Background: an optimization exercise with open tools, aiming at small area. Do not read the settings as production practice.
At most, simulation tests tie the RTL to the original design; equivalence was not proved.
Not every run is shown, and edits may drop behaviour that the tests do not exercise.
The RTL of runs 3 to 5 was laid out without a check of its function.
In runs 9 to 12 the design's own scripts or RTL, not TritonCTS, make the clock network.
The clock port is modelled as an ideal driver, which makes a skipped or thinned clock tree look cheaper than it is; a real chip needs a root buffer or a tree.

==> run_1/gate_families.png <==
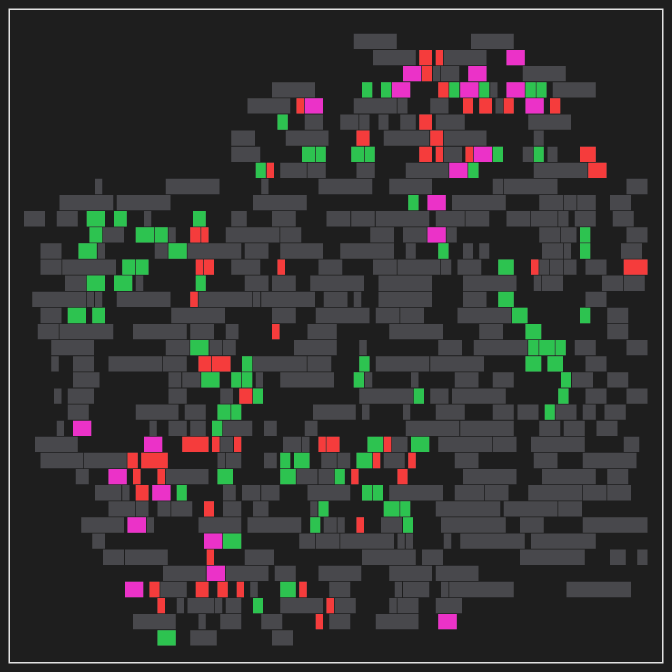
==> run_1/final_congestion.png <==
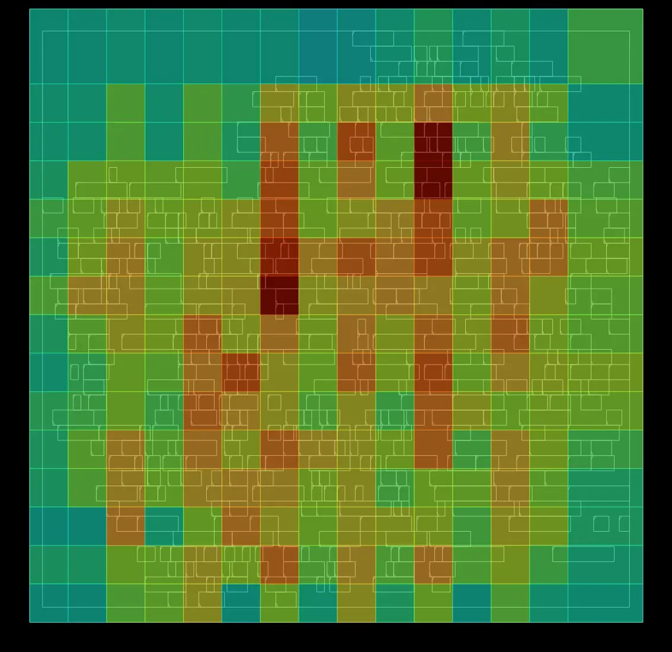
==> run_1/metal_stack.png <==
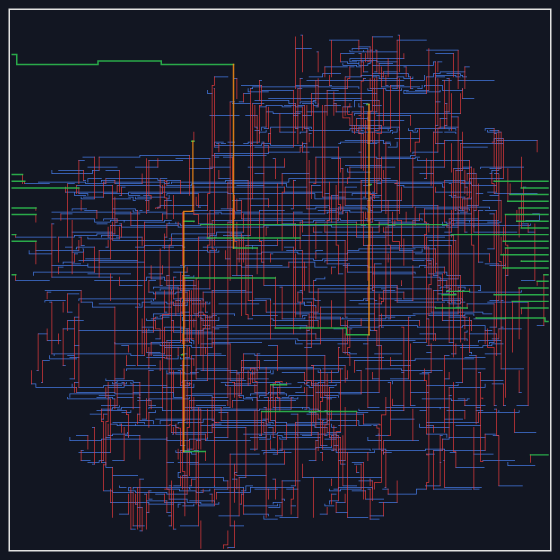
## design.v

```verilog
module baud_counter(
    input                   rst_n,
    input                   clk,
    input                   rd_n,
    input                   wr_n,                   
    input                   TEN,
    input                   REN,
    input       [1:0]       SM, 
    input       [7:0]       din,
    input       [7:0]       AB, 
    output      [7:0]       dout,               
    output                  TC                     
    );
    reg [7:0]               th, thB;
    reg [7:0]               tl, tlB;
    wire                    thselect, tlselect;     
    wire                    ENtimec;
    always @(posedge clk or negedge rst_n)
        if(!rst_n) begin
            thB <= 8'b0;
            tlB <= 8'b0;
        end else begin
            if(!wr_n && thselect) thB <= din;        
            if(!wr_n && tlselect) tlB <= din;
        end
    always @(posedge clk)                            
        if(!ENtimec || TC)                           
            if(SM == 2'b00) begin
                th <= 8'b1111_1111;
                tl <= 8'b1111_1010;                  
            end else begin
                th <= thB;
                tl <= tlB;
            end
        else
            {th, tl} <= {th, tl} + 1'b1;            
    assign  thselect = (AB == 8'h97);
    assign  tlselect = (AB == 8'h96);
    assign  dout = (!rd_n && thselect) ? thB : 
                   (!rd_n && tlselect) ? tlB : 8'b0;
    assign  ENtimec = TEN || REN;                    
    assign  TC = &{th, tl};                          
endmodule
module control(
    input wire              rst_n,
    input wire              clk,
    input wire  [7:0]       din,
    input wire  [7:0]       AB,
    input wire              set_rb8,
    input wire              rb8,
    input wire              rd_n,
    input wire              wr_n,
    input wire              TI,
    input wire              RI,
    output wire             tb8,
    output wire             REN,
    output wire [7:0]       dout,
    output wire [1:0]       SM,
    output wire             SM2,                   
    output wire             SCON_RI,
    output wire             Intuart
    );
    reg [7:0]               SCON;
    wire                    SCON_select;
    always @(posedge clk or negedge rst_n)
        if(!rst_n)
            SCON <= 8'b0;
        else if(!wr_n && SCON_select)
            SCON <= din;
        else begin
            if(TI) SCON[1] <= 1'b1;       
            if(RI) SCON[0] <= 1'b1;
            if(set_rb8) SCON[2] <= rb8;
        end
    assign  SCON_select = (AB == 8'h99);
    assign  dout = (!rd_n && SCON_select) ? SCON : 8'b0;
    assign  SM = SCON[7:6];
    assign  SM2 = SCON[5];
    assign  REN = SCON[4];
    assign  tb8 = SCON[3];
    assign  Intuart = SCON[1] || SCON[0];
    assign  SCON_RI = SCON[0];
endmodule
module fsm(
    input wire          rst_n,
    input wire          clk,
    input wire  [7:0]   din,
    input wire  [7:0]   AB,
    input wire          wr_n,
    input wire  [1:0]   SM,
    input wire          tb8,
    input wire          TC,
    output reg          TI,
    output reg          TxD,
    output reg          TEN,
    input               REN,
    input               SCON_RI,
    output wire         RxDo,
    output wire         ENRxD,
    output              T7
    );
    reg [3:0]           Tbaud_counter;
    wire                Tbaud;
    wire                T0;
    wire                T8;
    reg                 TxDclk;
    reg [2:0]           Tstate,
                        Next_Tstate;
    reg [2:0]           data_counter;
    wire                data_counter_end;
    reg [7:0]           TBUF;
    wire                TBUF_select;
    assign  ENRxD = !REN && TEN && (SM==2'b00);          
    assign  RxDo = TBUF[0];                              
    assign  TBUF_select = (AB == 8'h98);
    always @(posedge clk or negedge rst_n)
        if(!rst_n)
            TBUF <= 8'b0;
        else if((Tstate==3'b010)) begin
            if(((SM!=2'b00) && Tbaud) || ((SM==2'b00) && T8))
                TBUF <= TBUF >> 1;
        end
        else if(!wr_n && TBUF_select)
            TBUF <= din;
    always @(posedge clk or negedge rst_n)
        if(!rst_n)
            TEN <= 1'b0;
        else if((!wr_n && TBUF_select)|| (SM==2'b0 && REN))    
            TEN <= 1'b1;
        else if((Next_Tstate==3'b000) && Tbaud)
            TEN <= 1'b0;
    always @(posedge clk or negedge rst_n)
        if(!rst_n)
            Tstate <= 3'b000;
        else if(Tbaud)
            Tstate <= Next_Tstate;
    always @(*)
        case(Tstate)
            3'b000,
            3'b100:      TxD = 1'b1;
            3'b001:     TxD = 1'b0;
            3'b010:    
                begin
                    if(SM == 2'b00)
                        TxD = TxDclk;                            
                    else                        
                        TxD = TBUF[0];                           
                end
            3'b011:       TxD = tb8;
            default:    TxD = 1'bx;
        endcase      
    always @(*) begin
        Next_Tstate = 3'b000;
        case(Tstate)
            3'b000:begin
                if(!TEN)
                    Next_Tstate = 3'b000;
                else if(SM == 2'b00)             
                    case (REN)
                        1'b1:   if(!SCON_RI)    Next_Tstate = 3'b010;
                                else            Next_Tstate = 3'b000;   
                        1'b0:                   Next_Tstate = 3'b010;
                        default :  ;
                    endcase
                else
                    Next_Tstate = 3'b001;       
            end
            3'b001:                      
                Next_Tstate = 3'b010;
            3'b010:begin
                if(data_counter_end)
                    case(SM)
                        2'b00:Next_Tstate = 3'b000;           
                        2'b01:Next_Tstate = 3'b100;           
                        2'b10,
                        2'b11:Next_Tstate = 3'b011;            
                        default:;
                    endcase
                else
                    Next_Tstate = 3'b010;
            end
            3'b011:
                Next_Tstate = 3'b100;
            3'b100:
                Next_Tstate = 3'b000;
            default:
                Next_Tstate = 3'bx;
        endcase
    end
    always @(posedge clk)
        if(!TEN)
            Tbaud_counter <= 4'b0000;
        else if(TC)
            Tbaud_counter <= Tbaud_counter+1'b1;
    assign  Tbaud = (Tbaud_counter == 4'b1111) && TC;
    assign  T7 = (Tbaud_counter == 4'b0111) && TC;         
    assign  T8 = (Tbaud_counter == 4'b1000) && TC;
    assign  data_counter_end = (data_counter==3'b111);
    always @(posedge clk)
        if(Tstate!=3'b010)
            data_counter <= 0;
        else if(Tbaud)
            data_counter <= data_counter+1'b1;
    always @(posedge clk)
        if(SM==2'b10)
            TI <= (Tstate==3'b011) && Tbaud;
        else if((SM==2'b00) && REN)                          
            TI <= 1'b0;
        else
            TI <= data_counter_end && Tbaud;                  
    always @(posedge clk)
        if(Tstate!=3'b010)
            TxDclk <= 1'b0;
        else if(T7 || Tbaud)
            TxDclk <= !TxDclk;
endmodule
module receive(
    input wire           rst_n,
    input wire           clk,
    input wire  [7: 0]   AB,
    output wire [7: 0]   dout,
    input wire           rd_n,
    input wire  [1: 0]   SM,
    input wire           SM2,
    output reg           set_rb8,
                         rb8,
    input wire           TC,
    output reg           RI,
    input wire           SCON_RI,
    input wire           RxD,
    input wire           REN,
    input wire           T7
    );
    reg         [3: 0]   Rbaud_counter;
    wire                 Rbaud;
    wire                 R7,R8,R9;
    reg         [2: 0]   Rstate,
                         Next_Rstate;
    reg                 Rxdin;                  
    reg         [2: 0]  data_capture;
    reg                 Rvalid;  
    reg         [2: 0]  data_counter;
    wire                data_counter_end;
    reg         [7: 0]  Rshift,
                        RBUF;
    wire                RBUF_select;
    wire                recvJudge;    
    always @(posedge clk or negedge rst_n)
        if(!rst_n)
            Rvalid <= 1'b0;
        else if(SM == 2'b00)
            Rvalid <= REN;
        else case (Rstate)
            3'b000:  if(REN)
                        Rvalid <= !RxD;
            3'b001: if(Rbaud)
                        Rvalid <= !Rxdin;
            3'b011:   if(Rbaud)
                        Rvalid <= recvJudge;
            3'b100:  if((SM == 2'b01) && Rbaud)
                        Rvalid <= recvJudge;
            default :;
        endcase
    always @(posedge clk)
        if(!REN)
            data_capture <= 3'b111;
        else if(R7 || R8 || R9) begin                 
            data_capture[0] <= RxD;
            data_capture[2:1] <= data_capture[1:0];
        end
    always @(data_capture)
        case(data_capture)
            3'b111, 3'b011, 3'b110, 3'b101 : Rxdin = 1'b1;
            default:Rxdin = 1'b0;
        endcase
    always @(posedge clk or negedge rst_n)
        if(!rst_n)
            Rstate <= 3'b000;
        else if(Rbaud)
            Rstate <= Next_Rstate;
    always @(*) begin
        Next_Rstate = 3'b000;
        case(Rstate)
            3'b000:begin
                if(!REN)
                    Next_Rstate = 3'b000;
                else if(SM == 2'b00)
                    if(!SCON_RI)
                        Next_Rstate = 3'b010;
                    else
                        Next_Rstate = 3'b000;
                else if(Rvalid)
                    Next_Rstate = 3'b001;
                else
                    Next_Rstate = 3'b000;
            end
            3'b001:begin
                if(!Rxdin)
                    Next_Rstate = 3'b010;
                else
                    Next_Rstate = 3'b000;
            end
            3'b010:begin
                if(data_counter_end)
                    case(SM)
                        2'b00,
                        2'b01 : Next_Rstate = 3'b100;
                        2'b10,
                        2'b11 : Next_Rstate = 3'b011;
                        default: ;
                    endcase
                else
                    Next_Rstate = Rstate;
            end
            3'b011:   if(recvJudge)
                        Next_Rstate = 3'b100;
                    else
                        Next_Rstate = 3'b000;
            3'b100:  Next_Rstate = 3'b000;
            default: ;
        endcase
    end
    always @(posedge clk)
        if(Rstate != 3'b010)
            data_counter <= 3'b000;
        else if((Rstate == 3'b010) && Rbaud)
            data_counter <= data_counter + 1'b1;
    always @(posedge clk) begin
        if((Rstate == 3'b010) && Rbaud)
            Rshift <= {Rxdin, Rshift[7: 1]};
    end
    always @(posedge clk or negedge rst_n)
        if(!rst_n)
            RBUF <= 8'b0;
        else if((Rstate == 3'b100) && Rbaud)
            case (SM)
                2'b01:  if(recvJudge)
                            RBUF <= Rshift;
                default:    RBUF <= Rshift;
            endcase
    always @(*)
        if(Rstate == 3'b011 && recvJudge) begin
            set_rb8 = Rbaud;
            rb8     = Rxdin;
        end else begin
            set_rb8 = 0;
            rb8     = 0;
        end
    always @(posedge clk)
        if(!REN)                               
            Rbaud_counter <= 4'b1111;
        else if(Rvalid && TC)
            Rbaud_counter <= Rbaud_counter + 1'b1;
        else if(!Rvalid)
            Rbaud_counter <= 4'b1111;
    assign  Rbaud = (SM == 2'b00)? (T7) : ((Rbaud_counter == 4'b1111) && TC);
    assign  R7 = (Rbaud_counter == 4'b0111) && TC;
    assign  R8 = (Rbaud_counter == 4'b1000) && TC;
    assign  R9 = (Rbaud_counter == 4'b1001) && TC;
    always @(posedge clk)
        RI <= (Rstate == 3'b100) && Rbaud;
    assign  data_counter_end = (data_counter == 3'b111);
    assign  RBUF_select = (AB == 8'h98);
    assign  dout = (!rd_n && RBUF_select) ? RBUF : 8'b0;
    assign recvJudge    = (Rxdin || !SM2) && !SCON_RI; 
endmodule
module uart(
    input           rst_n,
    input           clk,
    input   [7:0]   AB,
    input   [7:0]   DB_i,
    output  [7:0]   DB_o,
    output          DB_oe,
    input           RxD_i,
    output          RxD_o,
    output          RxD_oe,
    input           rd,
    input           wr,
    output  wire    TxD,
    output  wire    Intuart     
    );
    wire            RxD;
    wire    [7:0]   din;
    wire    [7:0]   douttimer;
    wire    [7:0]   doutbuf;
    wire    [7:0]   doutcon;
    wire    [7:0]   dout;
    wire            TC;         
    wire            rb8;        
    wire    [1:0]   SM;        
    wire            SM2;
    wire            uart_select;
    wire            REN;
    wire            TEN;
    wire            tb8;
    wire            TI;
    wire            RxDo;       
    wire            set_rb8;
    wire            RI;
    wire            T7;
    wire            SCON_RI;
    wire            ENRxD;      
    assign  RxD_o = RxDo;
    assign  RxD_oe = ENRxD;
    assign  RxD = ENRxD ? RxDo : RxD_i;
    assign  din = DB_i;
    assign  dout = douttimer | doutbuf | doutcon;
    assign  DB_o = dout;
    assign  DB_oe = !rd && uart_select;
    assign  uart_select = (AB[7:4] == 4'b1001) & (   
                          (AB[3:0] == 4'b0110) |     
                          (AB[3:0] == 4'b0111) |              
                          (AB[3:0] == 4'b1000) |     
                          (AB[3:0] == 4'b1001)        
                        );
    baud_counter counter(
        .rst_n      (rst_n       ),
        .clk        (clk        ),
        .din        (din        ),
        .dout       (douttimer  ),
        .AB         (AB         ),
        .rd_n       (rd         ),
        .wr_n       (wr         ),
        .TEN        (TEN        ),
        .REN        (REN        ),
        .SM         (SM         ),
        .TC         (TC         )
    );
    fsm fsm1(
        .rst_n      (rst_n       ),
        .clk        (clk        ),
        .AB         (AB         ),
        .din        (din        ),
        .wr_n       (wr         ),
        .SM         (SM         ),
        .tb8        (tb8        ),
        .TC         (TC         ),
        .TI         (TI         ),
        .TxD        (TxD        ),
        .TEN        (TEN        ),
        .REN        (REN        ),
        .RxDo       (RxDo       ),
        .ENRxD      (ENRxD      ),
        .SCON_RI    (SCON_RI    ),
        .T7         (T7         )
    );
    receive receive1(
        .rst_n      (rst_n       ),
        .clk        (clk        ),
        .AB         (AB         ),
        .dout       (doutbuf    ),
        .rd_n       (rd         ),
        .SM         (SM         ),
        .SM2        (SM2        ),
        .set_rb8    (set_rb8    ),
        .rb8        (rb8        ),
        .TC         (TC         ),
        .RI         (RI         ),
        .RxD        (RxD        ),
        .REN        (REN        ),
        .SCON_RI    (SCON_RI    ),
        .T7         (T7         )
    );
    control control1(
        .rst_n      (rst_n       ),
        .clk        (clk        ),
        .din        (din        ),
        .dout       (doutcon    ),
        .AB         (AB         ),
        .rd_n       (rd         ),
        .wr_n       (wr         ),
        .SM         (SM         ),
        .SM2        (SM2        ),
        .REN        (REN        ),
        .tb8        (tb8        ),
        .set_rb8    (set_rb8    ),
        .rb8        (rb8        ),
        .TI         (TI         ),
        .RI         (RI         ),
        .SCON_RI    (SCON_RI    ),
        .Intuart    (Intuart    )
    );
endmodule
```

## run.sh

```bash
#!/bin/bash
# synth_recipe.tcl (not shown) runs the flow's synth.tcl, then flattens the netlist and writes it again
# the make line also repeats each setting of config.mk as NAME=value (left out here)
make -C /OpenROAD-flow-scripts/flow DESIGN_CONFIG=/design/flow/config.mk WORK_HOME=/design/flow/orfs CLKGATE_MAP_FILE= SYNTH_SCRIPT=/design/flow/synth_recipe.tcl finish
```

## config.mk

```make
export PLATFORM = sky130hd
export DESIGN_NAME = uart
export DESIGN_NICKNAME = uart
export VERILOG_FILES = /design/flow/design.v
export SDC_FILE = /design/flow/constraint.sdc
export NUM_CORES = 4
export LEC_CHECK = 0
export CAP_MARGIN = 20
export CORE_MARGIN = 2
export CORE_UTILIZATION = 40
export SLEW_MARGIN = 20
```

## constraint.sdc

```tcl
create_clock -name core_clock -period 5.0 [get_ports {clk}]
set_input_delay 1.0000 -clock core_clock [delete_from_list [all_inputs] [get_ports {clk}]]
set_output_delay 1.0000 -clock core_clock [all_outputs]
set_load 0.01 [all_outputs]
```

==> summary.txt, run 1 <==
met2 WL 4540 µm; Signal buf overhead 7.04%; IO Port Bufs 33; Filler Cells Inserted just over 1000; outcome complete, no violations; post-synthesis instance total 431; Avg Cell Area, Syn 10.4 µm²; # clk buffers 9; syn nets 462; top cell type by total area after synthesis dfrtp_1; DIE HEIGHT around 110 µm; Synthesis Warnings 4; hold endpoint receive1.Rshift[3]; RR Startpoint control1.SCON[7]; GRT met2 Usage 28.0%; Hold Slack 462 ps; CP endpoint kind output pin; leading cell types in the layout, fill and taps excluded dfrtp_1, dfxtp_1, clkdlybuf4s50_1, nor2_1, nand2_1; synthesized area 4500 µm²; CP Cell Sequence clkdlybuf4s50_1 > nand4bb_1 > or2_2 > nor2_1 > a22oi_1 > o21ai_0 > clkdlybuf4s50_1; worst-margin pin slew 987 ps; Critical Path End DB_o[1]; FP Rows 38; Post-CTS Setup Repair Bufs 0
-- gate_families.png (at the start) --
Key: NAND gates = red [cells 56]; XOR/XNOR gates = magenta [cells 21]; inverting AOI/OAI gates = green [cells 79]
commonest non-fill, non-tap cell in the layout: dfrtp_1
final cell count without fillers: 608
fraction of area in multi-input gates: 43.0%

-- final_congestion.png (at the start) --
grt met3 use: 2.35%
GRT Util Overall: 18.2%
per-cell routed wire length: 16.9 µm

-- metal_stack.png (at the start) --
Key: met4 = orange [wire length 149 µm]; met3 = green [wire length 411 µm]; met1 = blue [wire length 5170 µm]; met2 = red [wire length 4540 µm]
Vias: 3359
WL final: 10300 µm

==> run 2: changes to the inputs <==
--- a/config.mk
+++ b/config.mk
@@ -7,5 +7,6 @@
 export LEC_CHECK = 0
+export ABC_AREA = 1
 export CAP_MARGIN = 20
 export CORE_MARGIN = 2
-export CORE_UTILIZATION = 40
+export CORE_UTILIZATION = 70
 export SLEW_MARGIN = 20
==> run 2 against run 1 <==
Against the previous run: largest cell class unchanged; critical path depth is 1 higher; first-iteration DRC count grew to 2.6 times the previous value; sequential cell count stayed put; maximum frequency is 1.7% higher; critical path type unchanged; final area is 0.73% higher; highest routed layer unchanged; still clean.
==> summary.txt, run 2 <==
outcome complete, no violations; critical path depth 8; worst-margin pin slew 844 ps (-143 ps); top cell type by total area after synthesis dfrtp_1; Layout area overhead 12.8%; Post-CTS Setup Repair Bufs 0 (unchanged); CP Cell Sequence clkdlybuf4s50_1 > nor2_1 > nand3_1 > or2_2 > nor2_1 > nand2_1 > nand4_1 > clkdlybuf4s50_1; Hold Path Stages 0; FP Rows 29 (-24%); # clk buffers 10 (+1); leading cell types in the layout, fill and taps excluded nand2_1, o21ai_0, inv_1, nor2_1, dfrtp_1; RR Startpoint control1.SCON[7]; synthesized area 4610 µm² (+2.4%); post-synthesis simple-gate area fraction 28.8%; post-synthesis instance total 591 (+37%); Hold Slack 462 ps (+0.0320 ps); Avg Cell Area, Syn 7.80 µm² (-25%); hold endpoint receive1.Rshift[4]; Critical Path End DB_o[3]; DIE HEIGHT 85.1 µm (-23%); Ant. Diodes 0; Synthesis Warnings 4 (unchanged); FF+latch count, synth a little over 90; Final Hold Vio Count 0; Filler Cells Inserted 443 (-57%); met2 WL 5350 µm (+18%); IO Port Bufs 33 (unchanged); Top delay family on crit path simple AND/OR/NAND/NOR gates; Buf/Inv on CP 2; antenna violations before repair 0; syn nets 622 (+35%); Signal buf overhead 6.31% (-0.73 points); dpl cells 692; vias per std cell 5.85; CP endpoint kind output pin; Sinks on Clock Net 92; vias in the first global route just under 4000
==> run_2/clock_map.png <==
Scale bar: 20 µm.
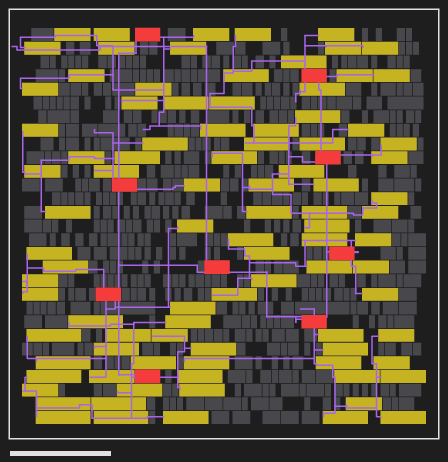
Key: cells driving clock nets = red [count 9]; flip-flops = yellow [count 92]; clock wires = purple [length 1090 µm]
Position of the flops: all over the die. There are 10 routed clock nets.
clk_skew: 10.8 ps
Clock Latency Late Sink: 370 ps

==> run_2/metal_stack.png <==
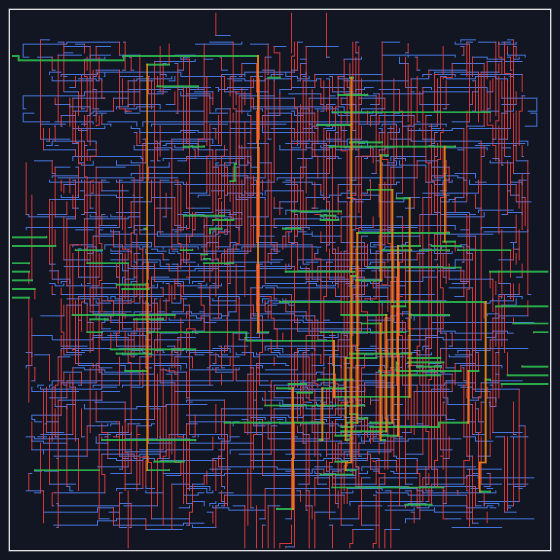
Key: met2 = red [wire length 5350 µm]; met4 = orange [wire length 456 µm]; met1 = blue [wire length 4550 µm]; met3 = green [wire length 685 µm]
Vias: 4140
per-cell routed wire length: 15.6 µm
WL final: 11000 µm
GRT Util Overall: 32.6%

==> run_2/final_congestion.png <==
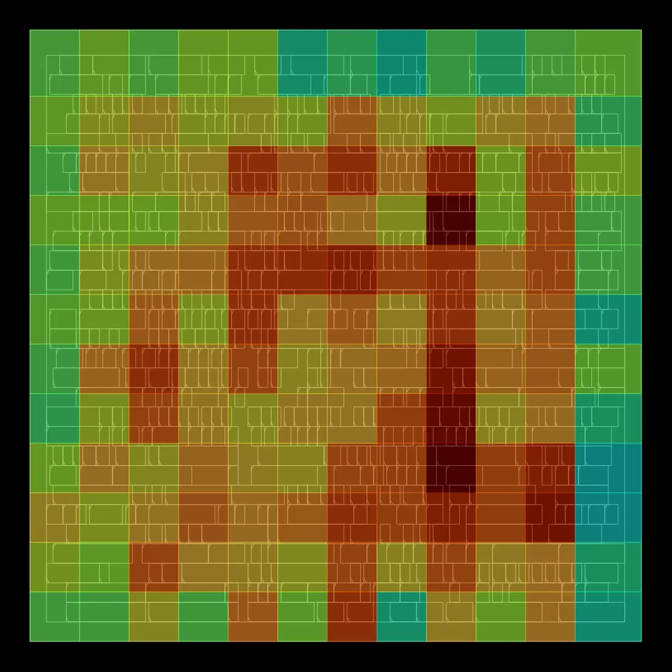
gr busiest metal: met2
Finished Core Util: 81.8%
grt met3 use: 5.06%
GRT met2 Usage: 54.1%
GR Layer Usage met1: 41.7%

==> run_2/gate_families.png <==
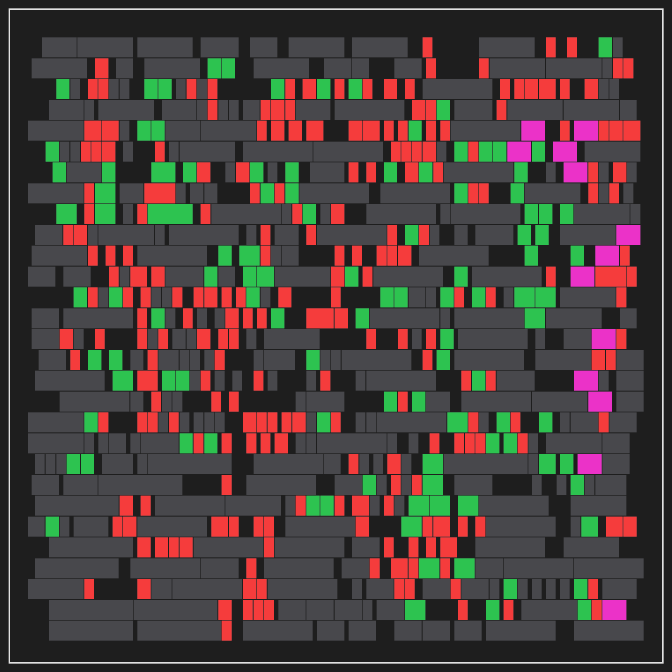
fraction of area in multi-input gates: 41.8%
final cell count without fillers: 708
commonest non-fill, non-tap cell in the layout: nand2_1

==> run 3: a larger rewrite; changed files in full <==
==> design.v <==
module uart(
    input           rst_n,
    input           clk,
    input   [7:0]   AB,
    input   [7:0]   DB_i,
    output  [7:0]   DB_o,
    output          DB_oe,
    input           RxD_i,
    output          RxD_o,
    output          RxD_oe,
    input           rd,
    input           wr,
    output          TxD,
    output          Intuart
    );
    localparam [3:0] S_IDLE  = 4'b0000,
                     S_START = 4'b0001,
                     S_CRC   = 4'b0011,
                     S_STOP  = 4'b0100,
                     S_D0    = 4'b1000;
    reg  [7:0]  thB, tlB;        
    reg  [15:0] cnt;             
    reg  [7:0]  SCON;
    reg  [7:0]  TBUF;
    reg  [7:0]  RBUF;
    reg  [7:0]  Rshift;
    reg         TEN;
    reg  [3:0]  ts;              
    reg  [3:0]  tb;              
    reg         TI;
    reg         Rvalid;
    reg  [3:0]  rs;              
    reg  [3:0]  rb;              
    reg  [2:0]  dc;              
    reg         RI;
    wire        sel   = AB[7:4] == 4'b1001;
    wire        we    = !wr && sel;
    wire        we_tl = we && AB[3:0] == 4'b0110;
    wire        we_th = we && AB[3:0] == 4'b0111;
    wire        we_sb = we && AB[3:0] == 4'b1000;
    wire        we_sc = we && AB[3:0] == 4'b1001;
    wire [1:0]  SM   = SCON[7:6];
    wire        SM0  = SM == 2'b00;
    wire        SM2  = SCON[5];
    wire        REN  = SCON[4];
    wire        TB8  = SCON[3];
    wire        SRI  = SCON[0];
    wire        TC     = &cnt;
    wire        EN     = TEN || REN;
    wire [15:0] reload = SM0 ? 16'hFFFA : {thB, tlB};
    always @(posedge clk)
        if (!rst_n) begin
            thB <= 8'b0;
            tlB <= 8'b0;
        end else begin
            if (we_th) thB <= DB_i;
            if (we_tl) tlB <= DB_i;
        end
    always @(posedge clk)
        if (!EN || TC) cnt <= reload;
        else           cnt <= cnt + 1'b1;
    wire        t_idle  = ts == S_IDLE;
    wire        t_data  = ts[3];
    wire        t_crc   = ts == S_CRC;
    wire        t_stop  = ts == S_STOP;
    wire        t_dend  = ts == 4'b1111;
    wire        Tbaud   = tb == 4'd15 && TC;
    wire        T7      = tb == 4'd7  && TC;
    wire        T8      = tb == 4'd8  && TC;
    reg  [3:0]  ts_next;
    always @(*) begin
        ts_next = S_IDLE;
        if (t_data) begin
            if (!t_dend)       ts_next = ts + 1'b1;
            else if (SM0)      ts_next = S_IDLE;
            else if (!SM[1])   ts_next = S_STOP;
            else               ts_next = S_CRC;
        end else if (t_idle) begin
            if (!TEN)          ts_next = S_IDLE;
            else if (!SM0)     ts_next = S_START;
            else if (REN && SRI) ts_next = S_IDLE;
            else               ts_next = S_D0;
        end else if (ts == S_START)
            ts_next = S_D0;
        else if (t_crc)
            ts_next = S_STOP;
    end
    always @(posedge clk)
        if (!rst_n)
            ts <= S_IDLE;
        else if (Tbaud)
            ts <= ts_next;
    always @(posedge clk)
        if (!rst_n)
            TEN <= 1'b0;
        else if (we_sb || (SM0 && REN))
            TEN <= 1'b1;
        else if (ts_next == S_IDLE && Tbaud)
            TEN <= 1'b0;
    always @(posedge clk)
        if (!rst_n)
            TBUF <= 8'b0;
        else if (t_data) begin
            if (SM0 ? T8 : Tbaud)
                TBUF <= TBUF >> 1;
        end else if (we_sb)
            TBUF <= DB_i;
    always @(posedge clk)
        if (!TEN)    tb <= 4'd0;
        else if (TC) tb <= tb + 1'b1;
    always @(posedge clk)
        if (SM == 2'b10)      TI <= t_crc && Tbaud;
        else if (SM0 && REN)  TI <= 1'b0;
        else                  TI <= t_dend && Tbaud;
    assign TxD = t_data ? (SM0 ? tb[3] : TBUF[0]) :
                 t_crc  ? TB8 :
                 (ts != S_START);
    wire        r_idle  = rs == S_IDLE;
    wire        r_data  = rs[3];
    wire        r_start = rs == S_START;
    wire        r_crc   = rs == S_CRC;
    wire        r_stop  = rs == S_STOP;
    wire        r_dend  = rs == 4'b1111;
    wire        Rbaud   = SM0 ? T7 : (rb == 4'd15 && TC);
    wire        R789    = (rb == 4'd7 || rb == 4'd8 || rb == 4'd9) && TC;
    wire        Rxdin   = (dc[0] & dc[1]) | (dc[0] & dc[2]) | (dc[1] & dc[2]);
    wire        judge   = (Rxdin || !SM2) && !SRI;
    reg  [3:0]  rs_next;
    always @(*) begin
        rs_next = S_IDLE;
        if (r_data) begin
            if (!r_dend)       rs_next = rs + 1'b1;
            else if (!SM[1])   rs_next = S_STOP;
            else               rs_next = S_CRC;
        end else if (r_idle) begin
            if (!REN)          rs_next = S_IDLE;
            else if (SM0)      rs_next = SRI ? S_IDLE : S_D0;
            else               rs_next = Rvalid ? S_START : S_IDLE;
        end else if (r_start)
            rs_next = Rxdin ? S_IDLE : S_D0;
        else if (r_crc)
            rs_next = judge ? S_STOP : S_IDLE;
    end
    always @(posedge clk)
        if (!rst_n)
            rs <= S_IDLE;
        else if (Rbaud)
            rs <= rs_next;
    always @(posedge clk)
        if (!rst_n)
            Rvalid <= 1'b0;
        else if (SM0)
            Rvalid <= REN;
        else if (r_idle) begin
            if (REN) Rvalid <= !RxD_i;
        end else if (r_start) begin
            if (Rbaud) Rvalid <= !Rxdin;
        end else if (r_crc || (r_stop && SM == 2'b01)) begin
            if (Rbaud) Rvalid <= judge;
        end
    always @(posedge clk)
        if (!REN || !Rvalid) rb <= 4'b1111;
        else if (TC)         rb <= rb + 1'b1;
    always @(posedge clk)
        if (!REN)      dc <= 3'b111;
        else if (R789) dc <= {dc[1:0], RxD_i};
    always @(posedge clk)
        if (r_data && Rbaud)
            Rshift <= {Rxdin, Rshift[7:1]};
    always @(posedge clk)
        if (!rst_n)
            RBUF <= 8'b0;
        else if (r_stop && Rbaud && (SM != 2'b01 || judge))
            RBUF <= Rshift;
    always @(posedge clk)
        RI <= r_stop && Rbaud;
    always @(posedge clk)
        if (!rst_n)
            SCON <= 8'b0;
        else if (we_sc)
            SCON <= DB_i;
        else begin
            if (TI) SCON[1] <= 1'b1;
            if (RI) SCON[0] <= 1'b1;
            if (r_crc && judge && Rbaud) SCON[2] <= Rxdin;
        end
    assign DB_oe   = !rd && sel && (AB[3:1] == 3'b011 || AB[3:1] == 3'b100);
    assign DB_o    = AB[3] ? (AB[0] ? SCON : RBUF) : (AB[0] ? thB : tlB);
    assign Intuart = SCON[1] || SCON[0];
    assign RxD_oe  = !REN && TEN && SM0;
    assign RxD_o   = TBUF[0];
endmodule
==> config.mk <==
export PLATFORM = sky130hd
export DESIGN_NAME = uart
export DESIGN_NICKNAME = uart
export VERILOG_FILES = /design/flow/design.v
export SDC_FILE = /design/flow/constraint.sdc
export NUM_CORES = 4
export LEC_CHECK = 0
export CAP_MARGIN = 20
export CORE_MARGIN = 2
export CORE_UTILIZATION = 40
export SLEW_MARGIN = 20
==> run 3 against run 2 <==
Against the previous run: routed wire length down 2.6%; hold slack worse by 0.65 ps; non-clock buffer count up 5; critical path type unchanged; register-to-register slack worse by 270 ps; highest routed layer unchanged; still clean.
==> summary.txt, run 3 <==
RR Startpoint cnt[10]; outcome complete, no violations; post-synthesis simple-gate area fraction 20.4% (-8.4 points); post-synthesis instance total 476 (-19%); Critical Path End DB_oe; syn nets 509 (-18%); synthesized area 4350 µm² (-5.6%); fraction of area in multi-input gates 47.0% (+5.2 points); Clock Latency Late Sink 380 ps (about the same); worst-margin pin slew 838 ps (-6.34 ps); CP Cell Sequence clkdlybuf4s50_1 > nor3b_1 > nor2_1 > nor3_1 > clkdlybuf4s50_1; grt met3 use 3.13% (-1.9 points); # clk buffers 9 (-1); final cell count without fillers 646 (-8.8%); dpl cells 630 (-9.0%); Buf/Inv on CP 2 (unchanged); Avg Cell Area, Syn 9.14 µm² (+17%); GRT met2 Usage 30.0% (-24 points); hold endpoint Rshift[1]; Sinks on Clock Net 87 (-5.4%); Synthesis Warnings 1 (-3); antenna violations before repair 0 (unchanged); vias in the first global route 3398 (-13%); Hold Path Stages 0 (unchanged); top cell type by total area after synthesis dfxtp_1; DIE HEIGHT 108 µm (+27%); leading cell types in the layout, fill and taps excluded dfxtp_1, nor2_1, nand2_1, mux2i_1, clkdlybuf4s50_1; Ant. Diodes 0 (unchanged); Post-CTS Setup Repair Bufs 0 (unchanged); FF+latch count, synth 87 (-5.4%); Layout area overhead 14.3%
==> run_3/final_congestion.png <==
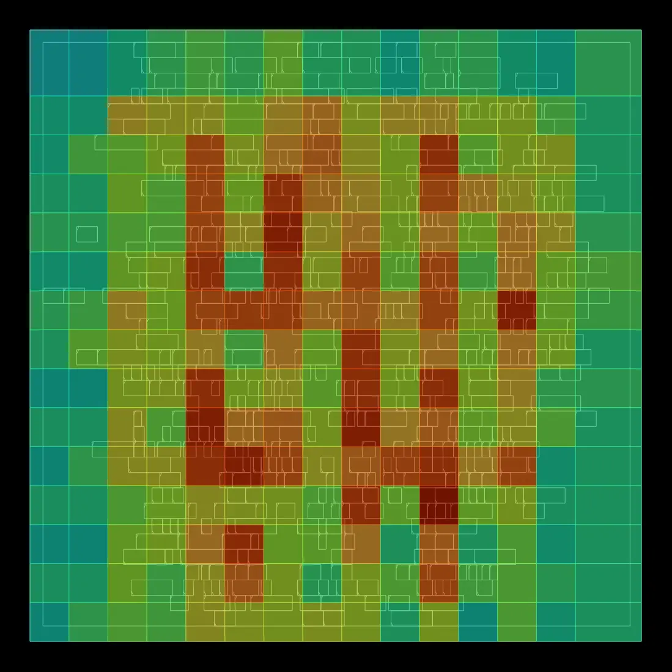
GRT Util Overall: 19.5%
Finished Core Util: 46.3%
GR Layer Usage met1: 26.6%

==> run_3/registers.png <==
Other sequential cells in the stronger grey, the rest of the logic in the fainter grey.
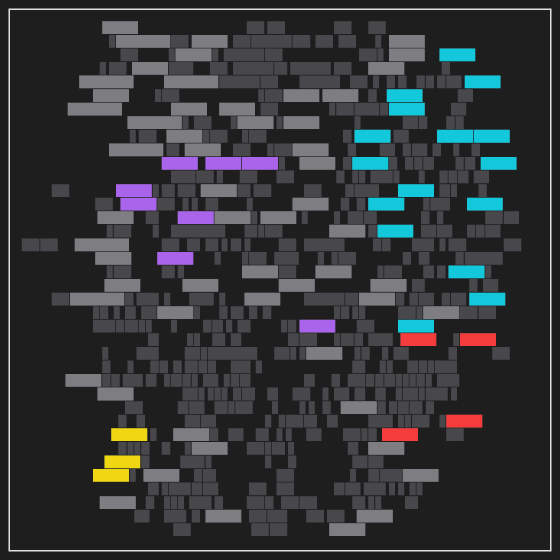
Key: `dc` = yellow [flops 3]; `TBUF` = purple [flops 8]; `ts` = red [flops 4]; `cnt` = cyan [flops 16]
Sequential Area: 1820 µm²

==> run_3/cell_classes.png <==
Scale bar: 20 µm. Fill, decap, tap and diode cells in grey.
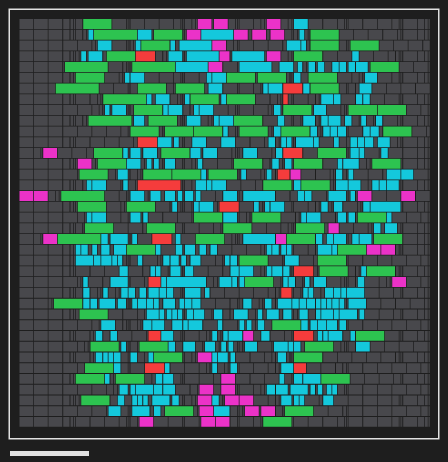
Key: flops = green [cells 87]; all other logic = cyan [cells 365]; clock drivers and dummy loads = red [cells 16]; other buffers and delay cells = magenta [cells 38]
core area: 10700 µm²
FP Rows: 38
design area: 4970 µm²

==> run_3/metal_stack.png <==
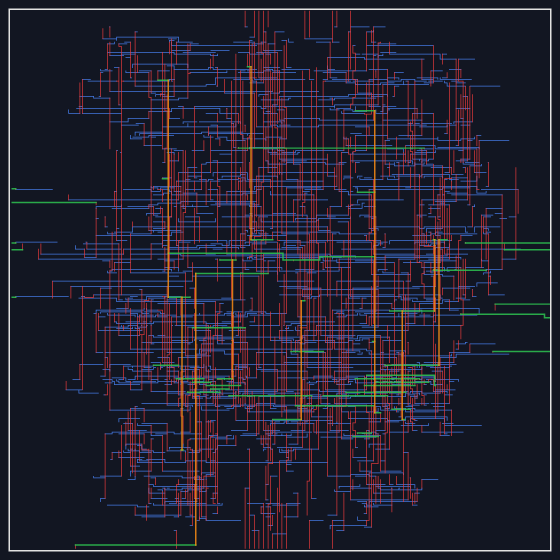
WL final: 10800 µm
Vias: 3527
per-cell routed wire length: 16.7 µm

==> run 4: changes to the inputs <==
==> flow/run.sh (new file) <==
#!/bin/bash
# Layout flow: the standard flow, with an area-oriented abc mapping in synthesis
# and minimum-size port buffers. Each tool's output is logged under orfs/logs; make's
# own output goes to flow_make.log.
set -euo pipefail
W=$(pwd)
export MY_ABC_SCRIPT=$W/flow/area.abc
bash standard.sh SYNTH_SCRIPT=$W/flow/synth.tcl \
  "BUFFER_PORTS_ARGS=-buffer_cell sky130_fd_sc_hd__buf_1" finish > $W/flow_make.log 2>&1
==> flow/area.abc (new file) <==
strash
dch
amap
topo
==> flow/synth.tcl (new file) <==
# The standard synthesis script, with abc given the area-oriented script in MY_ABC_SCRIPT
proc synth {args} { yosys synth -nofsm -noshare {*}$args }
proc abc {args} {
  set i [lsearch -exact $args -script]
  if { $i >= 0 && [info exists ::env(MY_ABC_SCRIPT)] } {
    lset args [expr { $i + 1 }] $::env(MY_ABC_SCRIPT)
  }
  yosys abc {*}$args
}
source $::env(SCRIPTS_DIR)/synth.tcl
# left out here: clear keep_hierarchy, flatten, clean up, hide names made inside functions, write 1_2_yosys.v
==> standard.sh (new file) <==
#!/bin/bash
# synth_recipe.tcl (not shown) runs the flow's synth.tcl, then flattens the netlist and writes it again
# the make line also repeats each setting of config.mk as NAME=value (left out here)
make -C /OpenROAD-flow-scripts/flow DESIGN_CONFIG=/design/flow/config.mk WORK_HOME=/design/flow/orfs CLKGATE_MAP_FILE= SYNTH_SCRIPT=/design/flow/synth_recipe.tcl "${@:-finish}"
removed: run.sh
==> run 4 against run 3 <==
Against the previous run: routed wire length decreased by 3.7%; maximum frequency decreased by 0.98%; largest cell class unchanged; worst setup slack got worse by 39 ps; sequential share of layout area increased by 3.9 points; global-route usage increased by 1.2 points; highest routed layer unchanged; clock-buffer cell count increased by 2; still clean.
==> summary.txt, run 4 <==
fraction of area in multi-input gates 41.4% (-5.7 points); Layout area overhead 14.4% (about the same); CTS Hold Bufs 0; Sequential Area 1820 µm² (unchanged); grt met3 use 4.88% (+1.7 points); outcome complete, no violations; post-synthesis instance total 448 (-5.9%); post-synthesis simple-gate area fraction 12.8% (-7.5 points); Post-CTS Setup Repair Bufs 0 (unchanged); CP Cell Sequence ha_1 > nand3_1 > nor2_1 > clkinv_1 > nor3_1 > and3_1 > nand3_1 > buf_4 > a221oi_1 > clkinv_1 > nor2_1 > o221ai_1 > a21oi_1; syn nets 481 (-5.5%); dpl cells 622 (-1.3%); antenna violations before repair 0 (unchanged); worst-margin pin slew 995 ps (+157 ps); Hold Path Stages 2 (+2); FF+latch count, synth 87 (unchanged); vias in the first global route 3300 (-2.9%); Clock Latency Late Sink 370 ps (about the same); top cell type by total area after synthesis dfxtp_1; worst r2r path cells 13; Post-synth top cells dfxtp_1, clkinv_1, nor2_1; Clock transition at path regs 80 ps; tapcells inserted 133; leading cell types in the layout, fill and taps excluded dfxtp_1, clkinv_1, nor2_1, buf_1, o21ai_0; Critical Path End rs[2]; # clk buffers 11 (+2); synthesized area 3930 µm² (-9.7%); hold endpoint TBUF[6]; Avg Cell Area, Syn 8.77 µm² (-4.0%); final cell count without fillers 638 (-1.2%); largest class multi-input gates; Ant. Diodes 0 (unchanged)
==> run_4/final_congestion.png <==
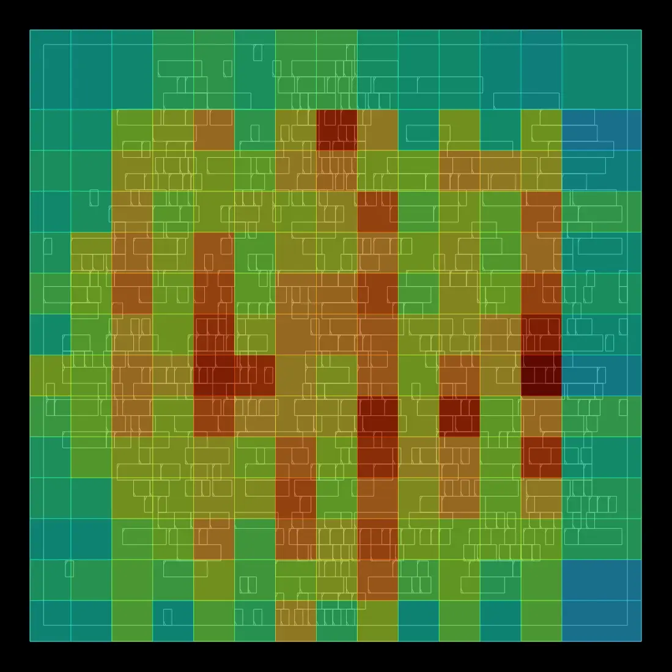
per-cell routed wire length: 16.2 µm
GRT met2 Usage: 33.2%
GR Layer Usage met1: 27.5%
GRT Util Overall: 20.7%
Finished Core Util: 46.6%

==> run_4/metal_stack.png <==
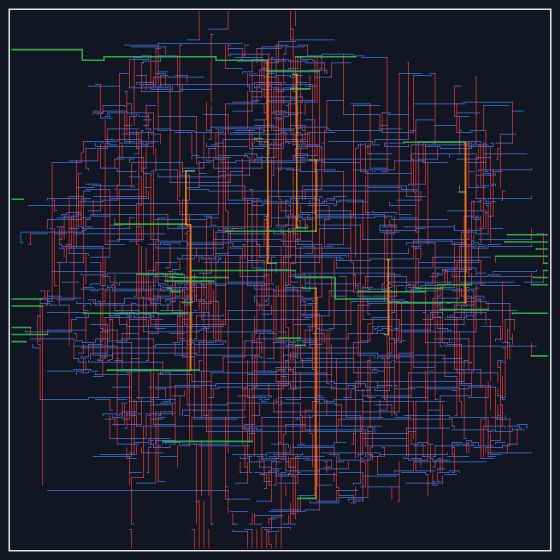
Key: met2 = red [wire length 4810 µm]; met1 = blue [wire length 4960 µm]; met3 = green [wire length 392 µm]; met4 = orange [wire length 206 µm]
Vias: 3602
WL final: 10400 µm

==> run_4/registers.png <==
Other sequential cells in the stronger grey, the rest of the logic in the fainter grey.
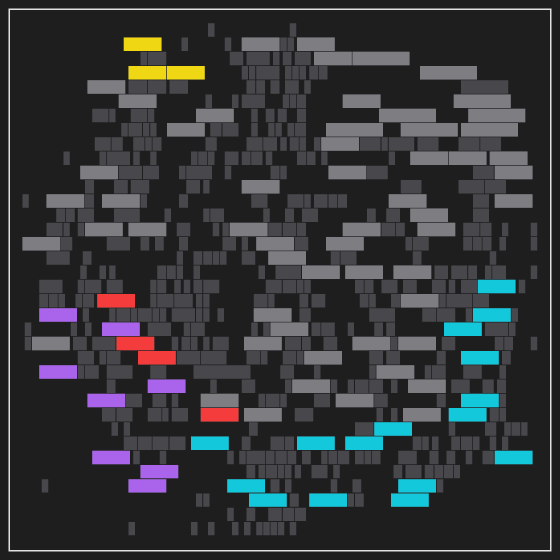
Key: `cnt` = cyan [flops 16]; `ts` = red [flops 4]; `TBUF` = purple [flops 8]; `dc` = yellow [flops 3]
Another 56 sequential cells are not coloured.
fraction of area in registers: 40.5%

==> run_4/cell_classes.png <==
Scale bar: 20 µm. Fill, decap, tap and diode cells in grey.
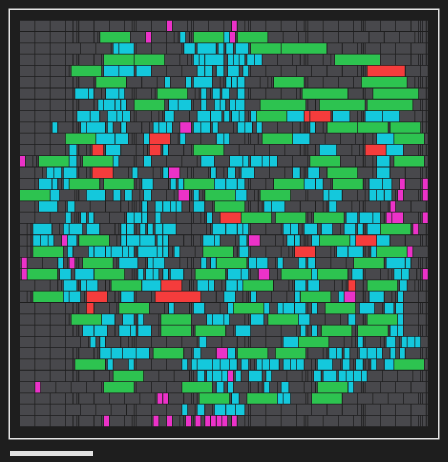
FP Rows: 36
design area: 4490 µm²
core area: 9640 µm²

==> run 5: changes to the inputs <==
==> flow/run.sh (replaced) <==
#!/bin/bash
# Layout flow: the standard flow (standard.sh) with
#  - synthesis: adders left to abc, and abc given an area-oriented script (flow/area.abc);
#    registers are mapped exactly as in the standard synthesis
#  - minimum-size buffers on the ports
#  - clock tree without dummy loads, larger sink clusters
# make's output goes to flow_make.log; each tool's log is under orfs/logs.
set -euo pipefail
W=$(pwd)
export MY_ABC_SCRIPT=$W/flow/area.abc
bash standard.sh SYNTH_SCRIPT=$W/flow/synth.tcl ADDER_MAP_FILE= \
  "BUFFER_PORTS_ARGS=-buffer_cell sky130_fd_sc_hd__buf_1" \
  "CTS_ARGS=-sink_clustering_enable -repair_clock_nets -dont_use_dummy_load -sink_clustering_size 30 -buf_list sky130_fd_sc_hd__clkbuf_8" \
  finish > $W/flow_make.log 2>&1
==> flow/area.abc (replaced) <==
strash
dc2
dch
amap
topo
--- a/config.mk
+++ b/config.mk
@@ -9,3 +9,4 @@
 export CORE_MARGIN = 2
-export CORE_UTILIZATION = 40
+export CORE_UTILIZATION = 65
+export GPL_TIMING_DRIVEN = 0
 export SLEW_MARGIN = 20
==> run 5 against run 4 <==
Against the previous run: maximum frequency is 7.4% lower; synthesized cell count down 6.3%; final area fell by 9.9%; clock skew grew 13 ps; clock-buffer cell count decreased by 2; register-to-register slack got worse by 320 ps; sequential share of layout area is 4.5 points higher; first-iteration DRC count grew 3.1%; sequential cell count stayed put; critical path type unchanged; largest cell class is now flip-flops and latches.
==> summary.txt, run 5 <==
CTS Hold Bufs 0 (unchanged); post-synthesis simple-gate area fraction 17.4% (+4.6 points); final cell count without fillers 535 (-16%); worst min path class reg -> reg; Clock Latency Late Sink 350 ps (-20 ps); Clock transition at path regs 80 ps (about the same); FP Rows 27 (-25%); worst-margin pin slew 1010 ps (+12.1 ps); gr busiest metal met2; Post-synth top cells dfxtp_1, nor2_1, clkinv_1; FF+latch count, synth 87 (unchanged); largest class flip-flops and latches; leading cell types in the layout, fill and taps excluded dfxtp_1, nor2_1, clkinv_1, buf_1, a211oi_1; CTS resizes 0; Critical Path End TBUF[0]; worst r2r path cells 17 (+4); Avg Cell Area, Syn 8.79 µm² (+0.21%); CP Cell Sequence and3_1 > and2_0 > and3_1 > and3_1 > and3_1 > and3_1 > and3_1 > nand2_1 > nor2_2 > clkinv_1 > nor2_1 > nand2_1 > clkinv_1 > a32oi_1 > o21ai_0 > clkinv_1 > o221a_1; fraction of area in multi-input gates 42.4% (+1.0 points); syn nets 441 (-8.3%); design area 4050 µm² (-9.9%); antenna violations before repair 0 (unchanged); Rel. slew slack 32.9%; top cell type by total area after synthesis dfxtp_1; number of flip-flops and latches 87; Layout area overhead 9.63%; Sinks on Clock Net 87; GRT met2 Usage 49.2% (+16 points); Sequential Area 1820 µm² (unchanged); Ant. Diodes 0 (unchanged); Hold Path Stages 2 (unchanged); synthesized area 3690 µm² (-6.1%); Buffers, non-clock 34; hold endpoint TBUF[2]; dpl cells 526 (-15%); # clk buffers 9 (-2); outcome complete, no violations; post-synthesis instance total 420 (-6.3%); CTS max path bufs 2
==> run_5/cell_classes.png <==
Scale bar: 20 µm. Fill, decap, tap and diode cells in grey.
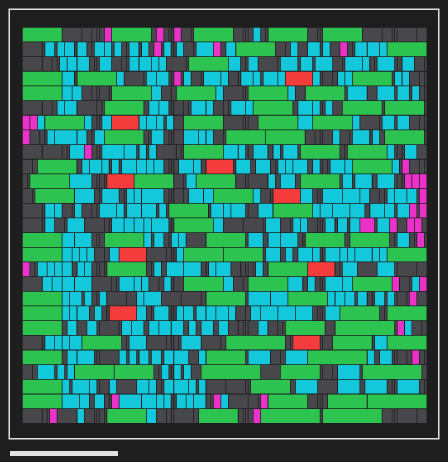
Key: all other logic = cyan [cells 333]; cells driving clock nets = red [cells 9]; other buffers and delay cells = magenta [cells 34]; flops = green [cells 87]
fraction of area in registers: 45.0%
core area: 5510 µm²

==> run_5/registers.png <==
Other sequential cells in the stronger grey, the rest of the logic in the fainter grey.
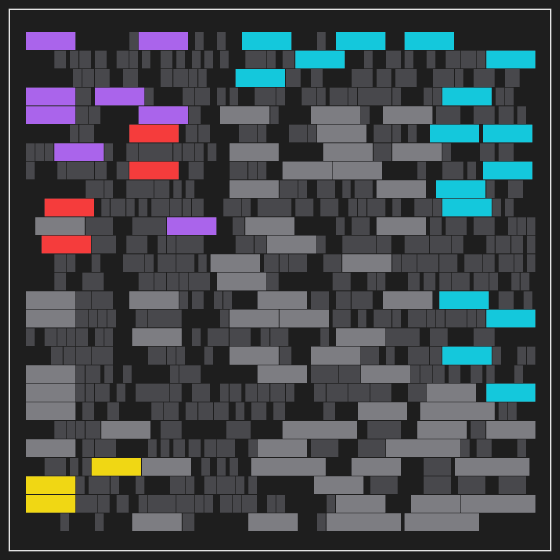
Key: `ts` = red [flops 4]; `TBUF` = purple [flops 8, where north-west]; `dc` = yellow [flops 3]; `cnt` = cyan [flops 16]
Another 56 sequential cells are not coloured.
Finished Core Util: 73.5%

==> run_5/final_congestion.png <==
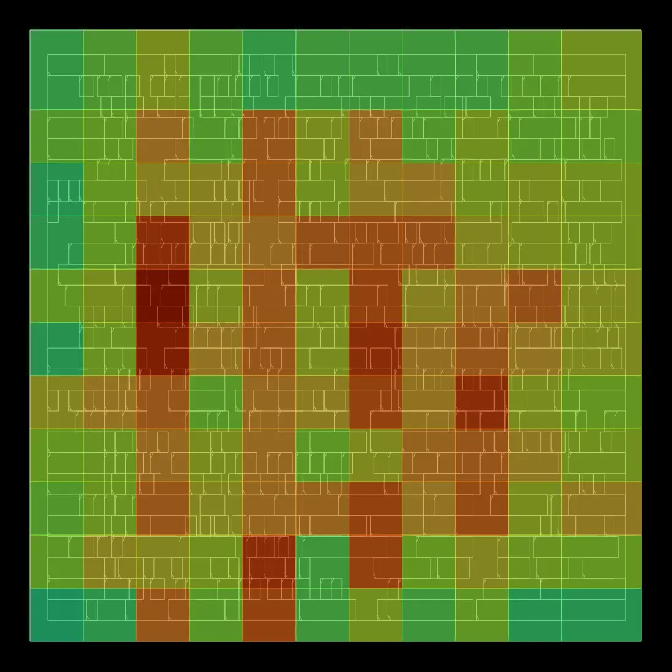
per-cell routed wire length: 16.6 µm
GR Layer Usage met1: 41.2%
GRT Util Overall: 29.8%
grt met3 use: 3.98%

==> run_5/metal_stack.png <==
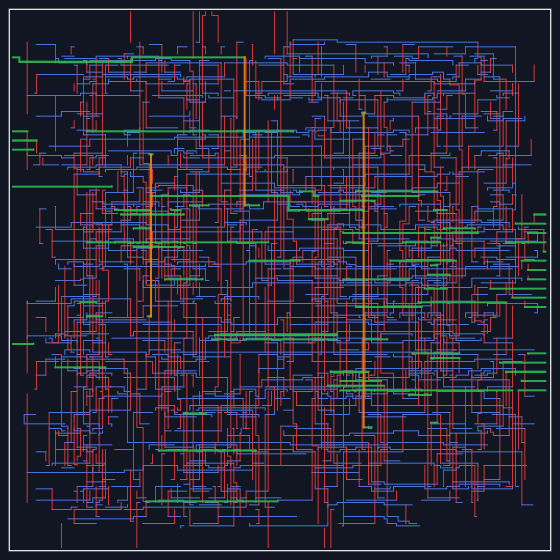
Key: met4 = orange [wire length 91.8 µm]; met2 = red [wire length 4130 µm]; met1 = blue [wire length 4170 µm]; met3 = green [wire length 522 µm]
WL final: 8910 µm
Vias: 3391

==> run 6: changes to the inputs <==
--- a/design.v
+++ b/design.v
@@ -17,3 +17,3 @@
                      S_START = 4'b0001,
-                     S_CRC   = 4'b0011,
+                     S_CRC   = 4'b0010,
                      S_STOP  = 4'b0100,
@@ -63,4 +63,5 @@
     wire        t_data  = ts[3];
-    wire        t_crc   = ts == S_CRC;
-    wire        t_stop  = ts == S_STOP;
+    wire        t_start = !ts[3] && ts[0];
+    wire        t_crc   = !ts[3] && ts[1];
+    wire        t_stop  = !ts[3] && ts[2];
     wire        t_dend  = ts == 4'b1111;
@@ -82,3 +83,3 @@
             else               ts_next = S_D0;
-        end else if (ts == S_START)
+        end else if (t_start)
             ts_next = S_D0;
@@ -97,3 +98,3 @@
             TEN <= 1'b1;
-        else if (ts_next == S_IDLE && Tbaud)
+        else if (Tbaud && (t_stop || (t_dend && SM0)))
             TEN <= 1'b0;
@@ -116,8 +117,8 @@
                  t_crc  ? TB8 :
-                 (ts != S_START);
+                 !t_start;
     wire        r_idle  = rs == S_IDLE;
     wire        r_data  = rs[3];
-    wire        r_start = rs == S_START;
-    wire        r_crc   = rs == S_CRC;
-    wire        r_stop  = rs == S_STOP;
+    wire        r_start = !rs[3] && rs[0];
+    wire        r_crc   = !rs[3] && rs[1];
+    wire        r_stop  = !rs[3] && rs[2];
     wire        r_dend  = rs == 4'b1111;
--- a/config.mk
+++ b/config.mk
@@ -9,4 +9,5 @@
 export CORE_MARGIN = 2
-export CORE_UTILIZATION = 65
+export CORE_UTILIZATION = 80
 export GPL_TIMING_DRIVEN = 0
+export PLACE_DENSITY = 0.9
 export SLEW_MARGIN = 20
==> run 6 against run 5 <==
Against the previous run: still clean; cell count decreased by 3.6%; clock skew is 8.3 ps lower; final area shrank 1.3%; worst setup slack worse by 250 ps; routed wire length up 10%; utilization is 18 points higher; clock-buffer cell count unchanged; critical endpoint is now TBUF[3].
==> summary.txt, run 6 <==
synthesized area 3670 µm² (-0.61%); die area 5140 µm²; Sinks on Clock Net 87 (unchanged); Rel. slew slack 30.4% (-2.5 points); leading cell types in the layout, fill and taps excluded dfxtp_1, nor2_1, clkinv_1, buf_1, a21oi_1; multiplexer share of the synthesized area 0%; Buffers, non-clock 34 (unchanged); Clock transition at path regs 80 ps (about the same); Post-synth top cells dfxtp_1, nor2_1, clkinv_1; CP Cell Sequence and3_1 > and2_0 > and3_1 > and3_1 > and3_1 > and3_1 > and3_1 > nand2_1 > nor2_2 > clkinv_1 > nor2_1 > nand2_1 > nor2_1 > a31oi_1 > o21ai_0 > clkinv_1 > o21ai_0 > a21oi_1; Hold Path Stages 2 (unchanged); Multi-input gate area 1680 µm²; Sequential Area 1820 µm² (unchanged); post-synthesis simple-gate area fraction 17.6% (+0.24 points); hold endpoint TBUF[4]; GR Layer Usage met1 46.1% (+4.9 points); FF+latch count, synth 87 (unchanged); Critical Path End TBUF[3]; clk tree area frac 3.10%; Worst Hold Launch TBUF[4]; Final Hold Vio Count 0; outcome complete, no violations; gr busiest metal met2; #MultiIn Comb roughly 290; core area 4380 µm² (-20%); post-synthesis instance total 421 (+0.24%); CTS resizes 0 (unchanged); worst-margin pin slew 1040 ps (+37.7 ps); clk_skew 15.9 ps; worst r2r path cells 18 (+1); share of cells above drive strength 1 around 2.6%; CTS Hold Bufs 0 (unchanged); DR iter-0 viols 584; worst min path class reg -> reg; Ant. Diodes 0 (unchanged); vias per std cell 7.15; CTS max path bufs 2 (unchanged); Max Fclk 0.219 GHz; # clk buffers 9 (unchanged); dpl cells 507 (-3.6%); GRT met2 Usage 66.3% (+17 points); syn nets 442 (+0.23%); number of flip-flops and latches 87 (unchanged); tapcells inserted 52; compound-cell area share of the yosys netlist ~28%; Top delay family on crit path simple AND/OR/NAND/NOR gates; design area 3990 µm² (-1.3%); total CTS buffers 9
==> run_6/gate_families.png <==
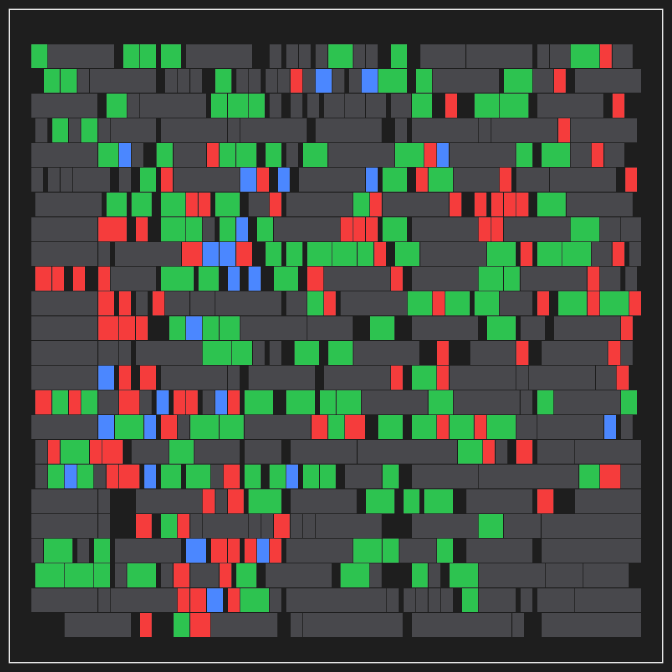
Key: NOR gates = red [cells 99]; NAND gates = blue [cells 25]; inverting AOI/OAI gates = green [cells 128, where all over the die]
fraction of area in multi-input gates: 42.0%
final cell count without fillers: 516
commonest non-fill, non-tap cell in the layout: dfxtp_1

==> run_6/cell_classes.png <==
Scale bar: 20 µm. Fill, decap, tap and diode cells in grey.
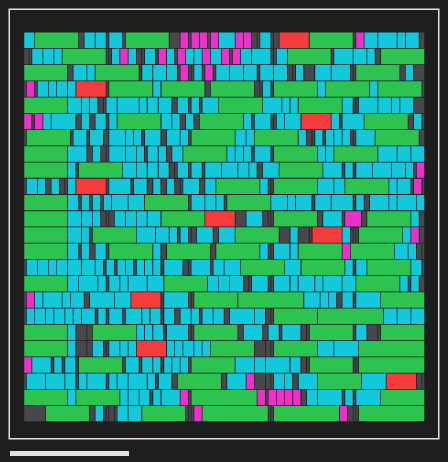
Key: other buffers and delay cells = magenta [cells 34]; flops = green [cells 87]; all other logic = cyan [cells 334]; cells driving clock nets = red [cells 9]
FP Rows: 24
Finished Core Util: 91.1%

==> run_6/registers.png <==
Other sequential cells in the stronger grey, the rest of the logic in the fainter grey.
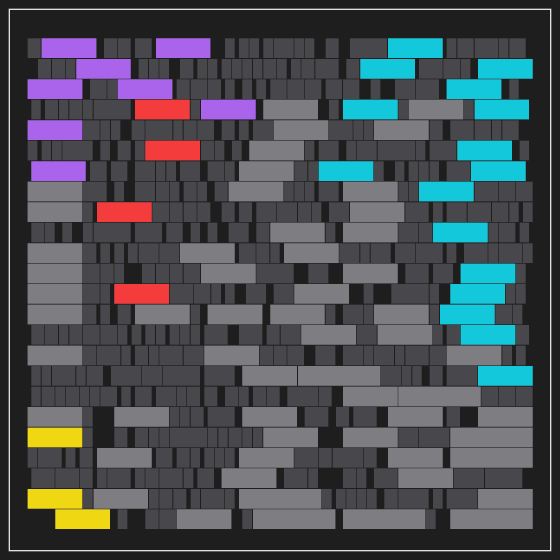
Key: `cnt` = cyan [flops 16]; `ts` = red [flops 4]; `TBUF` = purple [flops 8, where north-west]; `dc` = yellow [flops 3]
fraction of area in registers: 45.6%

==> run_6/metal_stack.png <==
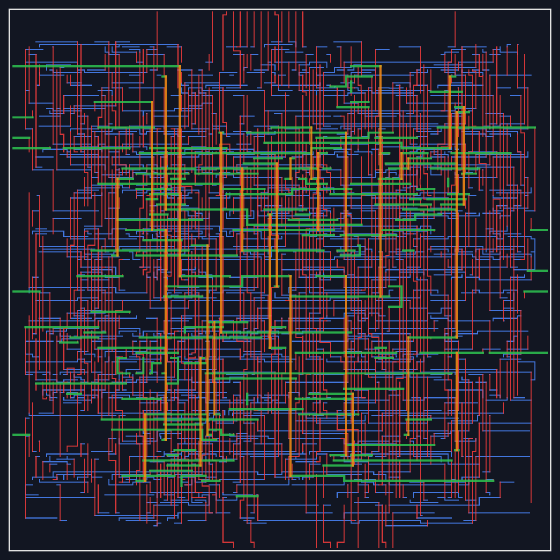
Key: met1 = blue [wire length 3650 µm]; met2 = red [wire length 4700 µm]; met3 = green [wire length 1030 µm]; met4 = orange [wire length 441 µm]
Vias: 3690
WL final: 9810 µm
GRT Util Overall: 38.9%
per-cell routed wire length: 19.0 µm

==> run 7: changes to the inputs <==
--- a/config.mk
+++ b/config.mk
@@ -9,5 +9,4 @@
 export CORE_MARGIN = 2
-export CORE_UTILIZATION = 80
+export CORE_UTILIZATION = 65
 export GPL_TIMING_DRIVEN = 0
-export PLACE_DENSITY = 0.9
 export SLEW_MARGIN = 20
==> run 7 against run 6 <==
Against the previous run: routed wire length decreased by 10%; register-to-register slack improved by 270 ps; sequential share of layout area decreased by 0.28 points; still clean on timing, DRC and antenna; worst setup slack improved by 270 ps; die area increased by 22%; largest cell class unchanged; non-clock buffer count unchanged; maximum frequency increased by 6.3%; synthesized cell count unchanged.
==> summary.txt, run 7 <==
post-synthesis instance total 421 (unchanged); Hold Path Stages 2 (unchanged); Multi-input gate area 1680 µm² (unchanged); Avg Cell Area, Syn 8.71 µm²; multiplexer share of the synthesized area 0% (unchanged); Critical Path End TBUF[0]; tapcells inserted 72 (+38%); design area 4020 µm² (+0.63%); met3 wire length 570 µm; Clock transition at path regs 80 ps (about the same); # clk buffers 9 (unchanged); total CTS buffers 9 (unchanged); DR iter-0 viols 256 (-56%); worst r2r path cells 17 (-1); FF+latch count, synth 87 (unchanged); Worst Hold Launch TBUF[5]; dpl cells 527 (+3.9%); #MultiIn Comb 288 (unchanged); post-synthesis simple-gate area fraction 17.6% (unchanged); clk_skew 16.2 ps (+0.271 ps); Sinks on Clock Net 87 (unchanged); hold endpoint TBUF[5]; CP Cell Sequence and3_1 > and2_0 > and3_1 > and3_1 > and3_1 > and3_1 > and3_1 > nand2_1 > nor2_2 > clkinv_1 > nor2_1 > nand2_1 > nor2_1 > a31oi_1 > o21ai_0 > clkinv_1 > o221a_1; Most flops, register cnt; die area 6260 µm² (+22%); share of cells above drive strength 1 2.59% (unchanged); CTS max path bufs 2 (unchanged); Vias 3342 (-9.4%); outcome complete, no violations; vias per std cell 6.24 (-13%); CTS Hold Bufs 0 (unchanged); worst min path class reg -> reg; Sequential Area 1820 µm² (unchanged); Buffers, non-clock 34 (unchanged); Total Neg Setup Slack 0 ps; commonest non-fill, non-tap cell in the layout dfxtp_1; global placement routability congestion 0.858; Rel. slew slack 32.6% (+2.3 points); gr busiest metal met2; worst-margin pin slew 1010 ps (-34.4 ps); Max Fclk 0.233 GHz (+6.3%); synthesized area 3670 µm² (unchanged); Ant. Diodes 0 (unchanged); number of flip-flops and latches 87 (unchanged); core area 5470 µm² (+25%); clk tree area frac 3.08% (-0.019 points); FP Rows 27 (+13%); Clock H-tree levels 3; leading cell types in the layout, fill and taps excluded dfxtp_1, nor2_1, clkinv_1, buf_1, a21oi_1; syn nets 442 (unchanged); Post-synth top cells dfxtp_1, nor2_1, clkinv_1
==> run_7/metal_stack.png <==
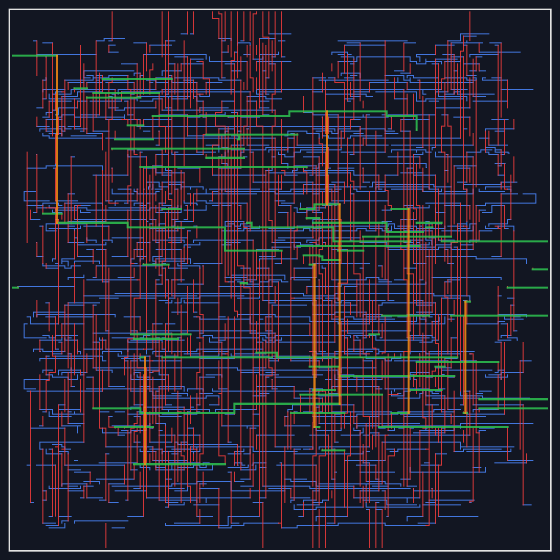
Key: met2 = red [wire length 4330 µm]; met1 = blue [wire length 3760 µm]; met4 = orange [wire length 153 µm]; met3 = green [wire length 570 µm]
WL final: 8810 µm
per-cell routed wire length: 16.4 µm
GRT Util Overall: 29.3%

==> run_7/gate_families.png <==
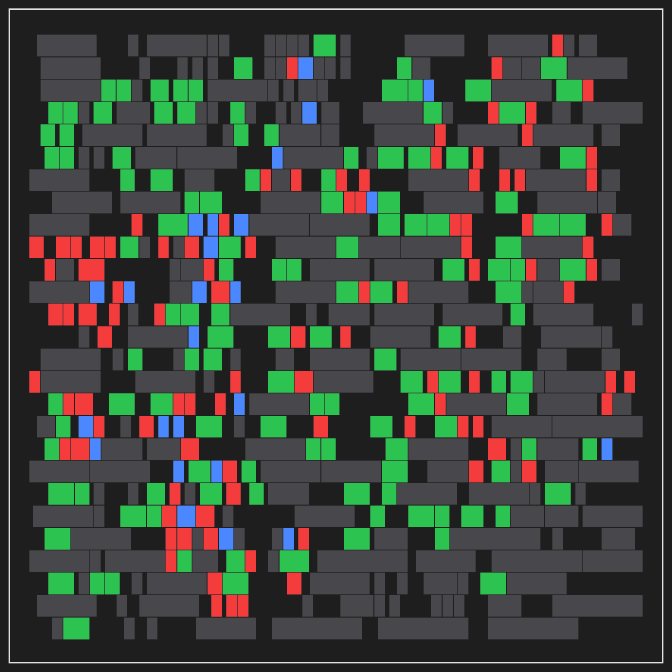
Key: inverting AOI/OAI gates = green [cells 128, where all over the die]; NAND gates = blue [cells 25]; NOR gates = red [cells 99]
fraction of area in multi-input gates: 41.8%
final cell count without fillers: 536

==> run_7/final_congestion.png <==
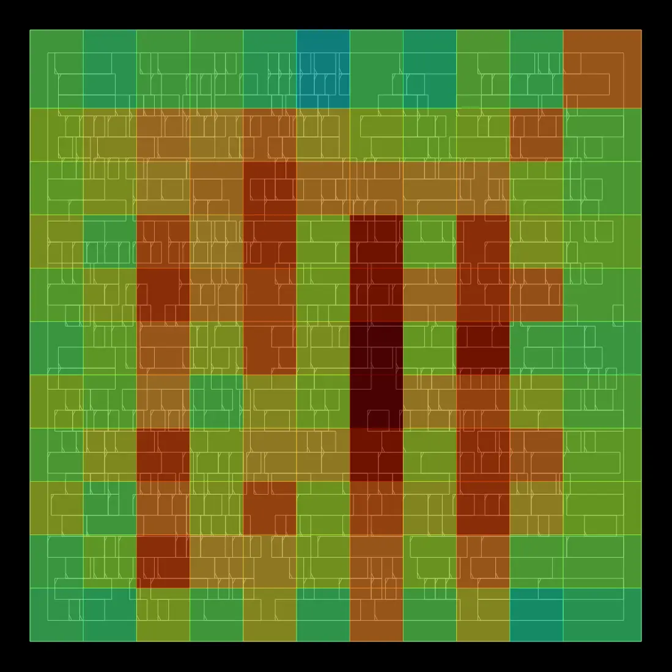
Finished Core Util: 73.4%
grt met3 use: 7.05%
GRT met2 Usage: 49.7%
GR Layer Usage met1: 37.0%

==> run_7/registers.png <==
Other sequential cells in the stronger grey, the rest of the logic in the fainter grey.
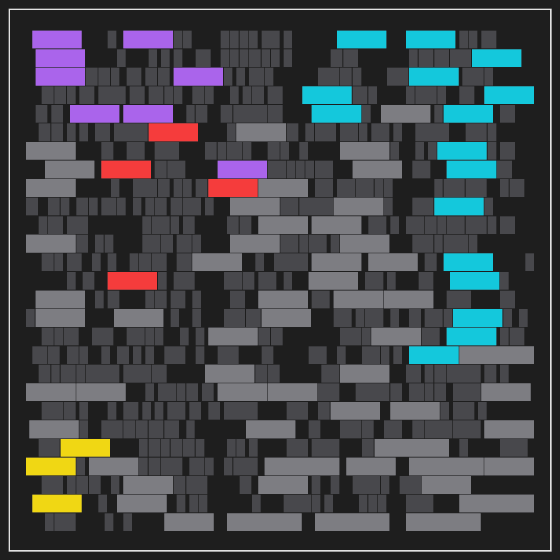
Key: `cnt` = cyan [flops 16]; `ts` = red [flops 4]; `TBUF` = purple [flops 8, where north-west]; `dc` = yellow [flops 3]
fraction of area in registers: 45.3%

==> run 8: changes to the inputs <==
--- a/design.v
+++ b/design.v
@@ -15,7 +15,7 @@
     );
-    localparam [3:0] S_IDLE  = 4'b0000,
-                     S_START = 4'b0001,
-                     S_CRC   = 4'b0010,
-                     S_STOP  = 4'b0100,
-                     S_D0    = 4'b1000;
+    localparam [1:0] S_IDLE  = 2'b00,
+                     S_START = 2'b01,
+                     S_CRC   = 2'b10,
+                     S_STOP  = 2'b11;
+    localparam [3:0] S_D0    = 4'b1000;
     reg  [7:0]  thB, tlB;        
@@ -29,3 +29,2 @@
     reg  [3:0]  tb;              
-    reg         TI;
     reg         Rvalid;
@@ -34,3 +33,2 @@
     reg  [2:0]  dc;              
-    reg         RI;
     wire        sel   = AB[7:4] == 4'b1001;
@@ -61,7 +59,8 @@
         else           cnt <= cnt + 1'b1;
-    wire        t_idle  = ts == S_IDLE;
     wire        t_data  = ts[3];
-    wire        t_start = !ts[3] && ts[0];
-    wire        t_crc   = !ts[3] && ts[1];
-    wire        t_stop  = !ts[3] && ts[2];
+    wire        t_idle  = !t_data && ts[1:0] == S_IDLE;
+    wire        t_start = !t_data && ts[1:0] == S_START;
+    wire        t_crc   = !t_data && ts[1:0] == S_CRC;
+    wire        t_stop  = !t_data && ts[1:0] == S_STOP;
+    wire        TI      = !t_data && ts[2];
     wire        t_dend  = ts == 4'b1111;
@@ -72,12 +71,12 @@
     always @(*) begin
-        ts_next = S_IDLE;
+        ts_next = {2'b00, S_IDLE};
         if (t_data) begin
             if (!t_dend)       ts_next = ts + 1'b1;
-            else if (SM0)      ts_next = S_IDLE;
-            else if (!SM[1])   ts_next = S_STOP;
-            else               ts_next = S_CRC;
+            else if (SM0)      ts_next = {1'b0, !REN, S_IDLE};
+            else if (!SM[1])   ts_next = {2'b01, S_STOP};
+            else               ts_next = {1'b0, SM[0], S_CRC};
         end else if (t_idle) begin
-            if (!TEN)          ts_next = S_IDLE;
-            else if (!SM0)     ts_next = S_START;
-            else if (REN && SRI) ts_next = S_IDLE;
+            if (!TEN)          ts_next = {2'b00, S_IDLE};
+            else if (!SM0)     ts_next = {2'b00, S_START};
+            else if (REN && SRI) ts_next = {2'b00, S_IDLE};
             else               ts_next = S_D0;
@@ -86,3 +85,3 @@
         else if (t_crc)
-            ts_next = S_STOP;
+            ts_next = {1'b0, SM == 2'b10, S_STOP};
     end
@@ -90,5 +89,7 @@
         if (!rst_n)
-            ts <= S_IDLE;
+            ts <= {2'b00, S_IDLE};
         else if (Tbaud)
             ts <= ts_next;
+        else
+            ts[2] <= ts[2] & ts[3];
     always @(posedge clk)
@@ -111,6 +112,2 @@
         else if (TC) tb <= tb + 1'b1;
-    always @(posedge clk)
-        if (SM == 2'b10)      TI <= t_crc && Tbaud;
-        else if (SM0 && REN)  TI <= 1'b0;
-        else                  TI <= t_dend && Tbaud;
     assign TxD = t_data ? (SM0 ? tb[3] : TBUF[0]) :
@@ -118,7 +115,8 @@
                  !t_start;
-    wire        r_idle  = rs == S_IDLE;
     wire        r_data  = rs[3];
-    wire        r_start = !rs[3] && rs[0];
-    wire        r_crc   = !rs[3] && rs[1];
-    wire        r_stop  = !rs[3] && rs[2];
+    wire        r_idle  = !r_data && rs[1:0] == S_IDLE;
+    wire        r_start = !r_data && rs[1:0] == S_START;
+    wire        r_crc   = !r_data && rs[1:0] == S_CRC;
+    wire        r_stop  = !r_data && rs[1:0] == S_STOP;
+    wire        RI      = !r_data && rs[2];
     wire        r_dend  = rs == 4'b1111;
@@ -130,15 +128,17 @@
     always @(*) begin
-        rs_next = S_IDLE;
+        rs_next = {2'b00, S_IDLE};
         if (r_data) begin
             if (!r_dend)       rs_next = rs + 1'b1;
-            else if (!SM[1])   rs_next = S_STOP;
-            else               rs_next = S_CRC;
+            else if (!SM[1])   rs_next = {2'b00, S_STOP};
+            else               rs_next = {2'b00, S_CRC};
         end else if (r_idle) begin
-            if (!REN)          rs_next = S_IDLE;
-            else if (SM0)      rs_next = SRI ? S_IDLE : S_D0;
-            else               rs_next = Rvalid ? S_START : S_IDLE;
+            if (!REN)          rs_next = {2'b00, S_IDLE};
+            else if (SM0)      rs_next = SRI ? {2'b00, S_IDLE} : S_D0;
+            else               rs_next = Rvalid ? {2'b00, S_START} : {2'b00, S_IDLE};
         end else if (r_start)
-            rs_next = Rxdin ? S_IDLE : S_D0;
+            rs_next = Rxdin ? {2'b00, S_IDLE} : S_D0;
         else if (r_crc)
-            rs_next = judge ? S_STOP : S_IDLE;
+            rs_next = judge ? {2'b00, S_STOP} : {2'b00, S_IDLE};
+        else if (r_stop)
+            rs_next = {2'b01, S_IDLE};
     end
@@ -146,5 +146,7 @@
         if (!rst_n)
-            rs <= S_IDLE;
+            rs <= {2'b00, S_IDLE};
         else if (Rbaud)
             rs <= rs_next;
+        else
+            rs[2] <= rs[2] & rs[3];
     always @(posedge clk)
@@ -176,4 +178,2 @@
     always @(posedge clk)
-        RI <= r_stop && Rbaud;
-    always @(posedge clk)
         if (!rst_n)
==> run 8 against run 7 <==
Against the previous run: critical path depth is 1 lower; final area is 0.62% lower; highest routed layer unchanged; critical path type unchanged.
==> summary.txt, run 8 <==
Final Hold Vio Count 0; Hold Path Stages 0 (-2); # clk buffers 9 (unchanged); #MultiIn Comb 285 (-1.0%); clk_skew 22.8 ps (+6.63 ps); number of flip-flops and latches 85 (-2.3%); top sig layer met4; die area 6170 µm² (-1.5%); Sinks on Clock Net 85 (-2.3%); met3 wire length 523 µm (-8.2%); Buffers, non-clock 35 (+2.9%); Most flops, register cnt; RSZ-0062 raised after global routing false; gr busiest metal met2; worst r2r path cells 16 (-1); leading cell types in the layout, fill and taps excluded dfxtp_1, nor2_1, clkinv_1, buf_1, a21oi_1; syn nets 433 (-2.0%); dpl cells 519 (-1.5%); synthesized area 3610 µm² (-1.6%); Critical Path End RBUF[1]; worst min path class reg -> reg; commonest non-fill, non-tap cell in the layout dfxtp_1; tapcells inserted 72 (unchanged); Max Fclk 0.221 GHz (-5.0%); total CTS buffers 9 (unchanged); GR Layer Usage met1 38.2% (+1.2 points); Clock transition at path regs 80 ps (about the same); met1 WL 3880 µm; Worst Hold Launch Rshift[7]; Multi-input gate area 1690 µm² (+0.89%); Post-synth top cells dfxtp_1, nor2_1, clkinv_1; post-synthesis simple-gate area fraction 17.3% (-0.37 points); hold endpoint Rshift[6]; CTS Hold Bufs 0 (unchanged); outcome complete, no violations; FF-to-FF End RBUF[1]; global placement routability congestion 0.868 (+1.1%); Signal buf overhead 3.67%; final setup violation count 0; Finished Core Util 73.4% (about the same); Hold Slack approximately 460 ps; Rel. slew slack 32.5% (-0.17 points); Filler Cells Inserted 438; CTS max path bufs 2 (unchanged); vias per std cell 6.39 (+2.5%); Clock H-tree levels 3 (unchanged); WL final 8890 µm (+0.95%); DR iter-0 viols 262 (+2.3%); clk tree area frac 3.10% (+0.019 points); post-synthesis instance total 412 (-2.1%); Ant. Diodes 0 (unchanged); Avg Cell Area, Syn 8.76 µm² (+0.55%); FF+latch count, synth 85 (-2.3%); Vias 3374 (+0.96%); CP Cell Sequence and3_1 > and2_0 > and3_1 > and3_1 > and3_1 > and3_1 > and3_1 > nand2_1 > nor2_2 > clkinv_1 > a221oi_1 > clkinv_1 > nor2_1 > clkinv_1 > or3_1 > o221a_1; post-route ant nets 0
==> run_8/final_congestion.png <==
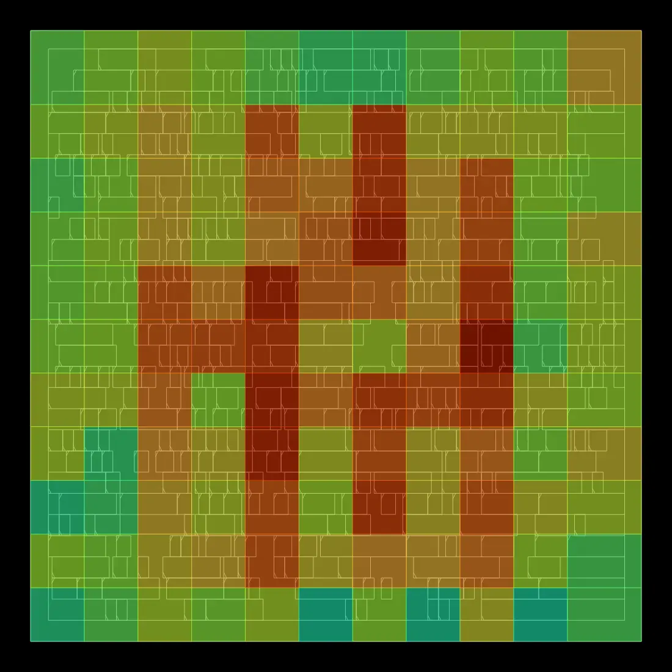
GRT met2 Usage: 47.6%
GRT Util Overall: 29.6%
grt met3 use: 6.44%
per-cell routed wire length: 16.8 µm

==> run_8/gate_families.png <==
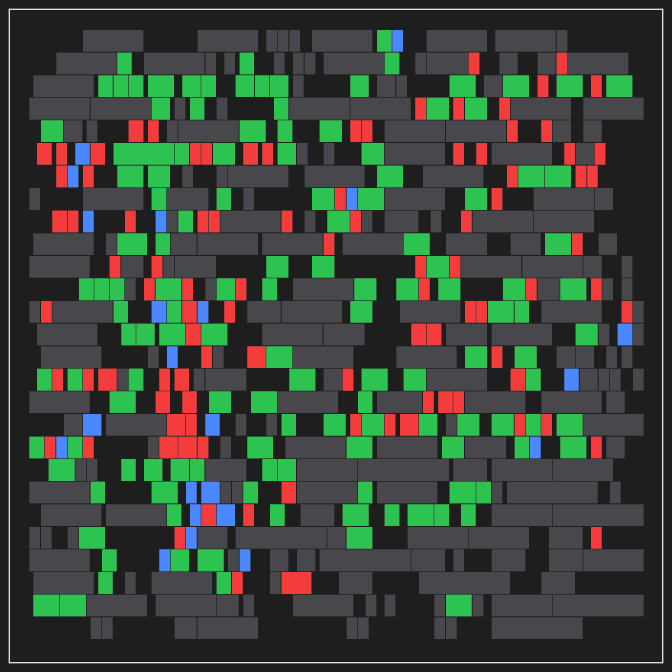
Key: NAND gates = blue [cells 22]; NOR gates = red [cells 95]; inverting AOI/OAI gates = green [cells 131, where all over the die]
fraction of area in multi-input gates: 42.4%
final cell count without fillers: 528

==> run_8/registers.png <==
Other sequential cells in the stronger grey, the rest of the logic in the fainter grey.
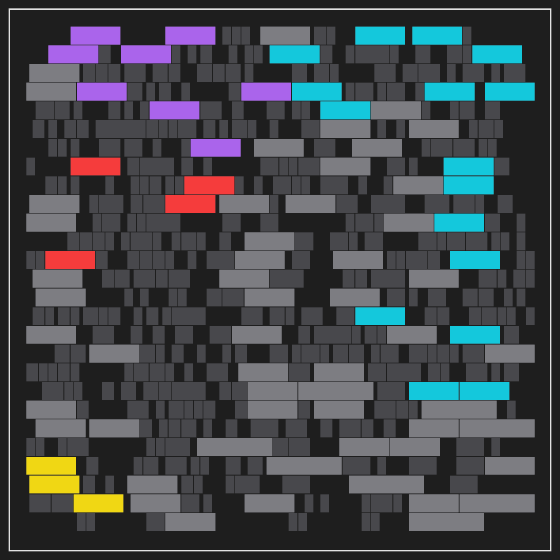
Key: `dc` = yellow [flops 3]; `TBUF` = purple [flops 8]; `cnt` = cyan [flops 16]; `ts` = red [flops 4]
Sequential Area: 1780 µm²

==> run_8/cell_classes.png <==
Scale bar: 20 µm. Fill, decap, tap and diode cells in grey.
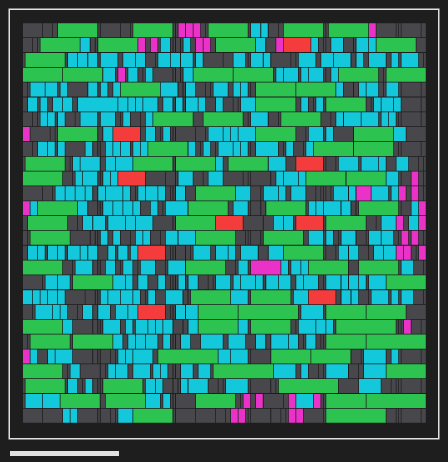
Key: flops = green [cells 85]; other buffers and delay cells = magenta [cells 35]; all other logic = cyan [cells 327]; cells driving clock nets = red [cells 9]
fraction of area in registers: 44.6%
FP Rows: 27
design area: 3990 µm²
core area: 5440 µm²

==> run 9: changes to the inputs <==
==> flow/run.sh (replaced) <==
#!/bin/bash
# Layout flow: the standard flow (standard.sh) with
#  - synthesis: adders left to abc, and abc given an area-oriented script (flow/area.abc);
#    registers are mapped exactly as in the standard synthesis
#  - minimum-size buffers on the ports
#  - a one-level clock tree (flow/cts_manual.tcl) in place of the H-tree
# make's output goes to flow_make.log; each tool's log is under orfs/logs.
set -euo pipefail
W=$(pwd)
export MY_ABC_SCRIPT=$W/flow/area.abc
export CTS_MANUAL_N=4
export CTS_MANUAL_BUF=sky130_fd_sc_hd__clkbuf_16
bash standard.sh SYNTH_SCRIPT=$W/flow/synth.tcl ADDER_MAP_FILE= \
  "BUFFER_PORTS_ARGS=-buffer_cell sky130_fd_sc_hd__buf_1" \
  PRE_CTS_TCL=$W/flow/cts_manual.tcl \
  finish > $W/flow_make.log 2>&1
==> flow/cts_manual.tcl (new file) <==
# Sourced before CTS (PRE_CTS_TCL): replaces clock_tree_synthesis with a one-level tree.
# The flip-flops are split by position into CTS_MANUAL_N groups (recursive halving along
# the longer side); each group gets one clock buffer at its centroid, driven by the clock
# port. Every flip-flop is thus one buffer away from the port.
proc clock_tree_synthesis { args } {
  set nclusters $::env(CTS_MANUAL_N)
  set bufmaster $::env(CTS_MANUAL_BUF)
  set block [ord::get_db_block]
  set clknet [[$block findBTerm clk] getNet]
  set sinks {}
  foreach it [$clknet getITerms] {
    set inst [$it getInst]
    lassign [$inst getLocation] x y
    lappend sinks [list $it $x $y]
  }
  set groups [list $sinks]
  while { [llength $groups] < $nclusters } {
    set gi 0
    set best -1
    for { set i 0 } { $i < [llength $groups] } { incr i } {
      if { [llength [lindex $groups $i]] > $best } {
        set best [llength [lindex $groups $i]]
        set gi $i
      }
    }
    set g [lindex $groups $gi]
    set xs [lmap s $g { lindex $s 1 }]
    set ys [lmap s $g { lindex $s 2 }]
    set dx [expr { [tcl::mathfunc::max {*}$xs] - [tcl::mathfunc::min {*}$xs] }]
    set dy [expr { [tcl::mathfunc::max {*}$ys] - [tcl::mathfunc::min {*}$ys] }]
    set k [expr { $dx > $dy ? 1 : 2 }]
    set g [lsort -integer -index $k $g]
    set h [expr { [llength $g] / 2 }]
    set groups [lreplace $groups $gi $gi [lrange $g 0 [expr { $h - 1 }]] [lrange $g $h end]]
  }
  set master [[ord::get_db] findMaster $bufmaster]
  set n 0
  foreach g $groups {
    set sx 0
    set sy 0
    foreach s $g {
      set sx [expr { $sx + [lindex $s 1] }]
      set sy [expr { $sy + [lindex $s 2] }]
    }
    set cx [expr { $sx / [llength $g] }]
    set cy [expr { $sy / [llength $g] }]
    set inst [odb::dbInst_create $block $master "clkbuf_leaf_$n"]
    set net [odb::dbNet_create $block "clknet_leaf_$n"]
    $net setSigType CLOCK
    foreach s $g {
      set it [lindex $s 0]
      $it disconnect
      $it connect $net
    }
    [$inst findITerm A] connect $clknet
    [$inst findITerm X] connect $net
    $inst setLocation $cx $cy
    $inst setPlacementStatus PLACED
    incr n
  }
  $clknet setSigType CLOCK
  puts "clock_tree_synthesis (manual): $n buffers of $bufmaster for [llength $sinks] sinks"
}
--- a/config.mk
+++ b/config.mk
@@ -7,3 +7,3 @@
 export LEC_CHECK = 0
-export CAP_MARGIN = 20
+export CAP_MARGIN = 0
 export CORE_MARGIN = 2
@@ -11,2 +11,2 @@
 export GPL_TIMING_DRIVEN = 0
-export SLEW_MARGIN = 20
+export SLEW_MARGIN = 0
==> run 9 against run 8 <==
Against the previous run: still clean; routed wire length fell by 0.36%; area after synthesis did not move; first-iteration DRC count rose by 3.8%; largest cell class unchanged; highest routed layer unchanged.
==> summary.txt, run 9 <==
dpl cells 519 (unchanged); syn nets 433 (unchanged); vias per std cell 6.44 (+0.72%); worst r2r path cells 16 (unchanged); post-synthesis instance total 412 (unchanged); Rel. slew slack 29.4% (-3.0 points); Final min period 4520 ps; DR iter-0 viols 272 (+3.8%); Multi-input gate area 1690 µm² (-0.44%); Max Fclk 0.221 GHz (about the same); post-route ant nets 0 (unchanged); Worst Hold Launch Rshift[7]; critical path depth 16; crit path DAT 4560 ps; Ant. Diodes 0 (unchanged); worst min path class reg -> reg; post-synthesis simple-gate area fraction 17.3% (unchanged); outcome complete, no violations; reg-to-reg slack, setup 480 ps; #MultiIn Comb 285 (unchanged); met1 WL 3960 µm (+2.2%); number of flip-flops and latches 85 (unchanged); gr busiest metal met2; Critical Path End RBUF[1]; final setup violation count 0 (unchanged); Avg Cell Area, Syn 8.76 µm² (unchanged); Filler Cells Inserted 417 (-4.8%); Post-synth top cells dfxtp_1, nor2_1, clkinv_1; design area 3970 µm² (-0.69%); number of flops mapped to enable cells by yosys 8; global placement routability congestion 0.868 (unchanged); Buf/Inv on CP 3; top sig layer met4; Final Hold Vio Count 0 (unchanged); Clock transition at path regs 90 ps (about the same); Hold Path Stages 0 (unchanged); FF-to-FF End RBUF[1]; clk_skew 6.82 ps (-16.0 ps); met3 wire length 408 µm (-22%); CTS resizes 0; tapcells inserted 72 (unchanged); commonest non-fill, non-tap cell in the layout dfxtp_1; RSZ-0062 raised after global routing false; hold endpoint Rshift[6]; FF+latch count, synth 85 (unchanged); die area 6170 µm² (unchanged); worst path required time 5040 ps; FP Rows 27 (unchanged); leading cell types in the layout, fill and taps excluded dfxtp_1, nor2_1, clkinv_1, buf_1, a21oi_1; Sequential Area 1780 µm² (unchanged); Slowest Stage Delay on Critical Path 470 ps; synthesized area 3610 µm² (unchanged)
==> run_9/gate_families.png <==
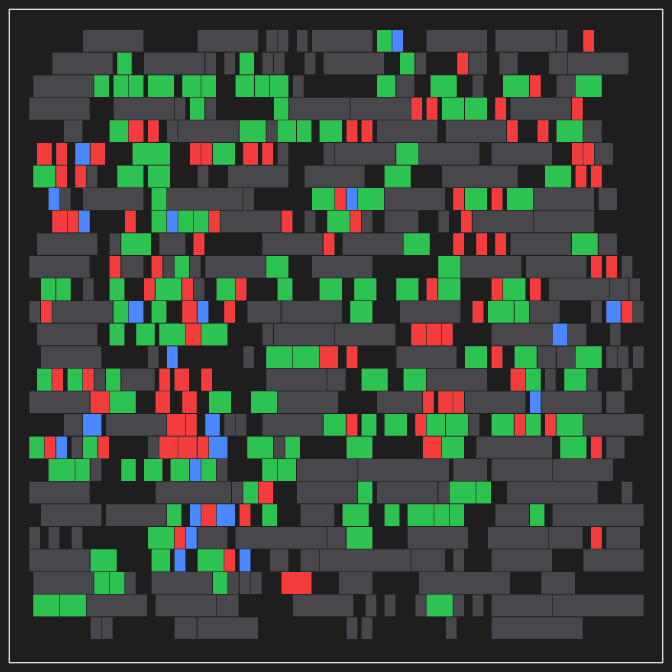
Key: NAND gates = blue [cells 22]; NOR gates = red [cells 95]; inverting AOI/OAI gates = green [cells 131, where all over the die]
fraction of area in multi-input gates: 42.5%
final cell count without fillers: 523

==> run_9/final_congestion.png <==
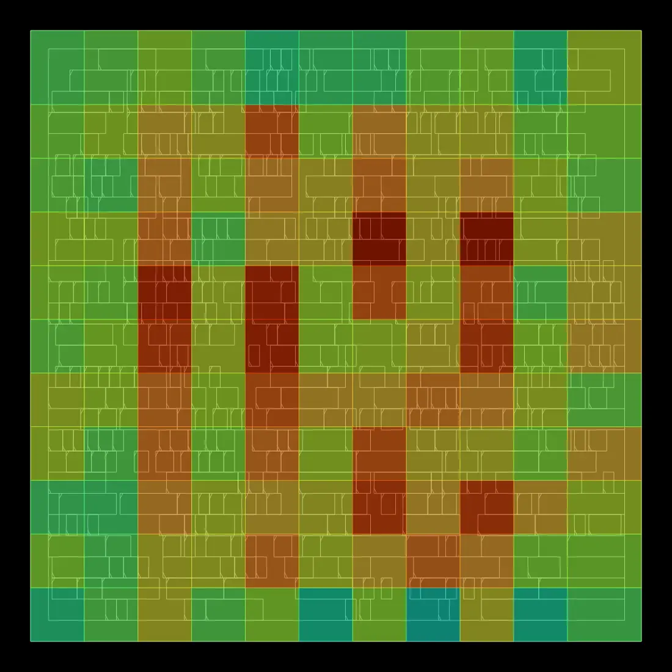
GRT Util Overall: 28.1%
GR Layer Usage met1: 38.8%
GRT met2 Usage: 48.1%
per-cell routed wire length: 16.9 µm
grt met3 use: 1.61%

==> run_9/registers.png <==
Other sequential cells in the stronger grey, the rest of the logic in the fainter grey.
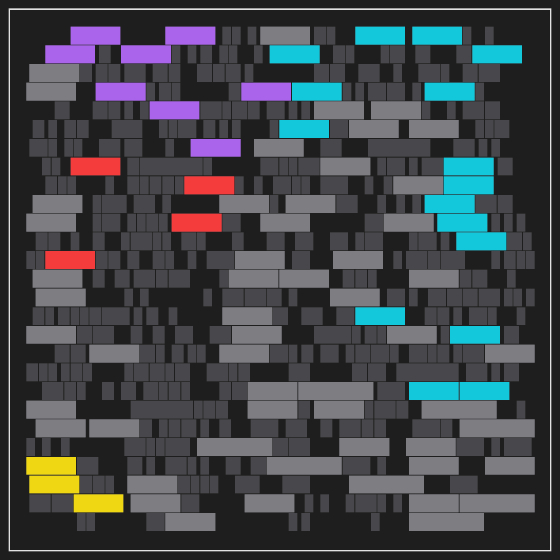
Finished Core Util: 72.9%
fraction of area in registers: 44.9%

==> run_9/metal_stack.png <==
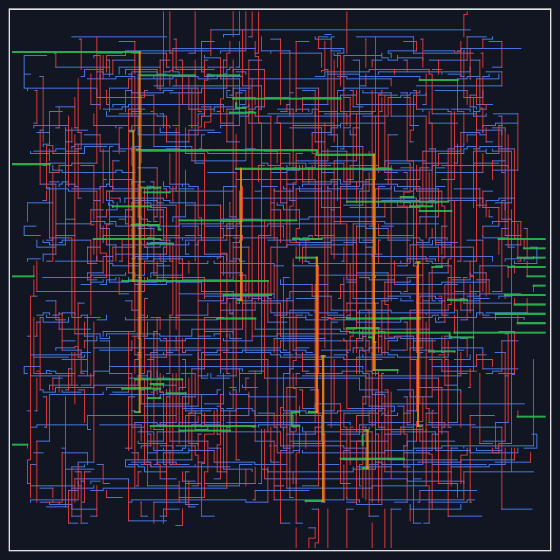
Key: met3 = green [wire length 408 µm]; met4 = orange [wire length 197 µm]; met2 = red [wire length 4290 µm]; met1 = blue [wire length 3960 µm]
WL final: 8860 µm
Vias: 3366

==> run 10: changes to the inputs <==
--- a/config.mk
+++ b/config.mk
@@ -7,3 +7,3 @@
 export LEC_CHECK = 0
-export CAP_MARGIN = 0
+export CAP_MARGIN = 20
 export CORE_MARGIN = 2
@@ -11,2 +11,2 @@
 export GPL_TIMING_DRIVEN = 0
-export SLEW_MARGIN = 0
+export SLEW_MARGIN = 20
==> run 10 against run 9 <==
Against the previous run: still clean on timing, DRC and antenna; sequential cell count unchanged; synthesized cell count unchanged; via count down 0.21%; final area about the same; cell count unchanged.
==> summary.txt, run 10 <==
met3 wire length 412 µm (+0.98%); Avg Cell Area, Syn 8.76 µm² (unchanged); final setup violation count 0 (unchanged); synthesized area 3610 µm² (unchanged); commonest non-fill, non-tap cell in the layout dfxtp_1; Post-synth top cells dfxtp_1, nor2_1, clkinv_1; met1 WL 3930 µm (-0.81%); Critical Path End RBUF[1]; Rel. slew slack 33.0% (+3.5 points); FP Rows 27 (unchanged); post-synthesis simple-gate area fraction 17.3% (unchanged); outcome complete, no violations; Sequential Area 1780 µm² (unchanged); Buf/Inv on CP 3 (unchanged); Ant. Diodes 0 (unchanged); crit path DAT 4590 ps (+30 ps); Hold Path Stages 0 (unchanged); worst r2r path cells 16 (unchanged); global placement routability congestion 0.868 (unchanged); #MultiIn Comb 285 (unchanged); Slew Viols, Final 0; top sig layer met4; reg-to-reg slack, setup 450 ps (-20 ps); RSZ-0062 raised after global routing false; gr busiest metal met2; Filler Cells Inserted 440 (+5.5%); dpl cells 519 (unchanged); Final Hold Vio Count 0 (unchanged); critical path depth 16 (unchanged); Final min period 4550 ps (+22.0 ps); DR iter-0 viols 241 (-11%); Vias 3359 (-0.21%); FF-to-FF End RBUF[1]; GR Layer Usage met1 38.9% (+0.090 points); CTS resizes 0 (unchanged); number of flops mapped to enable cells by yosys 8 (unchanged); clk_skew 7.47 ps (+0.649 ps); WL final 8810 µm (-0.62%); post-route ant nets 0 (unchanged); Multi-input gate area 1690 µm² (+0.15%); Clock transition at path regs 90 ps (about the same); worst min path class reg -> reg
==> run_10/cell_classes.png <==
Scale bar: 20 µm. Fill, decap, tap and diode cells in grey.
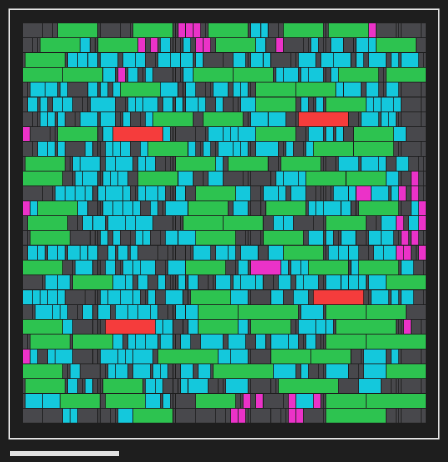
Key: flops = green [cells 85]; cells driving clock nets = red [cells 4]; all other logic = cyan [cells 327]; other buffers and delay cells = magenta [cells 35]
Finished Core Util: 72.9%
design area: 3970 µm²
fraction of area in registers: 44.9%

==> run_10/gate_families.png <==
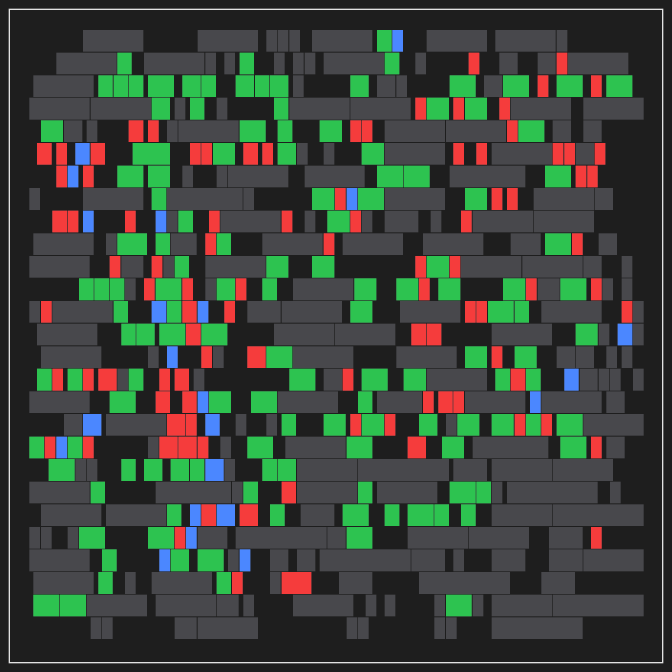
Key: NOR gates = red [cells 95]; NAND gates = blue [cells 22]; inverting AOI/OAI gates = green [cells 131, where all over the die]
fraction of area in multi-input gates: 42.6%

==> run_10/registers.png <==
Other sequential cells in the stronger grey, the rest of the logic in the fainter grey.
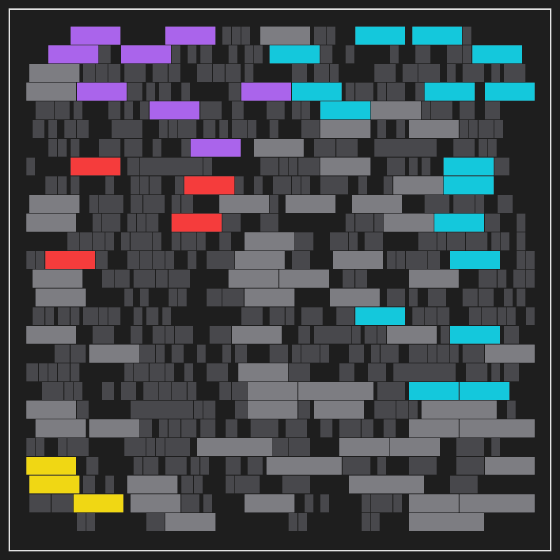
Key: `TBUF` = purple [flops 8]; `cnt` = cyan [flops 16]; `ts` = red [flops 4]; `dc` = yellow [flops 3]
Another 54 sequential cells are not coloured.

==> run_10/final_congestion.png <==
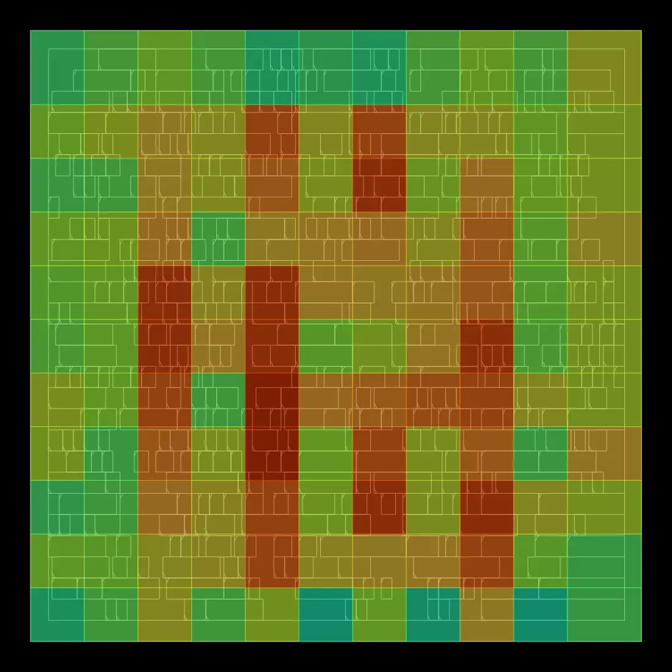
GRT Util Overall: 27.9%
GRT met2 Usage: 48.2%
grt met3 use: 1.72%
per-cell routed wire length: 16.8 µm

==> run 11: changes to the inputs <==
--- a/flow/run.sh
+++ b/flow/run.sh
@@ -2,3 +2,3 @@
 # Layout flow: the standard flow (standard.sh) with
-#  - synthesis: adders left to abc, and abc given an area-oriented script (flow/area.abc);
+#  - synthesis: adders left to abc, and abc given an area-oriented script (flow/area.abc: deepsyn, then area mapping);
 #    registers are mapped exactly as in the standard synthesis
==> flow/area.abc (replaced) <==
strash
&get -n
&deepsyn -I 20 -J 5 -S 1
&put
dch
amap
topo
==> run 11 against run 10 <==
Against the previous run: still clean on timing, DRC and antenna; die area down 2.5%; sequential share of layout area increased by 1.6 points; hold slack better by 14 ps; routed wire length decreased by 6.4%.
==> summary.txt, run 11 <==
outcome complete, no violations; design area 3830 µm² (-3.3%); Buf/Inv on CP 3 (unchanged); Ant. Diodes 0 (unchanged); global placement routability congestion 0.962 (+11%); FF-to-FF End TBUF[1]; top sig layer met4; Rel. slew slack 34.9% (+1.9 points); number of flops mapped to enable cells by yosys 8 (unchanged); #MultiIn Comb 288 (+1.1%); post-route ant nets 0 (unchanged); DR iter-0 viols 282 (+17%); Clock transition at path regs 90 ps (about the same); post-synthesis simple-gate area fraction 21.7% (+4.5 points); worst min path class reg -> reg; final setup violation count 0 (unchanged); met1 WL 3740 µm (-4.9%); reg-to-reg slack, setup 660 ps (+200 ps); CTS resizes 0 (unchanged); clk_skew 10.5 ps (+3.04 ps); Hold Path Stages 0 (unchanged); Avg Cell Area, Syn 8.25 µm² (-5.9%); share of the synthesized area in the top cell type a little over two fifths; Multi-input gate area 1530 µm² (-9.3%); Filler Cells Inserted 429 (-2.5%); critical path depth 19 (+3); Final min period 4340 ps (-204 ps); met3 wire length 341 µm (-17%); FP Rows 26 (-3.7%); crit path DAT 4420 ps (-170 ps); Sequential Area 1780 µm² (unchanged); Slew Viols, Final 0 (unchanged); post-synthesis instance total roughly 430; Post-synth top cells nor2_1, dfxtp_1, clkinv_1; dpl cells 530 (+2.1%); WS Path Type reg -> reg; leading cell types in the layout, fill and taps excluded nor2_1, dfxtp_1, clkinv_1, o21ai_0, buf_1; Final Hold Vio Count 0 (unchanged); gr busiest metal met2
==> run_11/gate_families.png <==
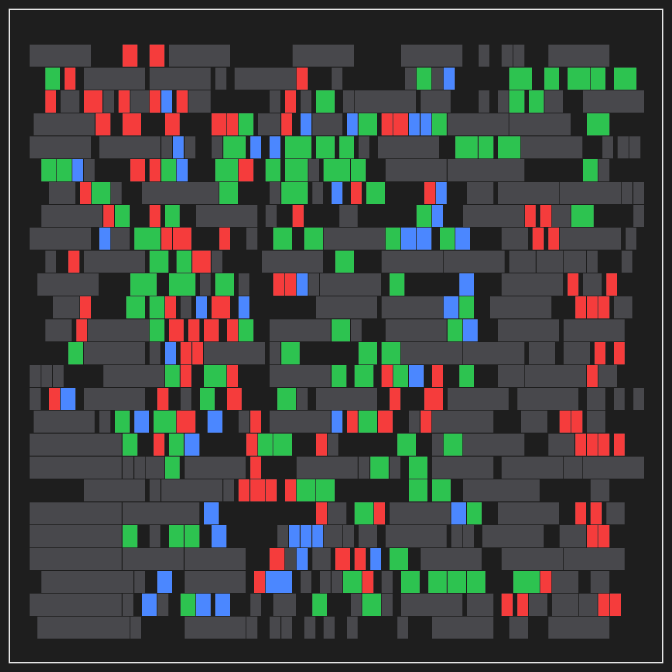
Key: NOR gates = red [cells 100, where all over the die]; inverting AOI/OAI gates = green [cells 100]; NAND gates = blue [cells 44]
commonest non-fill, non-tap cell in the layout: nor2_1
fraction of area in multi-input gates: 40.0%
final cell count without fillers: 534

==> run_11/metal_stack.png <==
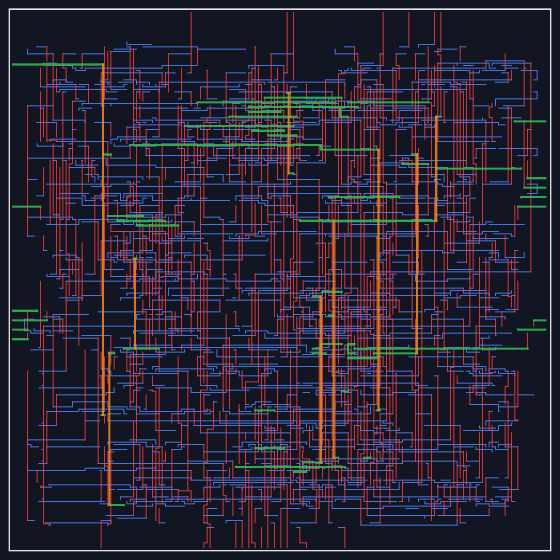
WL final: 8240 µm
Vias: 3204
per-cell routed wire length: 15.4 µm

==> run_11/registers.png <==
Other sequential cells in the stronger grey, the rest of the logic in the fainter grey.
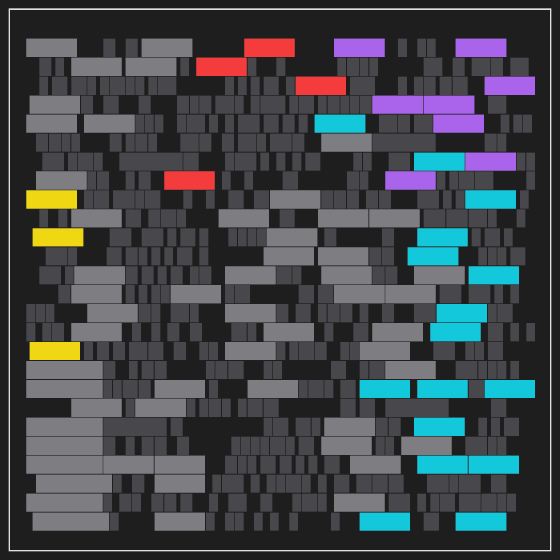
Key: `cnt` = cyan [flops 16]; `ts` = red [flops 4, where north]; `dc` = yellow [flops 3]; `TBUF` = purple [flops 8, where north-east]
fraction of area in registers: 46.5%
Finished Core Util: 74.1%

==> run_11/final_congestion.png <==
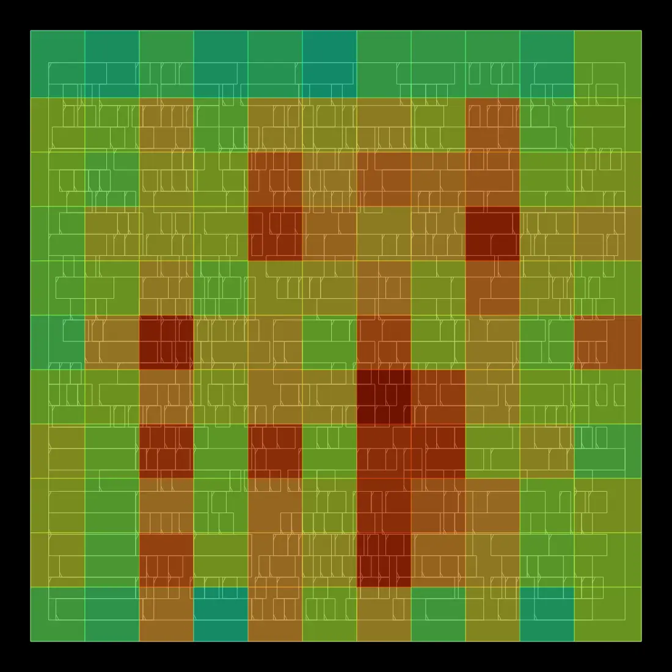
GRT met2 Usage: 48.7%
GRT Util Overall: 28.0%
grt met3 use: 1.40%
GR Layer Usage met1: 38.3%

==> run 12: changes to the inputs <==
--- a/design.v
+++ b/design.v
@@ -21,3 +21,3 @@
     reg  [7:0]  thB, tlB;        
-    reg  [15:0] cnt;             
+    reg  [15:0] cnt_n;           
     reg  [7:0]  SCON;
@@ -45,3 +45,3 @@
     wire        SRI  = SCON[0];
-    wire        TC     = &cnt;
+    wire        TC     = cnt_n == 16'd0;
     wire        EN     = TEN || REN;
@@ -57,4 +57,4 @@
     always @(posedge clk)
-        if (!EN || TC) cnt <= reload;
-        else           cnt <= cnt + 1'b1;
+        if (!EN || TC) cnt_n <= ~reload;
+        else           cnt_n <= cnt_n - 1'b1;
     wire        t_data  = ts[3];
==> run 12 against run 11 <==
Against the previous run: cell count increased by 2.2%; synthesized cell count increased by 1.6%.
==> summary.txt, run 12 <==
outcome complete, no violations; HPWL after DPL 6240 µm; post-route ant nets 0 (unchanged); Critical Path End RBUF[5]; largest class flip-flops and latches; FF-to-FF End RBUF[5]; post-synthesis simple-gate area fraction 14.0% (-7.8 points); post-synthesis instance total 433 (+1.6%); met3 wire length 758 µm (+120%); #MultiIn Comb 257 (-11%); largest family of logic cells by synthesized area compound AO/OA/AOI/OAI gates; Ant. Diodes 0 (unchanged); global placement routability congestion 0.877 (-8.8%); worst min path class reg -> reg; top sig layer met4; Buf/Inv on CP 9 (+6); CTS resizes 10 (+10); critical path depth 29 (+10); Slew Viols, Final 0 (unchanged); Rel. slew slack 45.5% (+11 points); met1 WL 3720 µm (-0.40%); first-pass GRT wire length 13900 µm; final setup violation count 0 (unchanged); Hold Path Stages 1 (+1); crit-path most repeated cell nor2_2; crit path DAT 4530 ps (+110 ps); largest net degree at the start of global routing 23; Avg Cell Area, Syn 8.14 µm² (-1.3%); final cell count without fillers 546 (+2.2%); Starting Density 68.1%; dpl cells 536 (+1.1%); clk_skew 11.6 ps (+1.10 ps); leading cell types in the layout, fill and taps excluded clkinv_1, dfxtp_1, o22ai_1, nor2_1, buf_1; multiplexer share of the synthesized area 0%; fraction of area in multi-input gates 38.0% (-2.0 points); number of flops mapped to enable cells by yosys 8 (unchanged); Multi-input gate area 1520 µm² (-0.73%); Final Hold Vio Count 0 (unchanged); CTS Hold Bufs 0; Clock transition at path regs 80 ps (about the same); Post-synth top cells clkinv_1, dfxtp_1, nor2_1, o22ai_1, o21ai_0; reg-to-reg slack, setup 500 ps (-160 ps); Final min period 4500 ps (+156 ps); Clock Latency Late Sink about 160 ps; Total Neg Setup Slack 0 ps; share of the synthesized area in the top cell type 43.8% (-0.12 points); GR Layer Usage met1 39.3% (+0.96 points); commonest non-fill, non-tap cell in the layout clkinv_1; Max-Cap Viols 0; # DRC 0; tapcells inserted 70; Sequential Area 1780 µm² (unchanged); WS Path Type reg -> reg; Filler Cells Inserted 385 (-10%); gr busiest metal met2; DR iter-0 viols 262 (-7.1%)
==> run_12/registers.png <==
Other sequential cells in the stronger grey, the rest of the logic in the fainter grey.
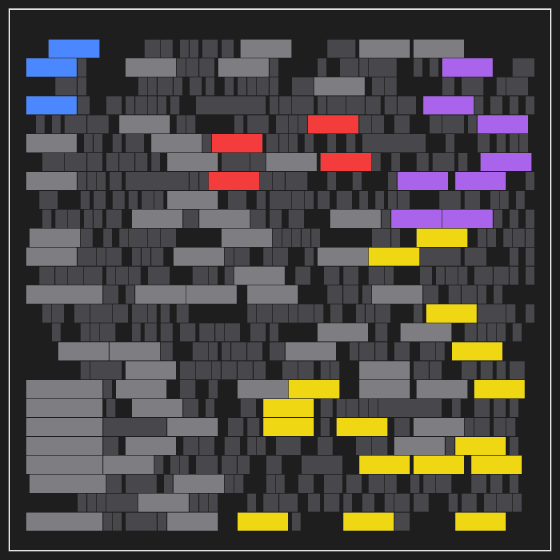
Key: `dc` = blue [flops 3]; `cnt_n` = yellow [flops 16]; `TBUF` = purple [flops 8]; `ts` = red [flops 4, where north]
Another 54 sequential cells are not coloured.
fraction of area in registers: 44.5%
Finished Core Util: 77.4%

==> run_12/final_congestion.png <==
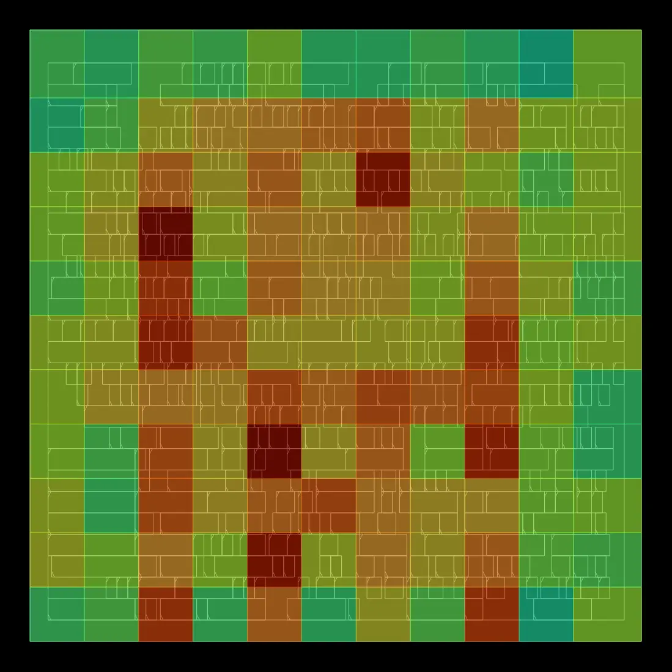
grt met3 use: 3.60%
per-cell routed wire length: 15.9 µm
GRT met2 Usage: 48.0%

==> run_12/cell_classes.png <==
Scale bar: 20 µm. Fill, decap, tap and diode cells in grey.
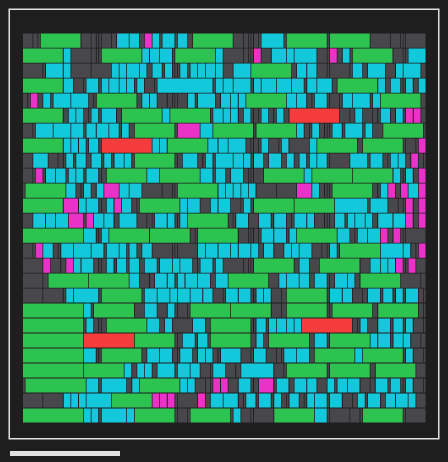
Key: other buffers and delay cells = magenta [cells 39]; flops = green [cells 85]; all other logic = cyan [cells 348]; cells driving clock nets = red [cells 4]
FP Rows: 26
design area: 4010 µm²
core area: 5170 µm²

==> run_12/metal_stack.png <==
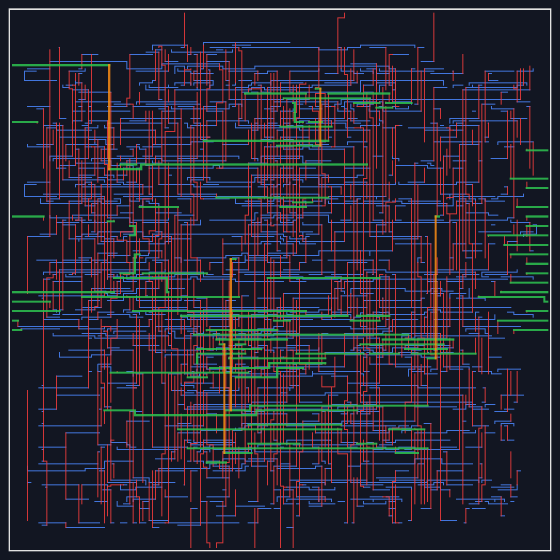
Key: met2 = red [wire length 4100 µm]; met3 = green [wire length 759 µm]; met1 = blue [wire length 3720 µm]; met4 = orange [wire length 80.9 µm]
WL final: 8660 µm
GRT Util Overall: 28.2%
Vias: 3274


==> screenshots <==
Selected gate families.
image #1
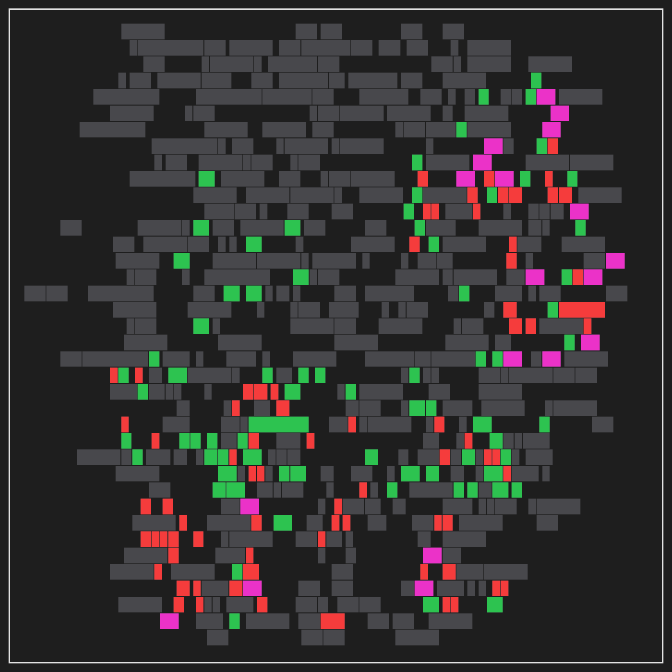
image #2
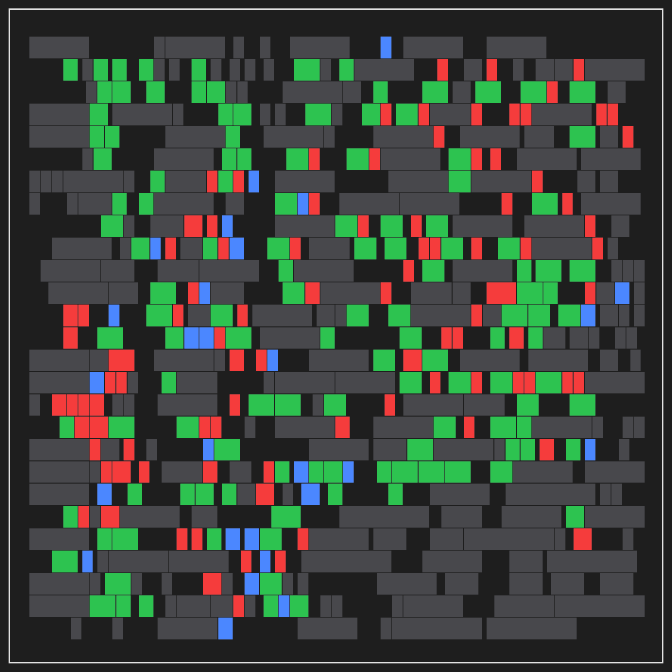
image #3
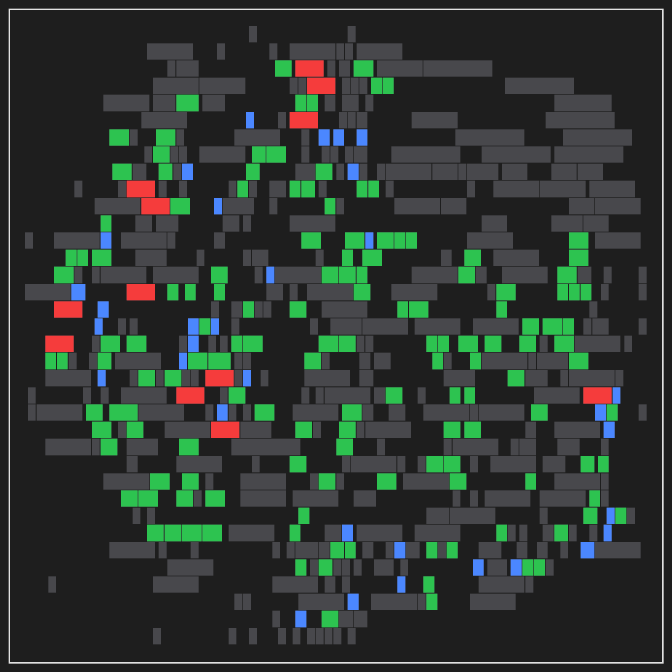
image #4
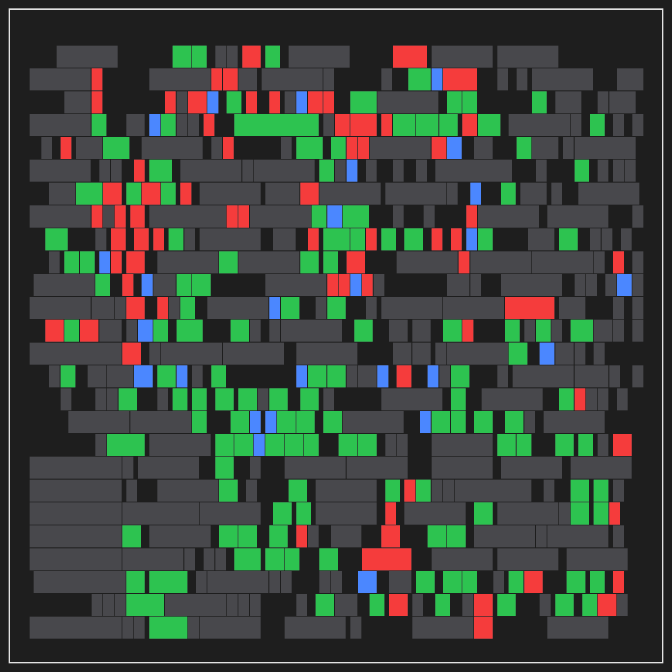
| from | picture |
|---|---|
| run 4 | image #3 |
| run 5 | image #2 |
| run 3 | image #1 |
| run 12 | image #4 |

Key to image #1:
Key: XOR/XNOR gates = magenta [cells 19]; inverting AOI/OAI gates = green [cells 75]; NAND gates = red [cells 75]


==> screenshots <==
Placement by cell class.
Scale bar: 20 µm. Fill, decap, tap and diode cells in grey.
shot_01.png
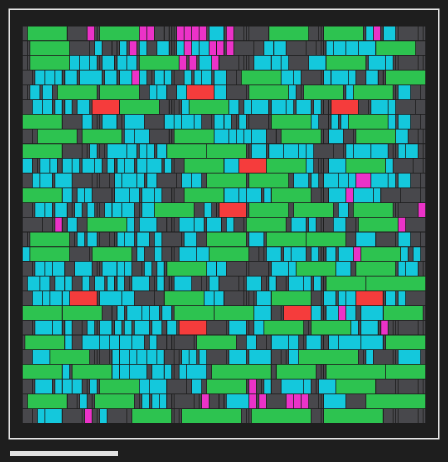
shot_02.png
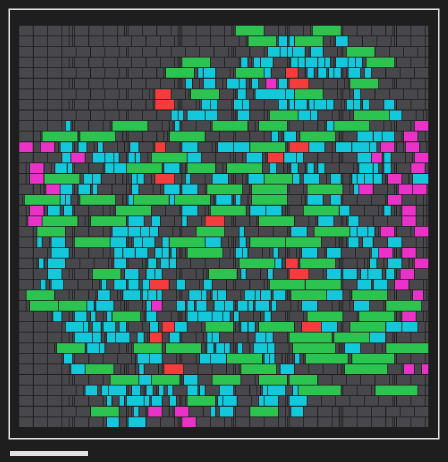
shot_03.png
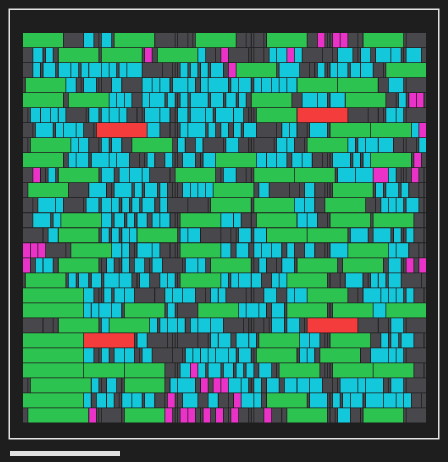
shot_04.png
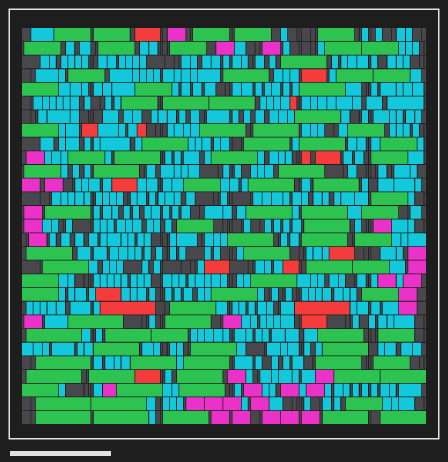
- most cells: shot_04.png
- largest die: shot_02.png
- run 1 = shot_02.png
- run 7 = shot_01.png
- run 11 = shot_03.png
- run 2 = shot_04.png

Key to shot_02.png:
Key: flops = green [cells 92]; all other logic = cyan [cells 322]; clock drivers and dummy loads = red [cells 16]; other buffers and delay cells = magenta [cells 38]

-- afterwards: timing with drivers on the ports --
No port has a modelled driver above. Below, the same layouts with a new extraction and two added sets of constraints. Step 1 sets driving cells, clkbuf_16 on the clock port and buf_2 on the other inputs (assumed; they add their load-dependent delay and slew). Step 2 adds t to the input delays and takes it off the output delays; t is the mean of the earliest and latest rising clock arrival at the registers after step 1. Input paths then give back, and output paths get back, about the clock's delay inside the block. a / b / c = ideal / step 1 / step 2; a / b = the first two.
run	t (ns)	slack for setup (ns)	worst hold slack (ns)	latest minus earliest clock arrival (ns)	worst register clock-pin slew, ns
run 1	0.403	0.628 / 0.597 / 0.597	0.462 / 0.462 / 0.462	0.014 / 0.014	0.11 / 0.11
run 2	0.400	0.701 / 0.674 / 0.674	0.462 / 0.462 / 0.462	0.010 / 0.011	0.09 / 0.09
run 3	0.403	1.041 / 1.020 / 1.020	0.461 / 0.461 / 0.461	0.010 / 0.010	0.09 / 0.09
run 4	0.395	1.002 / 0.980 / 0.980	0.454 / 0.454 / 0.454	0.011 / 0.011	0.09 / 0.09
run 5	0.365	0.683 / 0.683 / 0.683	0.443 / 0.443 / 0.443	0.024 / 0.024	0.09 / 0.09
run 6	0.386	0.431 / 0.431 / 0.431	0.445 / 0.445 / 0.445	0.016 / 0.017	0.08 / 0.08
run 7	0.373	0.700 / 0.700 / 0.700	0.448 / 0.448 / 0.448	0.016 / 0.017	0.08 / 0.08
run 8	0.369	0.476 / 0.476 / 0.476	0.457 / 0.457 / 0.457	0.024 / 0.023	0.09 / 0.09
run 9	0.224	0.476 / 0.476 / 0.476	0.454 / 0.454 / 0.454	0.007 / 0.007	0.09 / 0.09
run 10	0.224	0.454 / 0.454 / 0.454	0.453 / 0.453 / 0.453	0.007 / 0.008	0.09 / 0.09
run 11	0.222	0.658 / 0.658 / 0.658	0.467 / 0.467 / 0.467	0.010 / 0.011	0.09 / 0.09
run 12	0.227	0.503 / 0.503 / 0.503	0.454 / 0.454 / 0.454	0.012 / 0.012	0.09 / 0.09
After both steps every run listed still meets setup and hold. For run 1, which loses most, drivers alone change the setup slack by -0.031 ns; drivers and shift together by -0.031 ns.
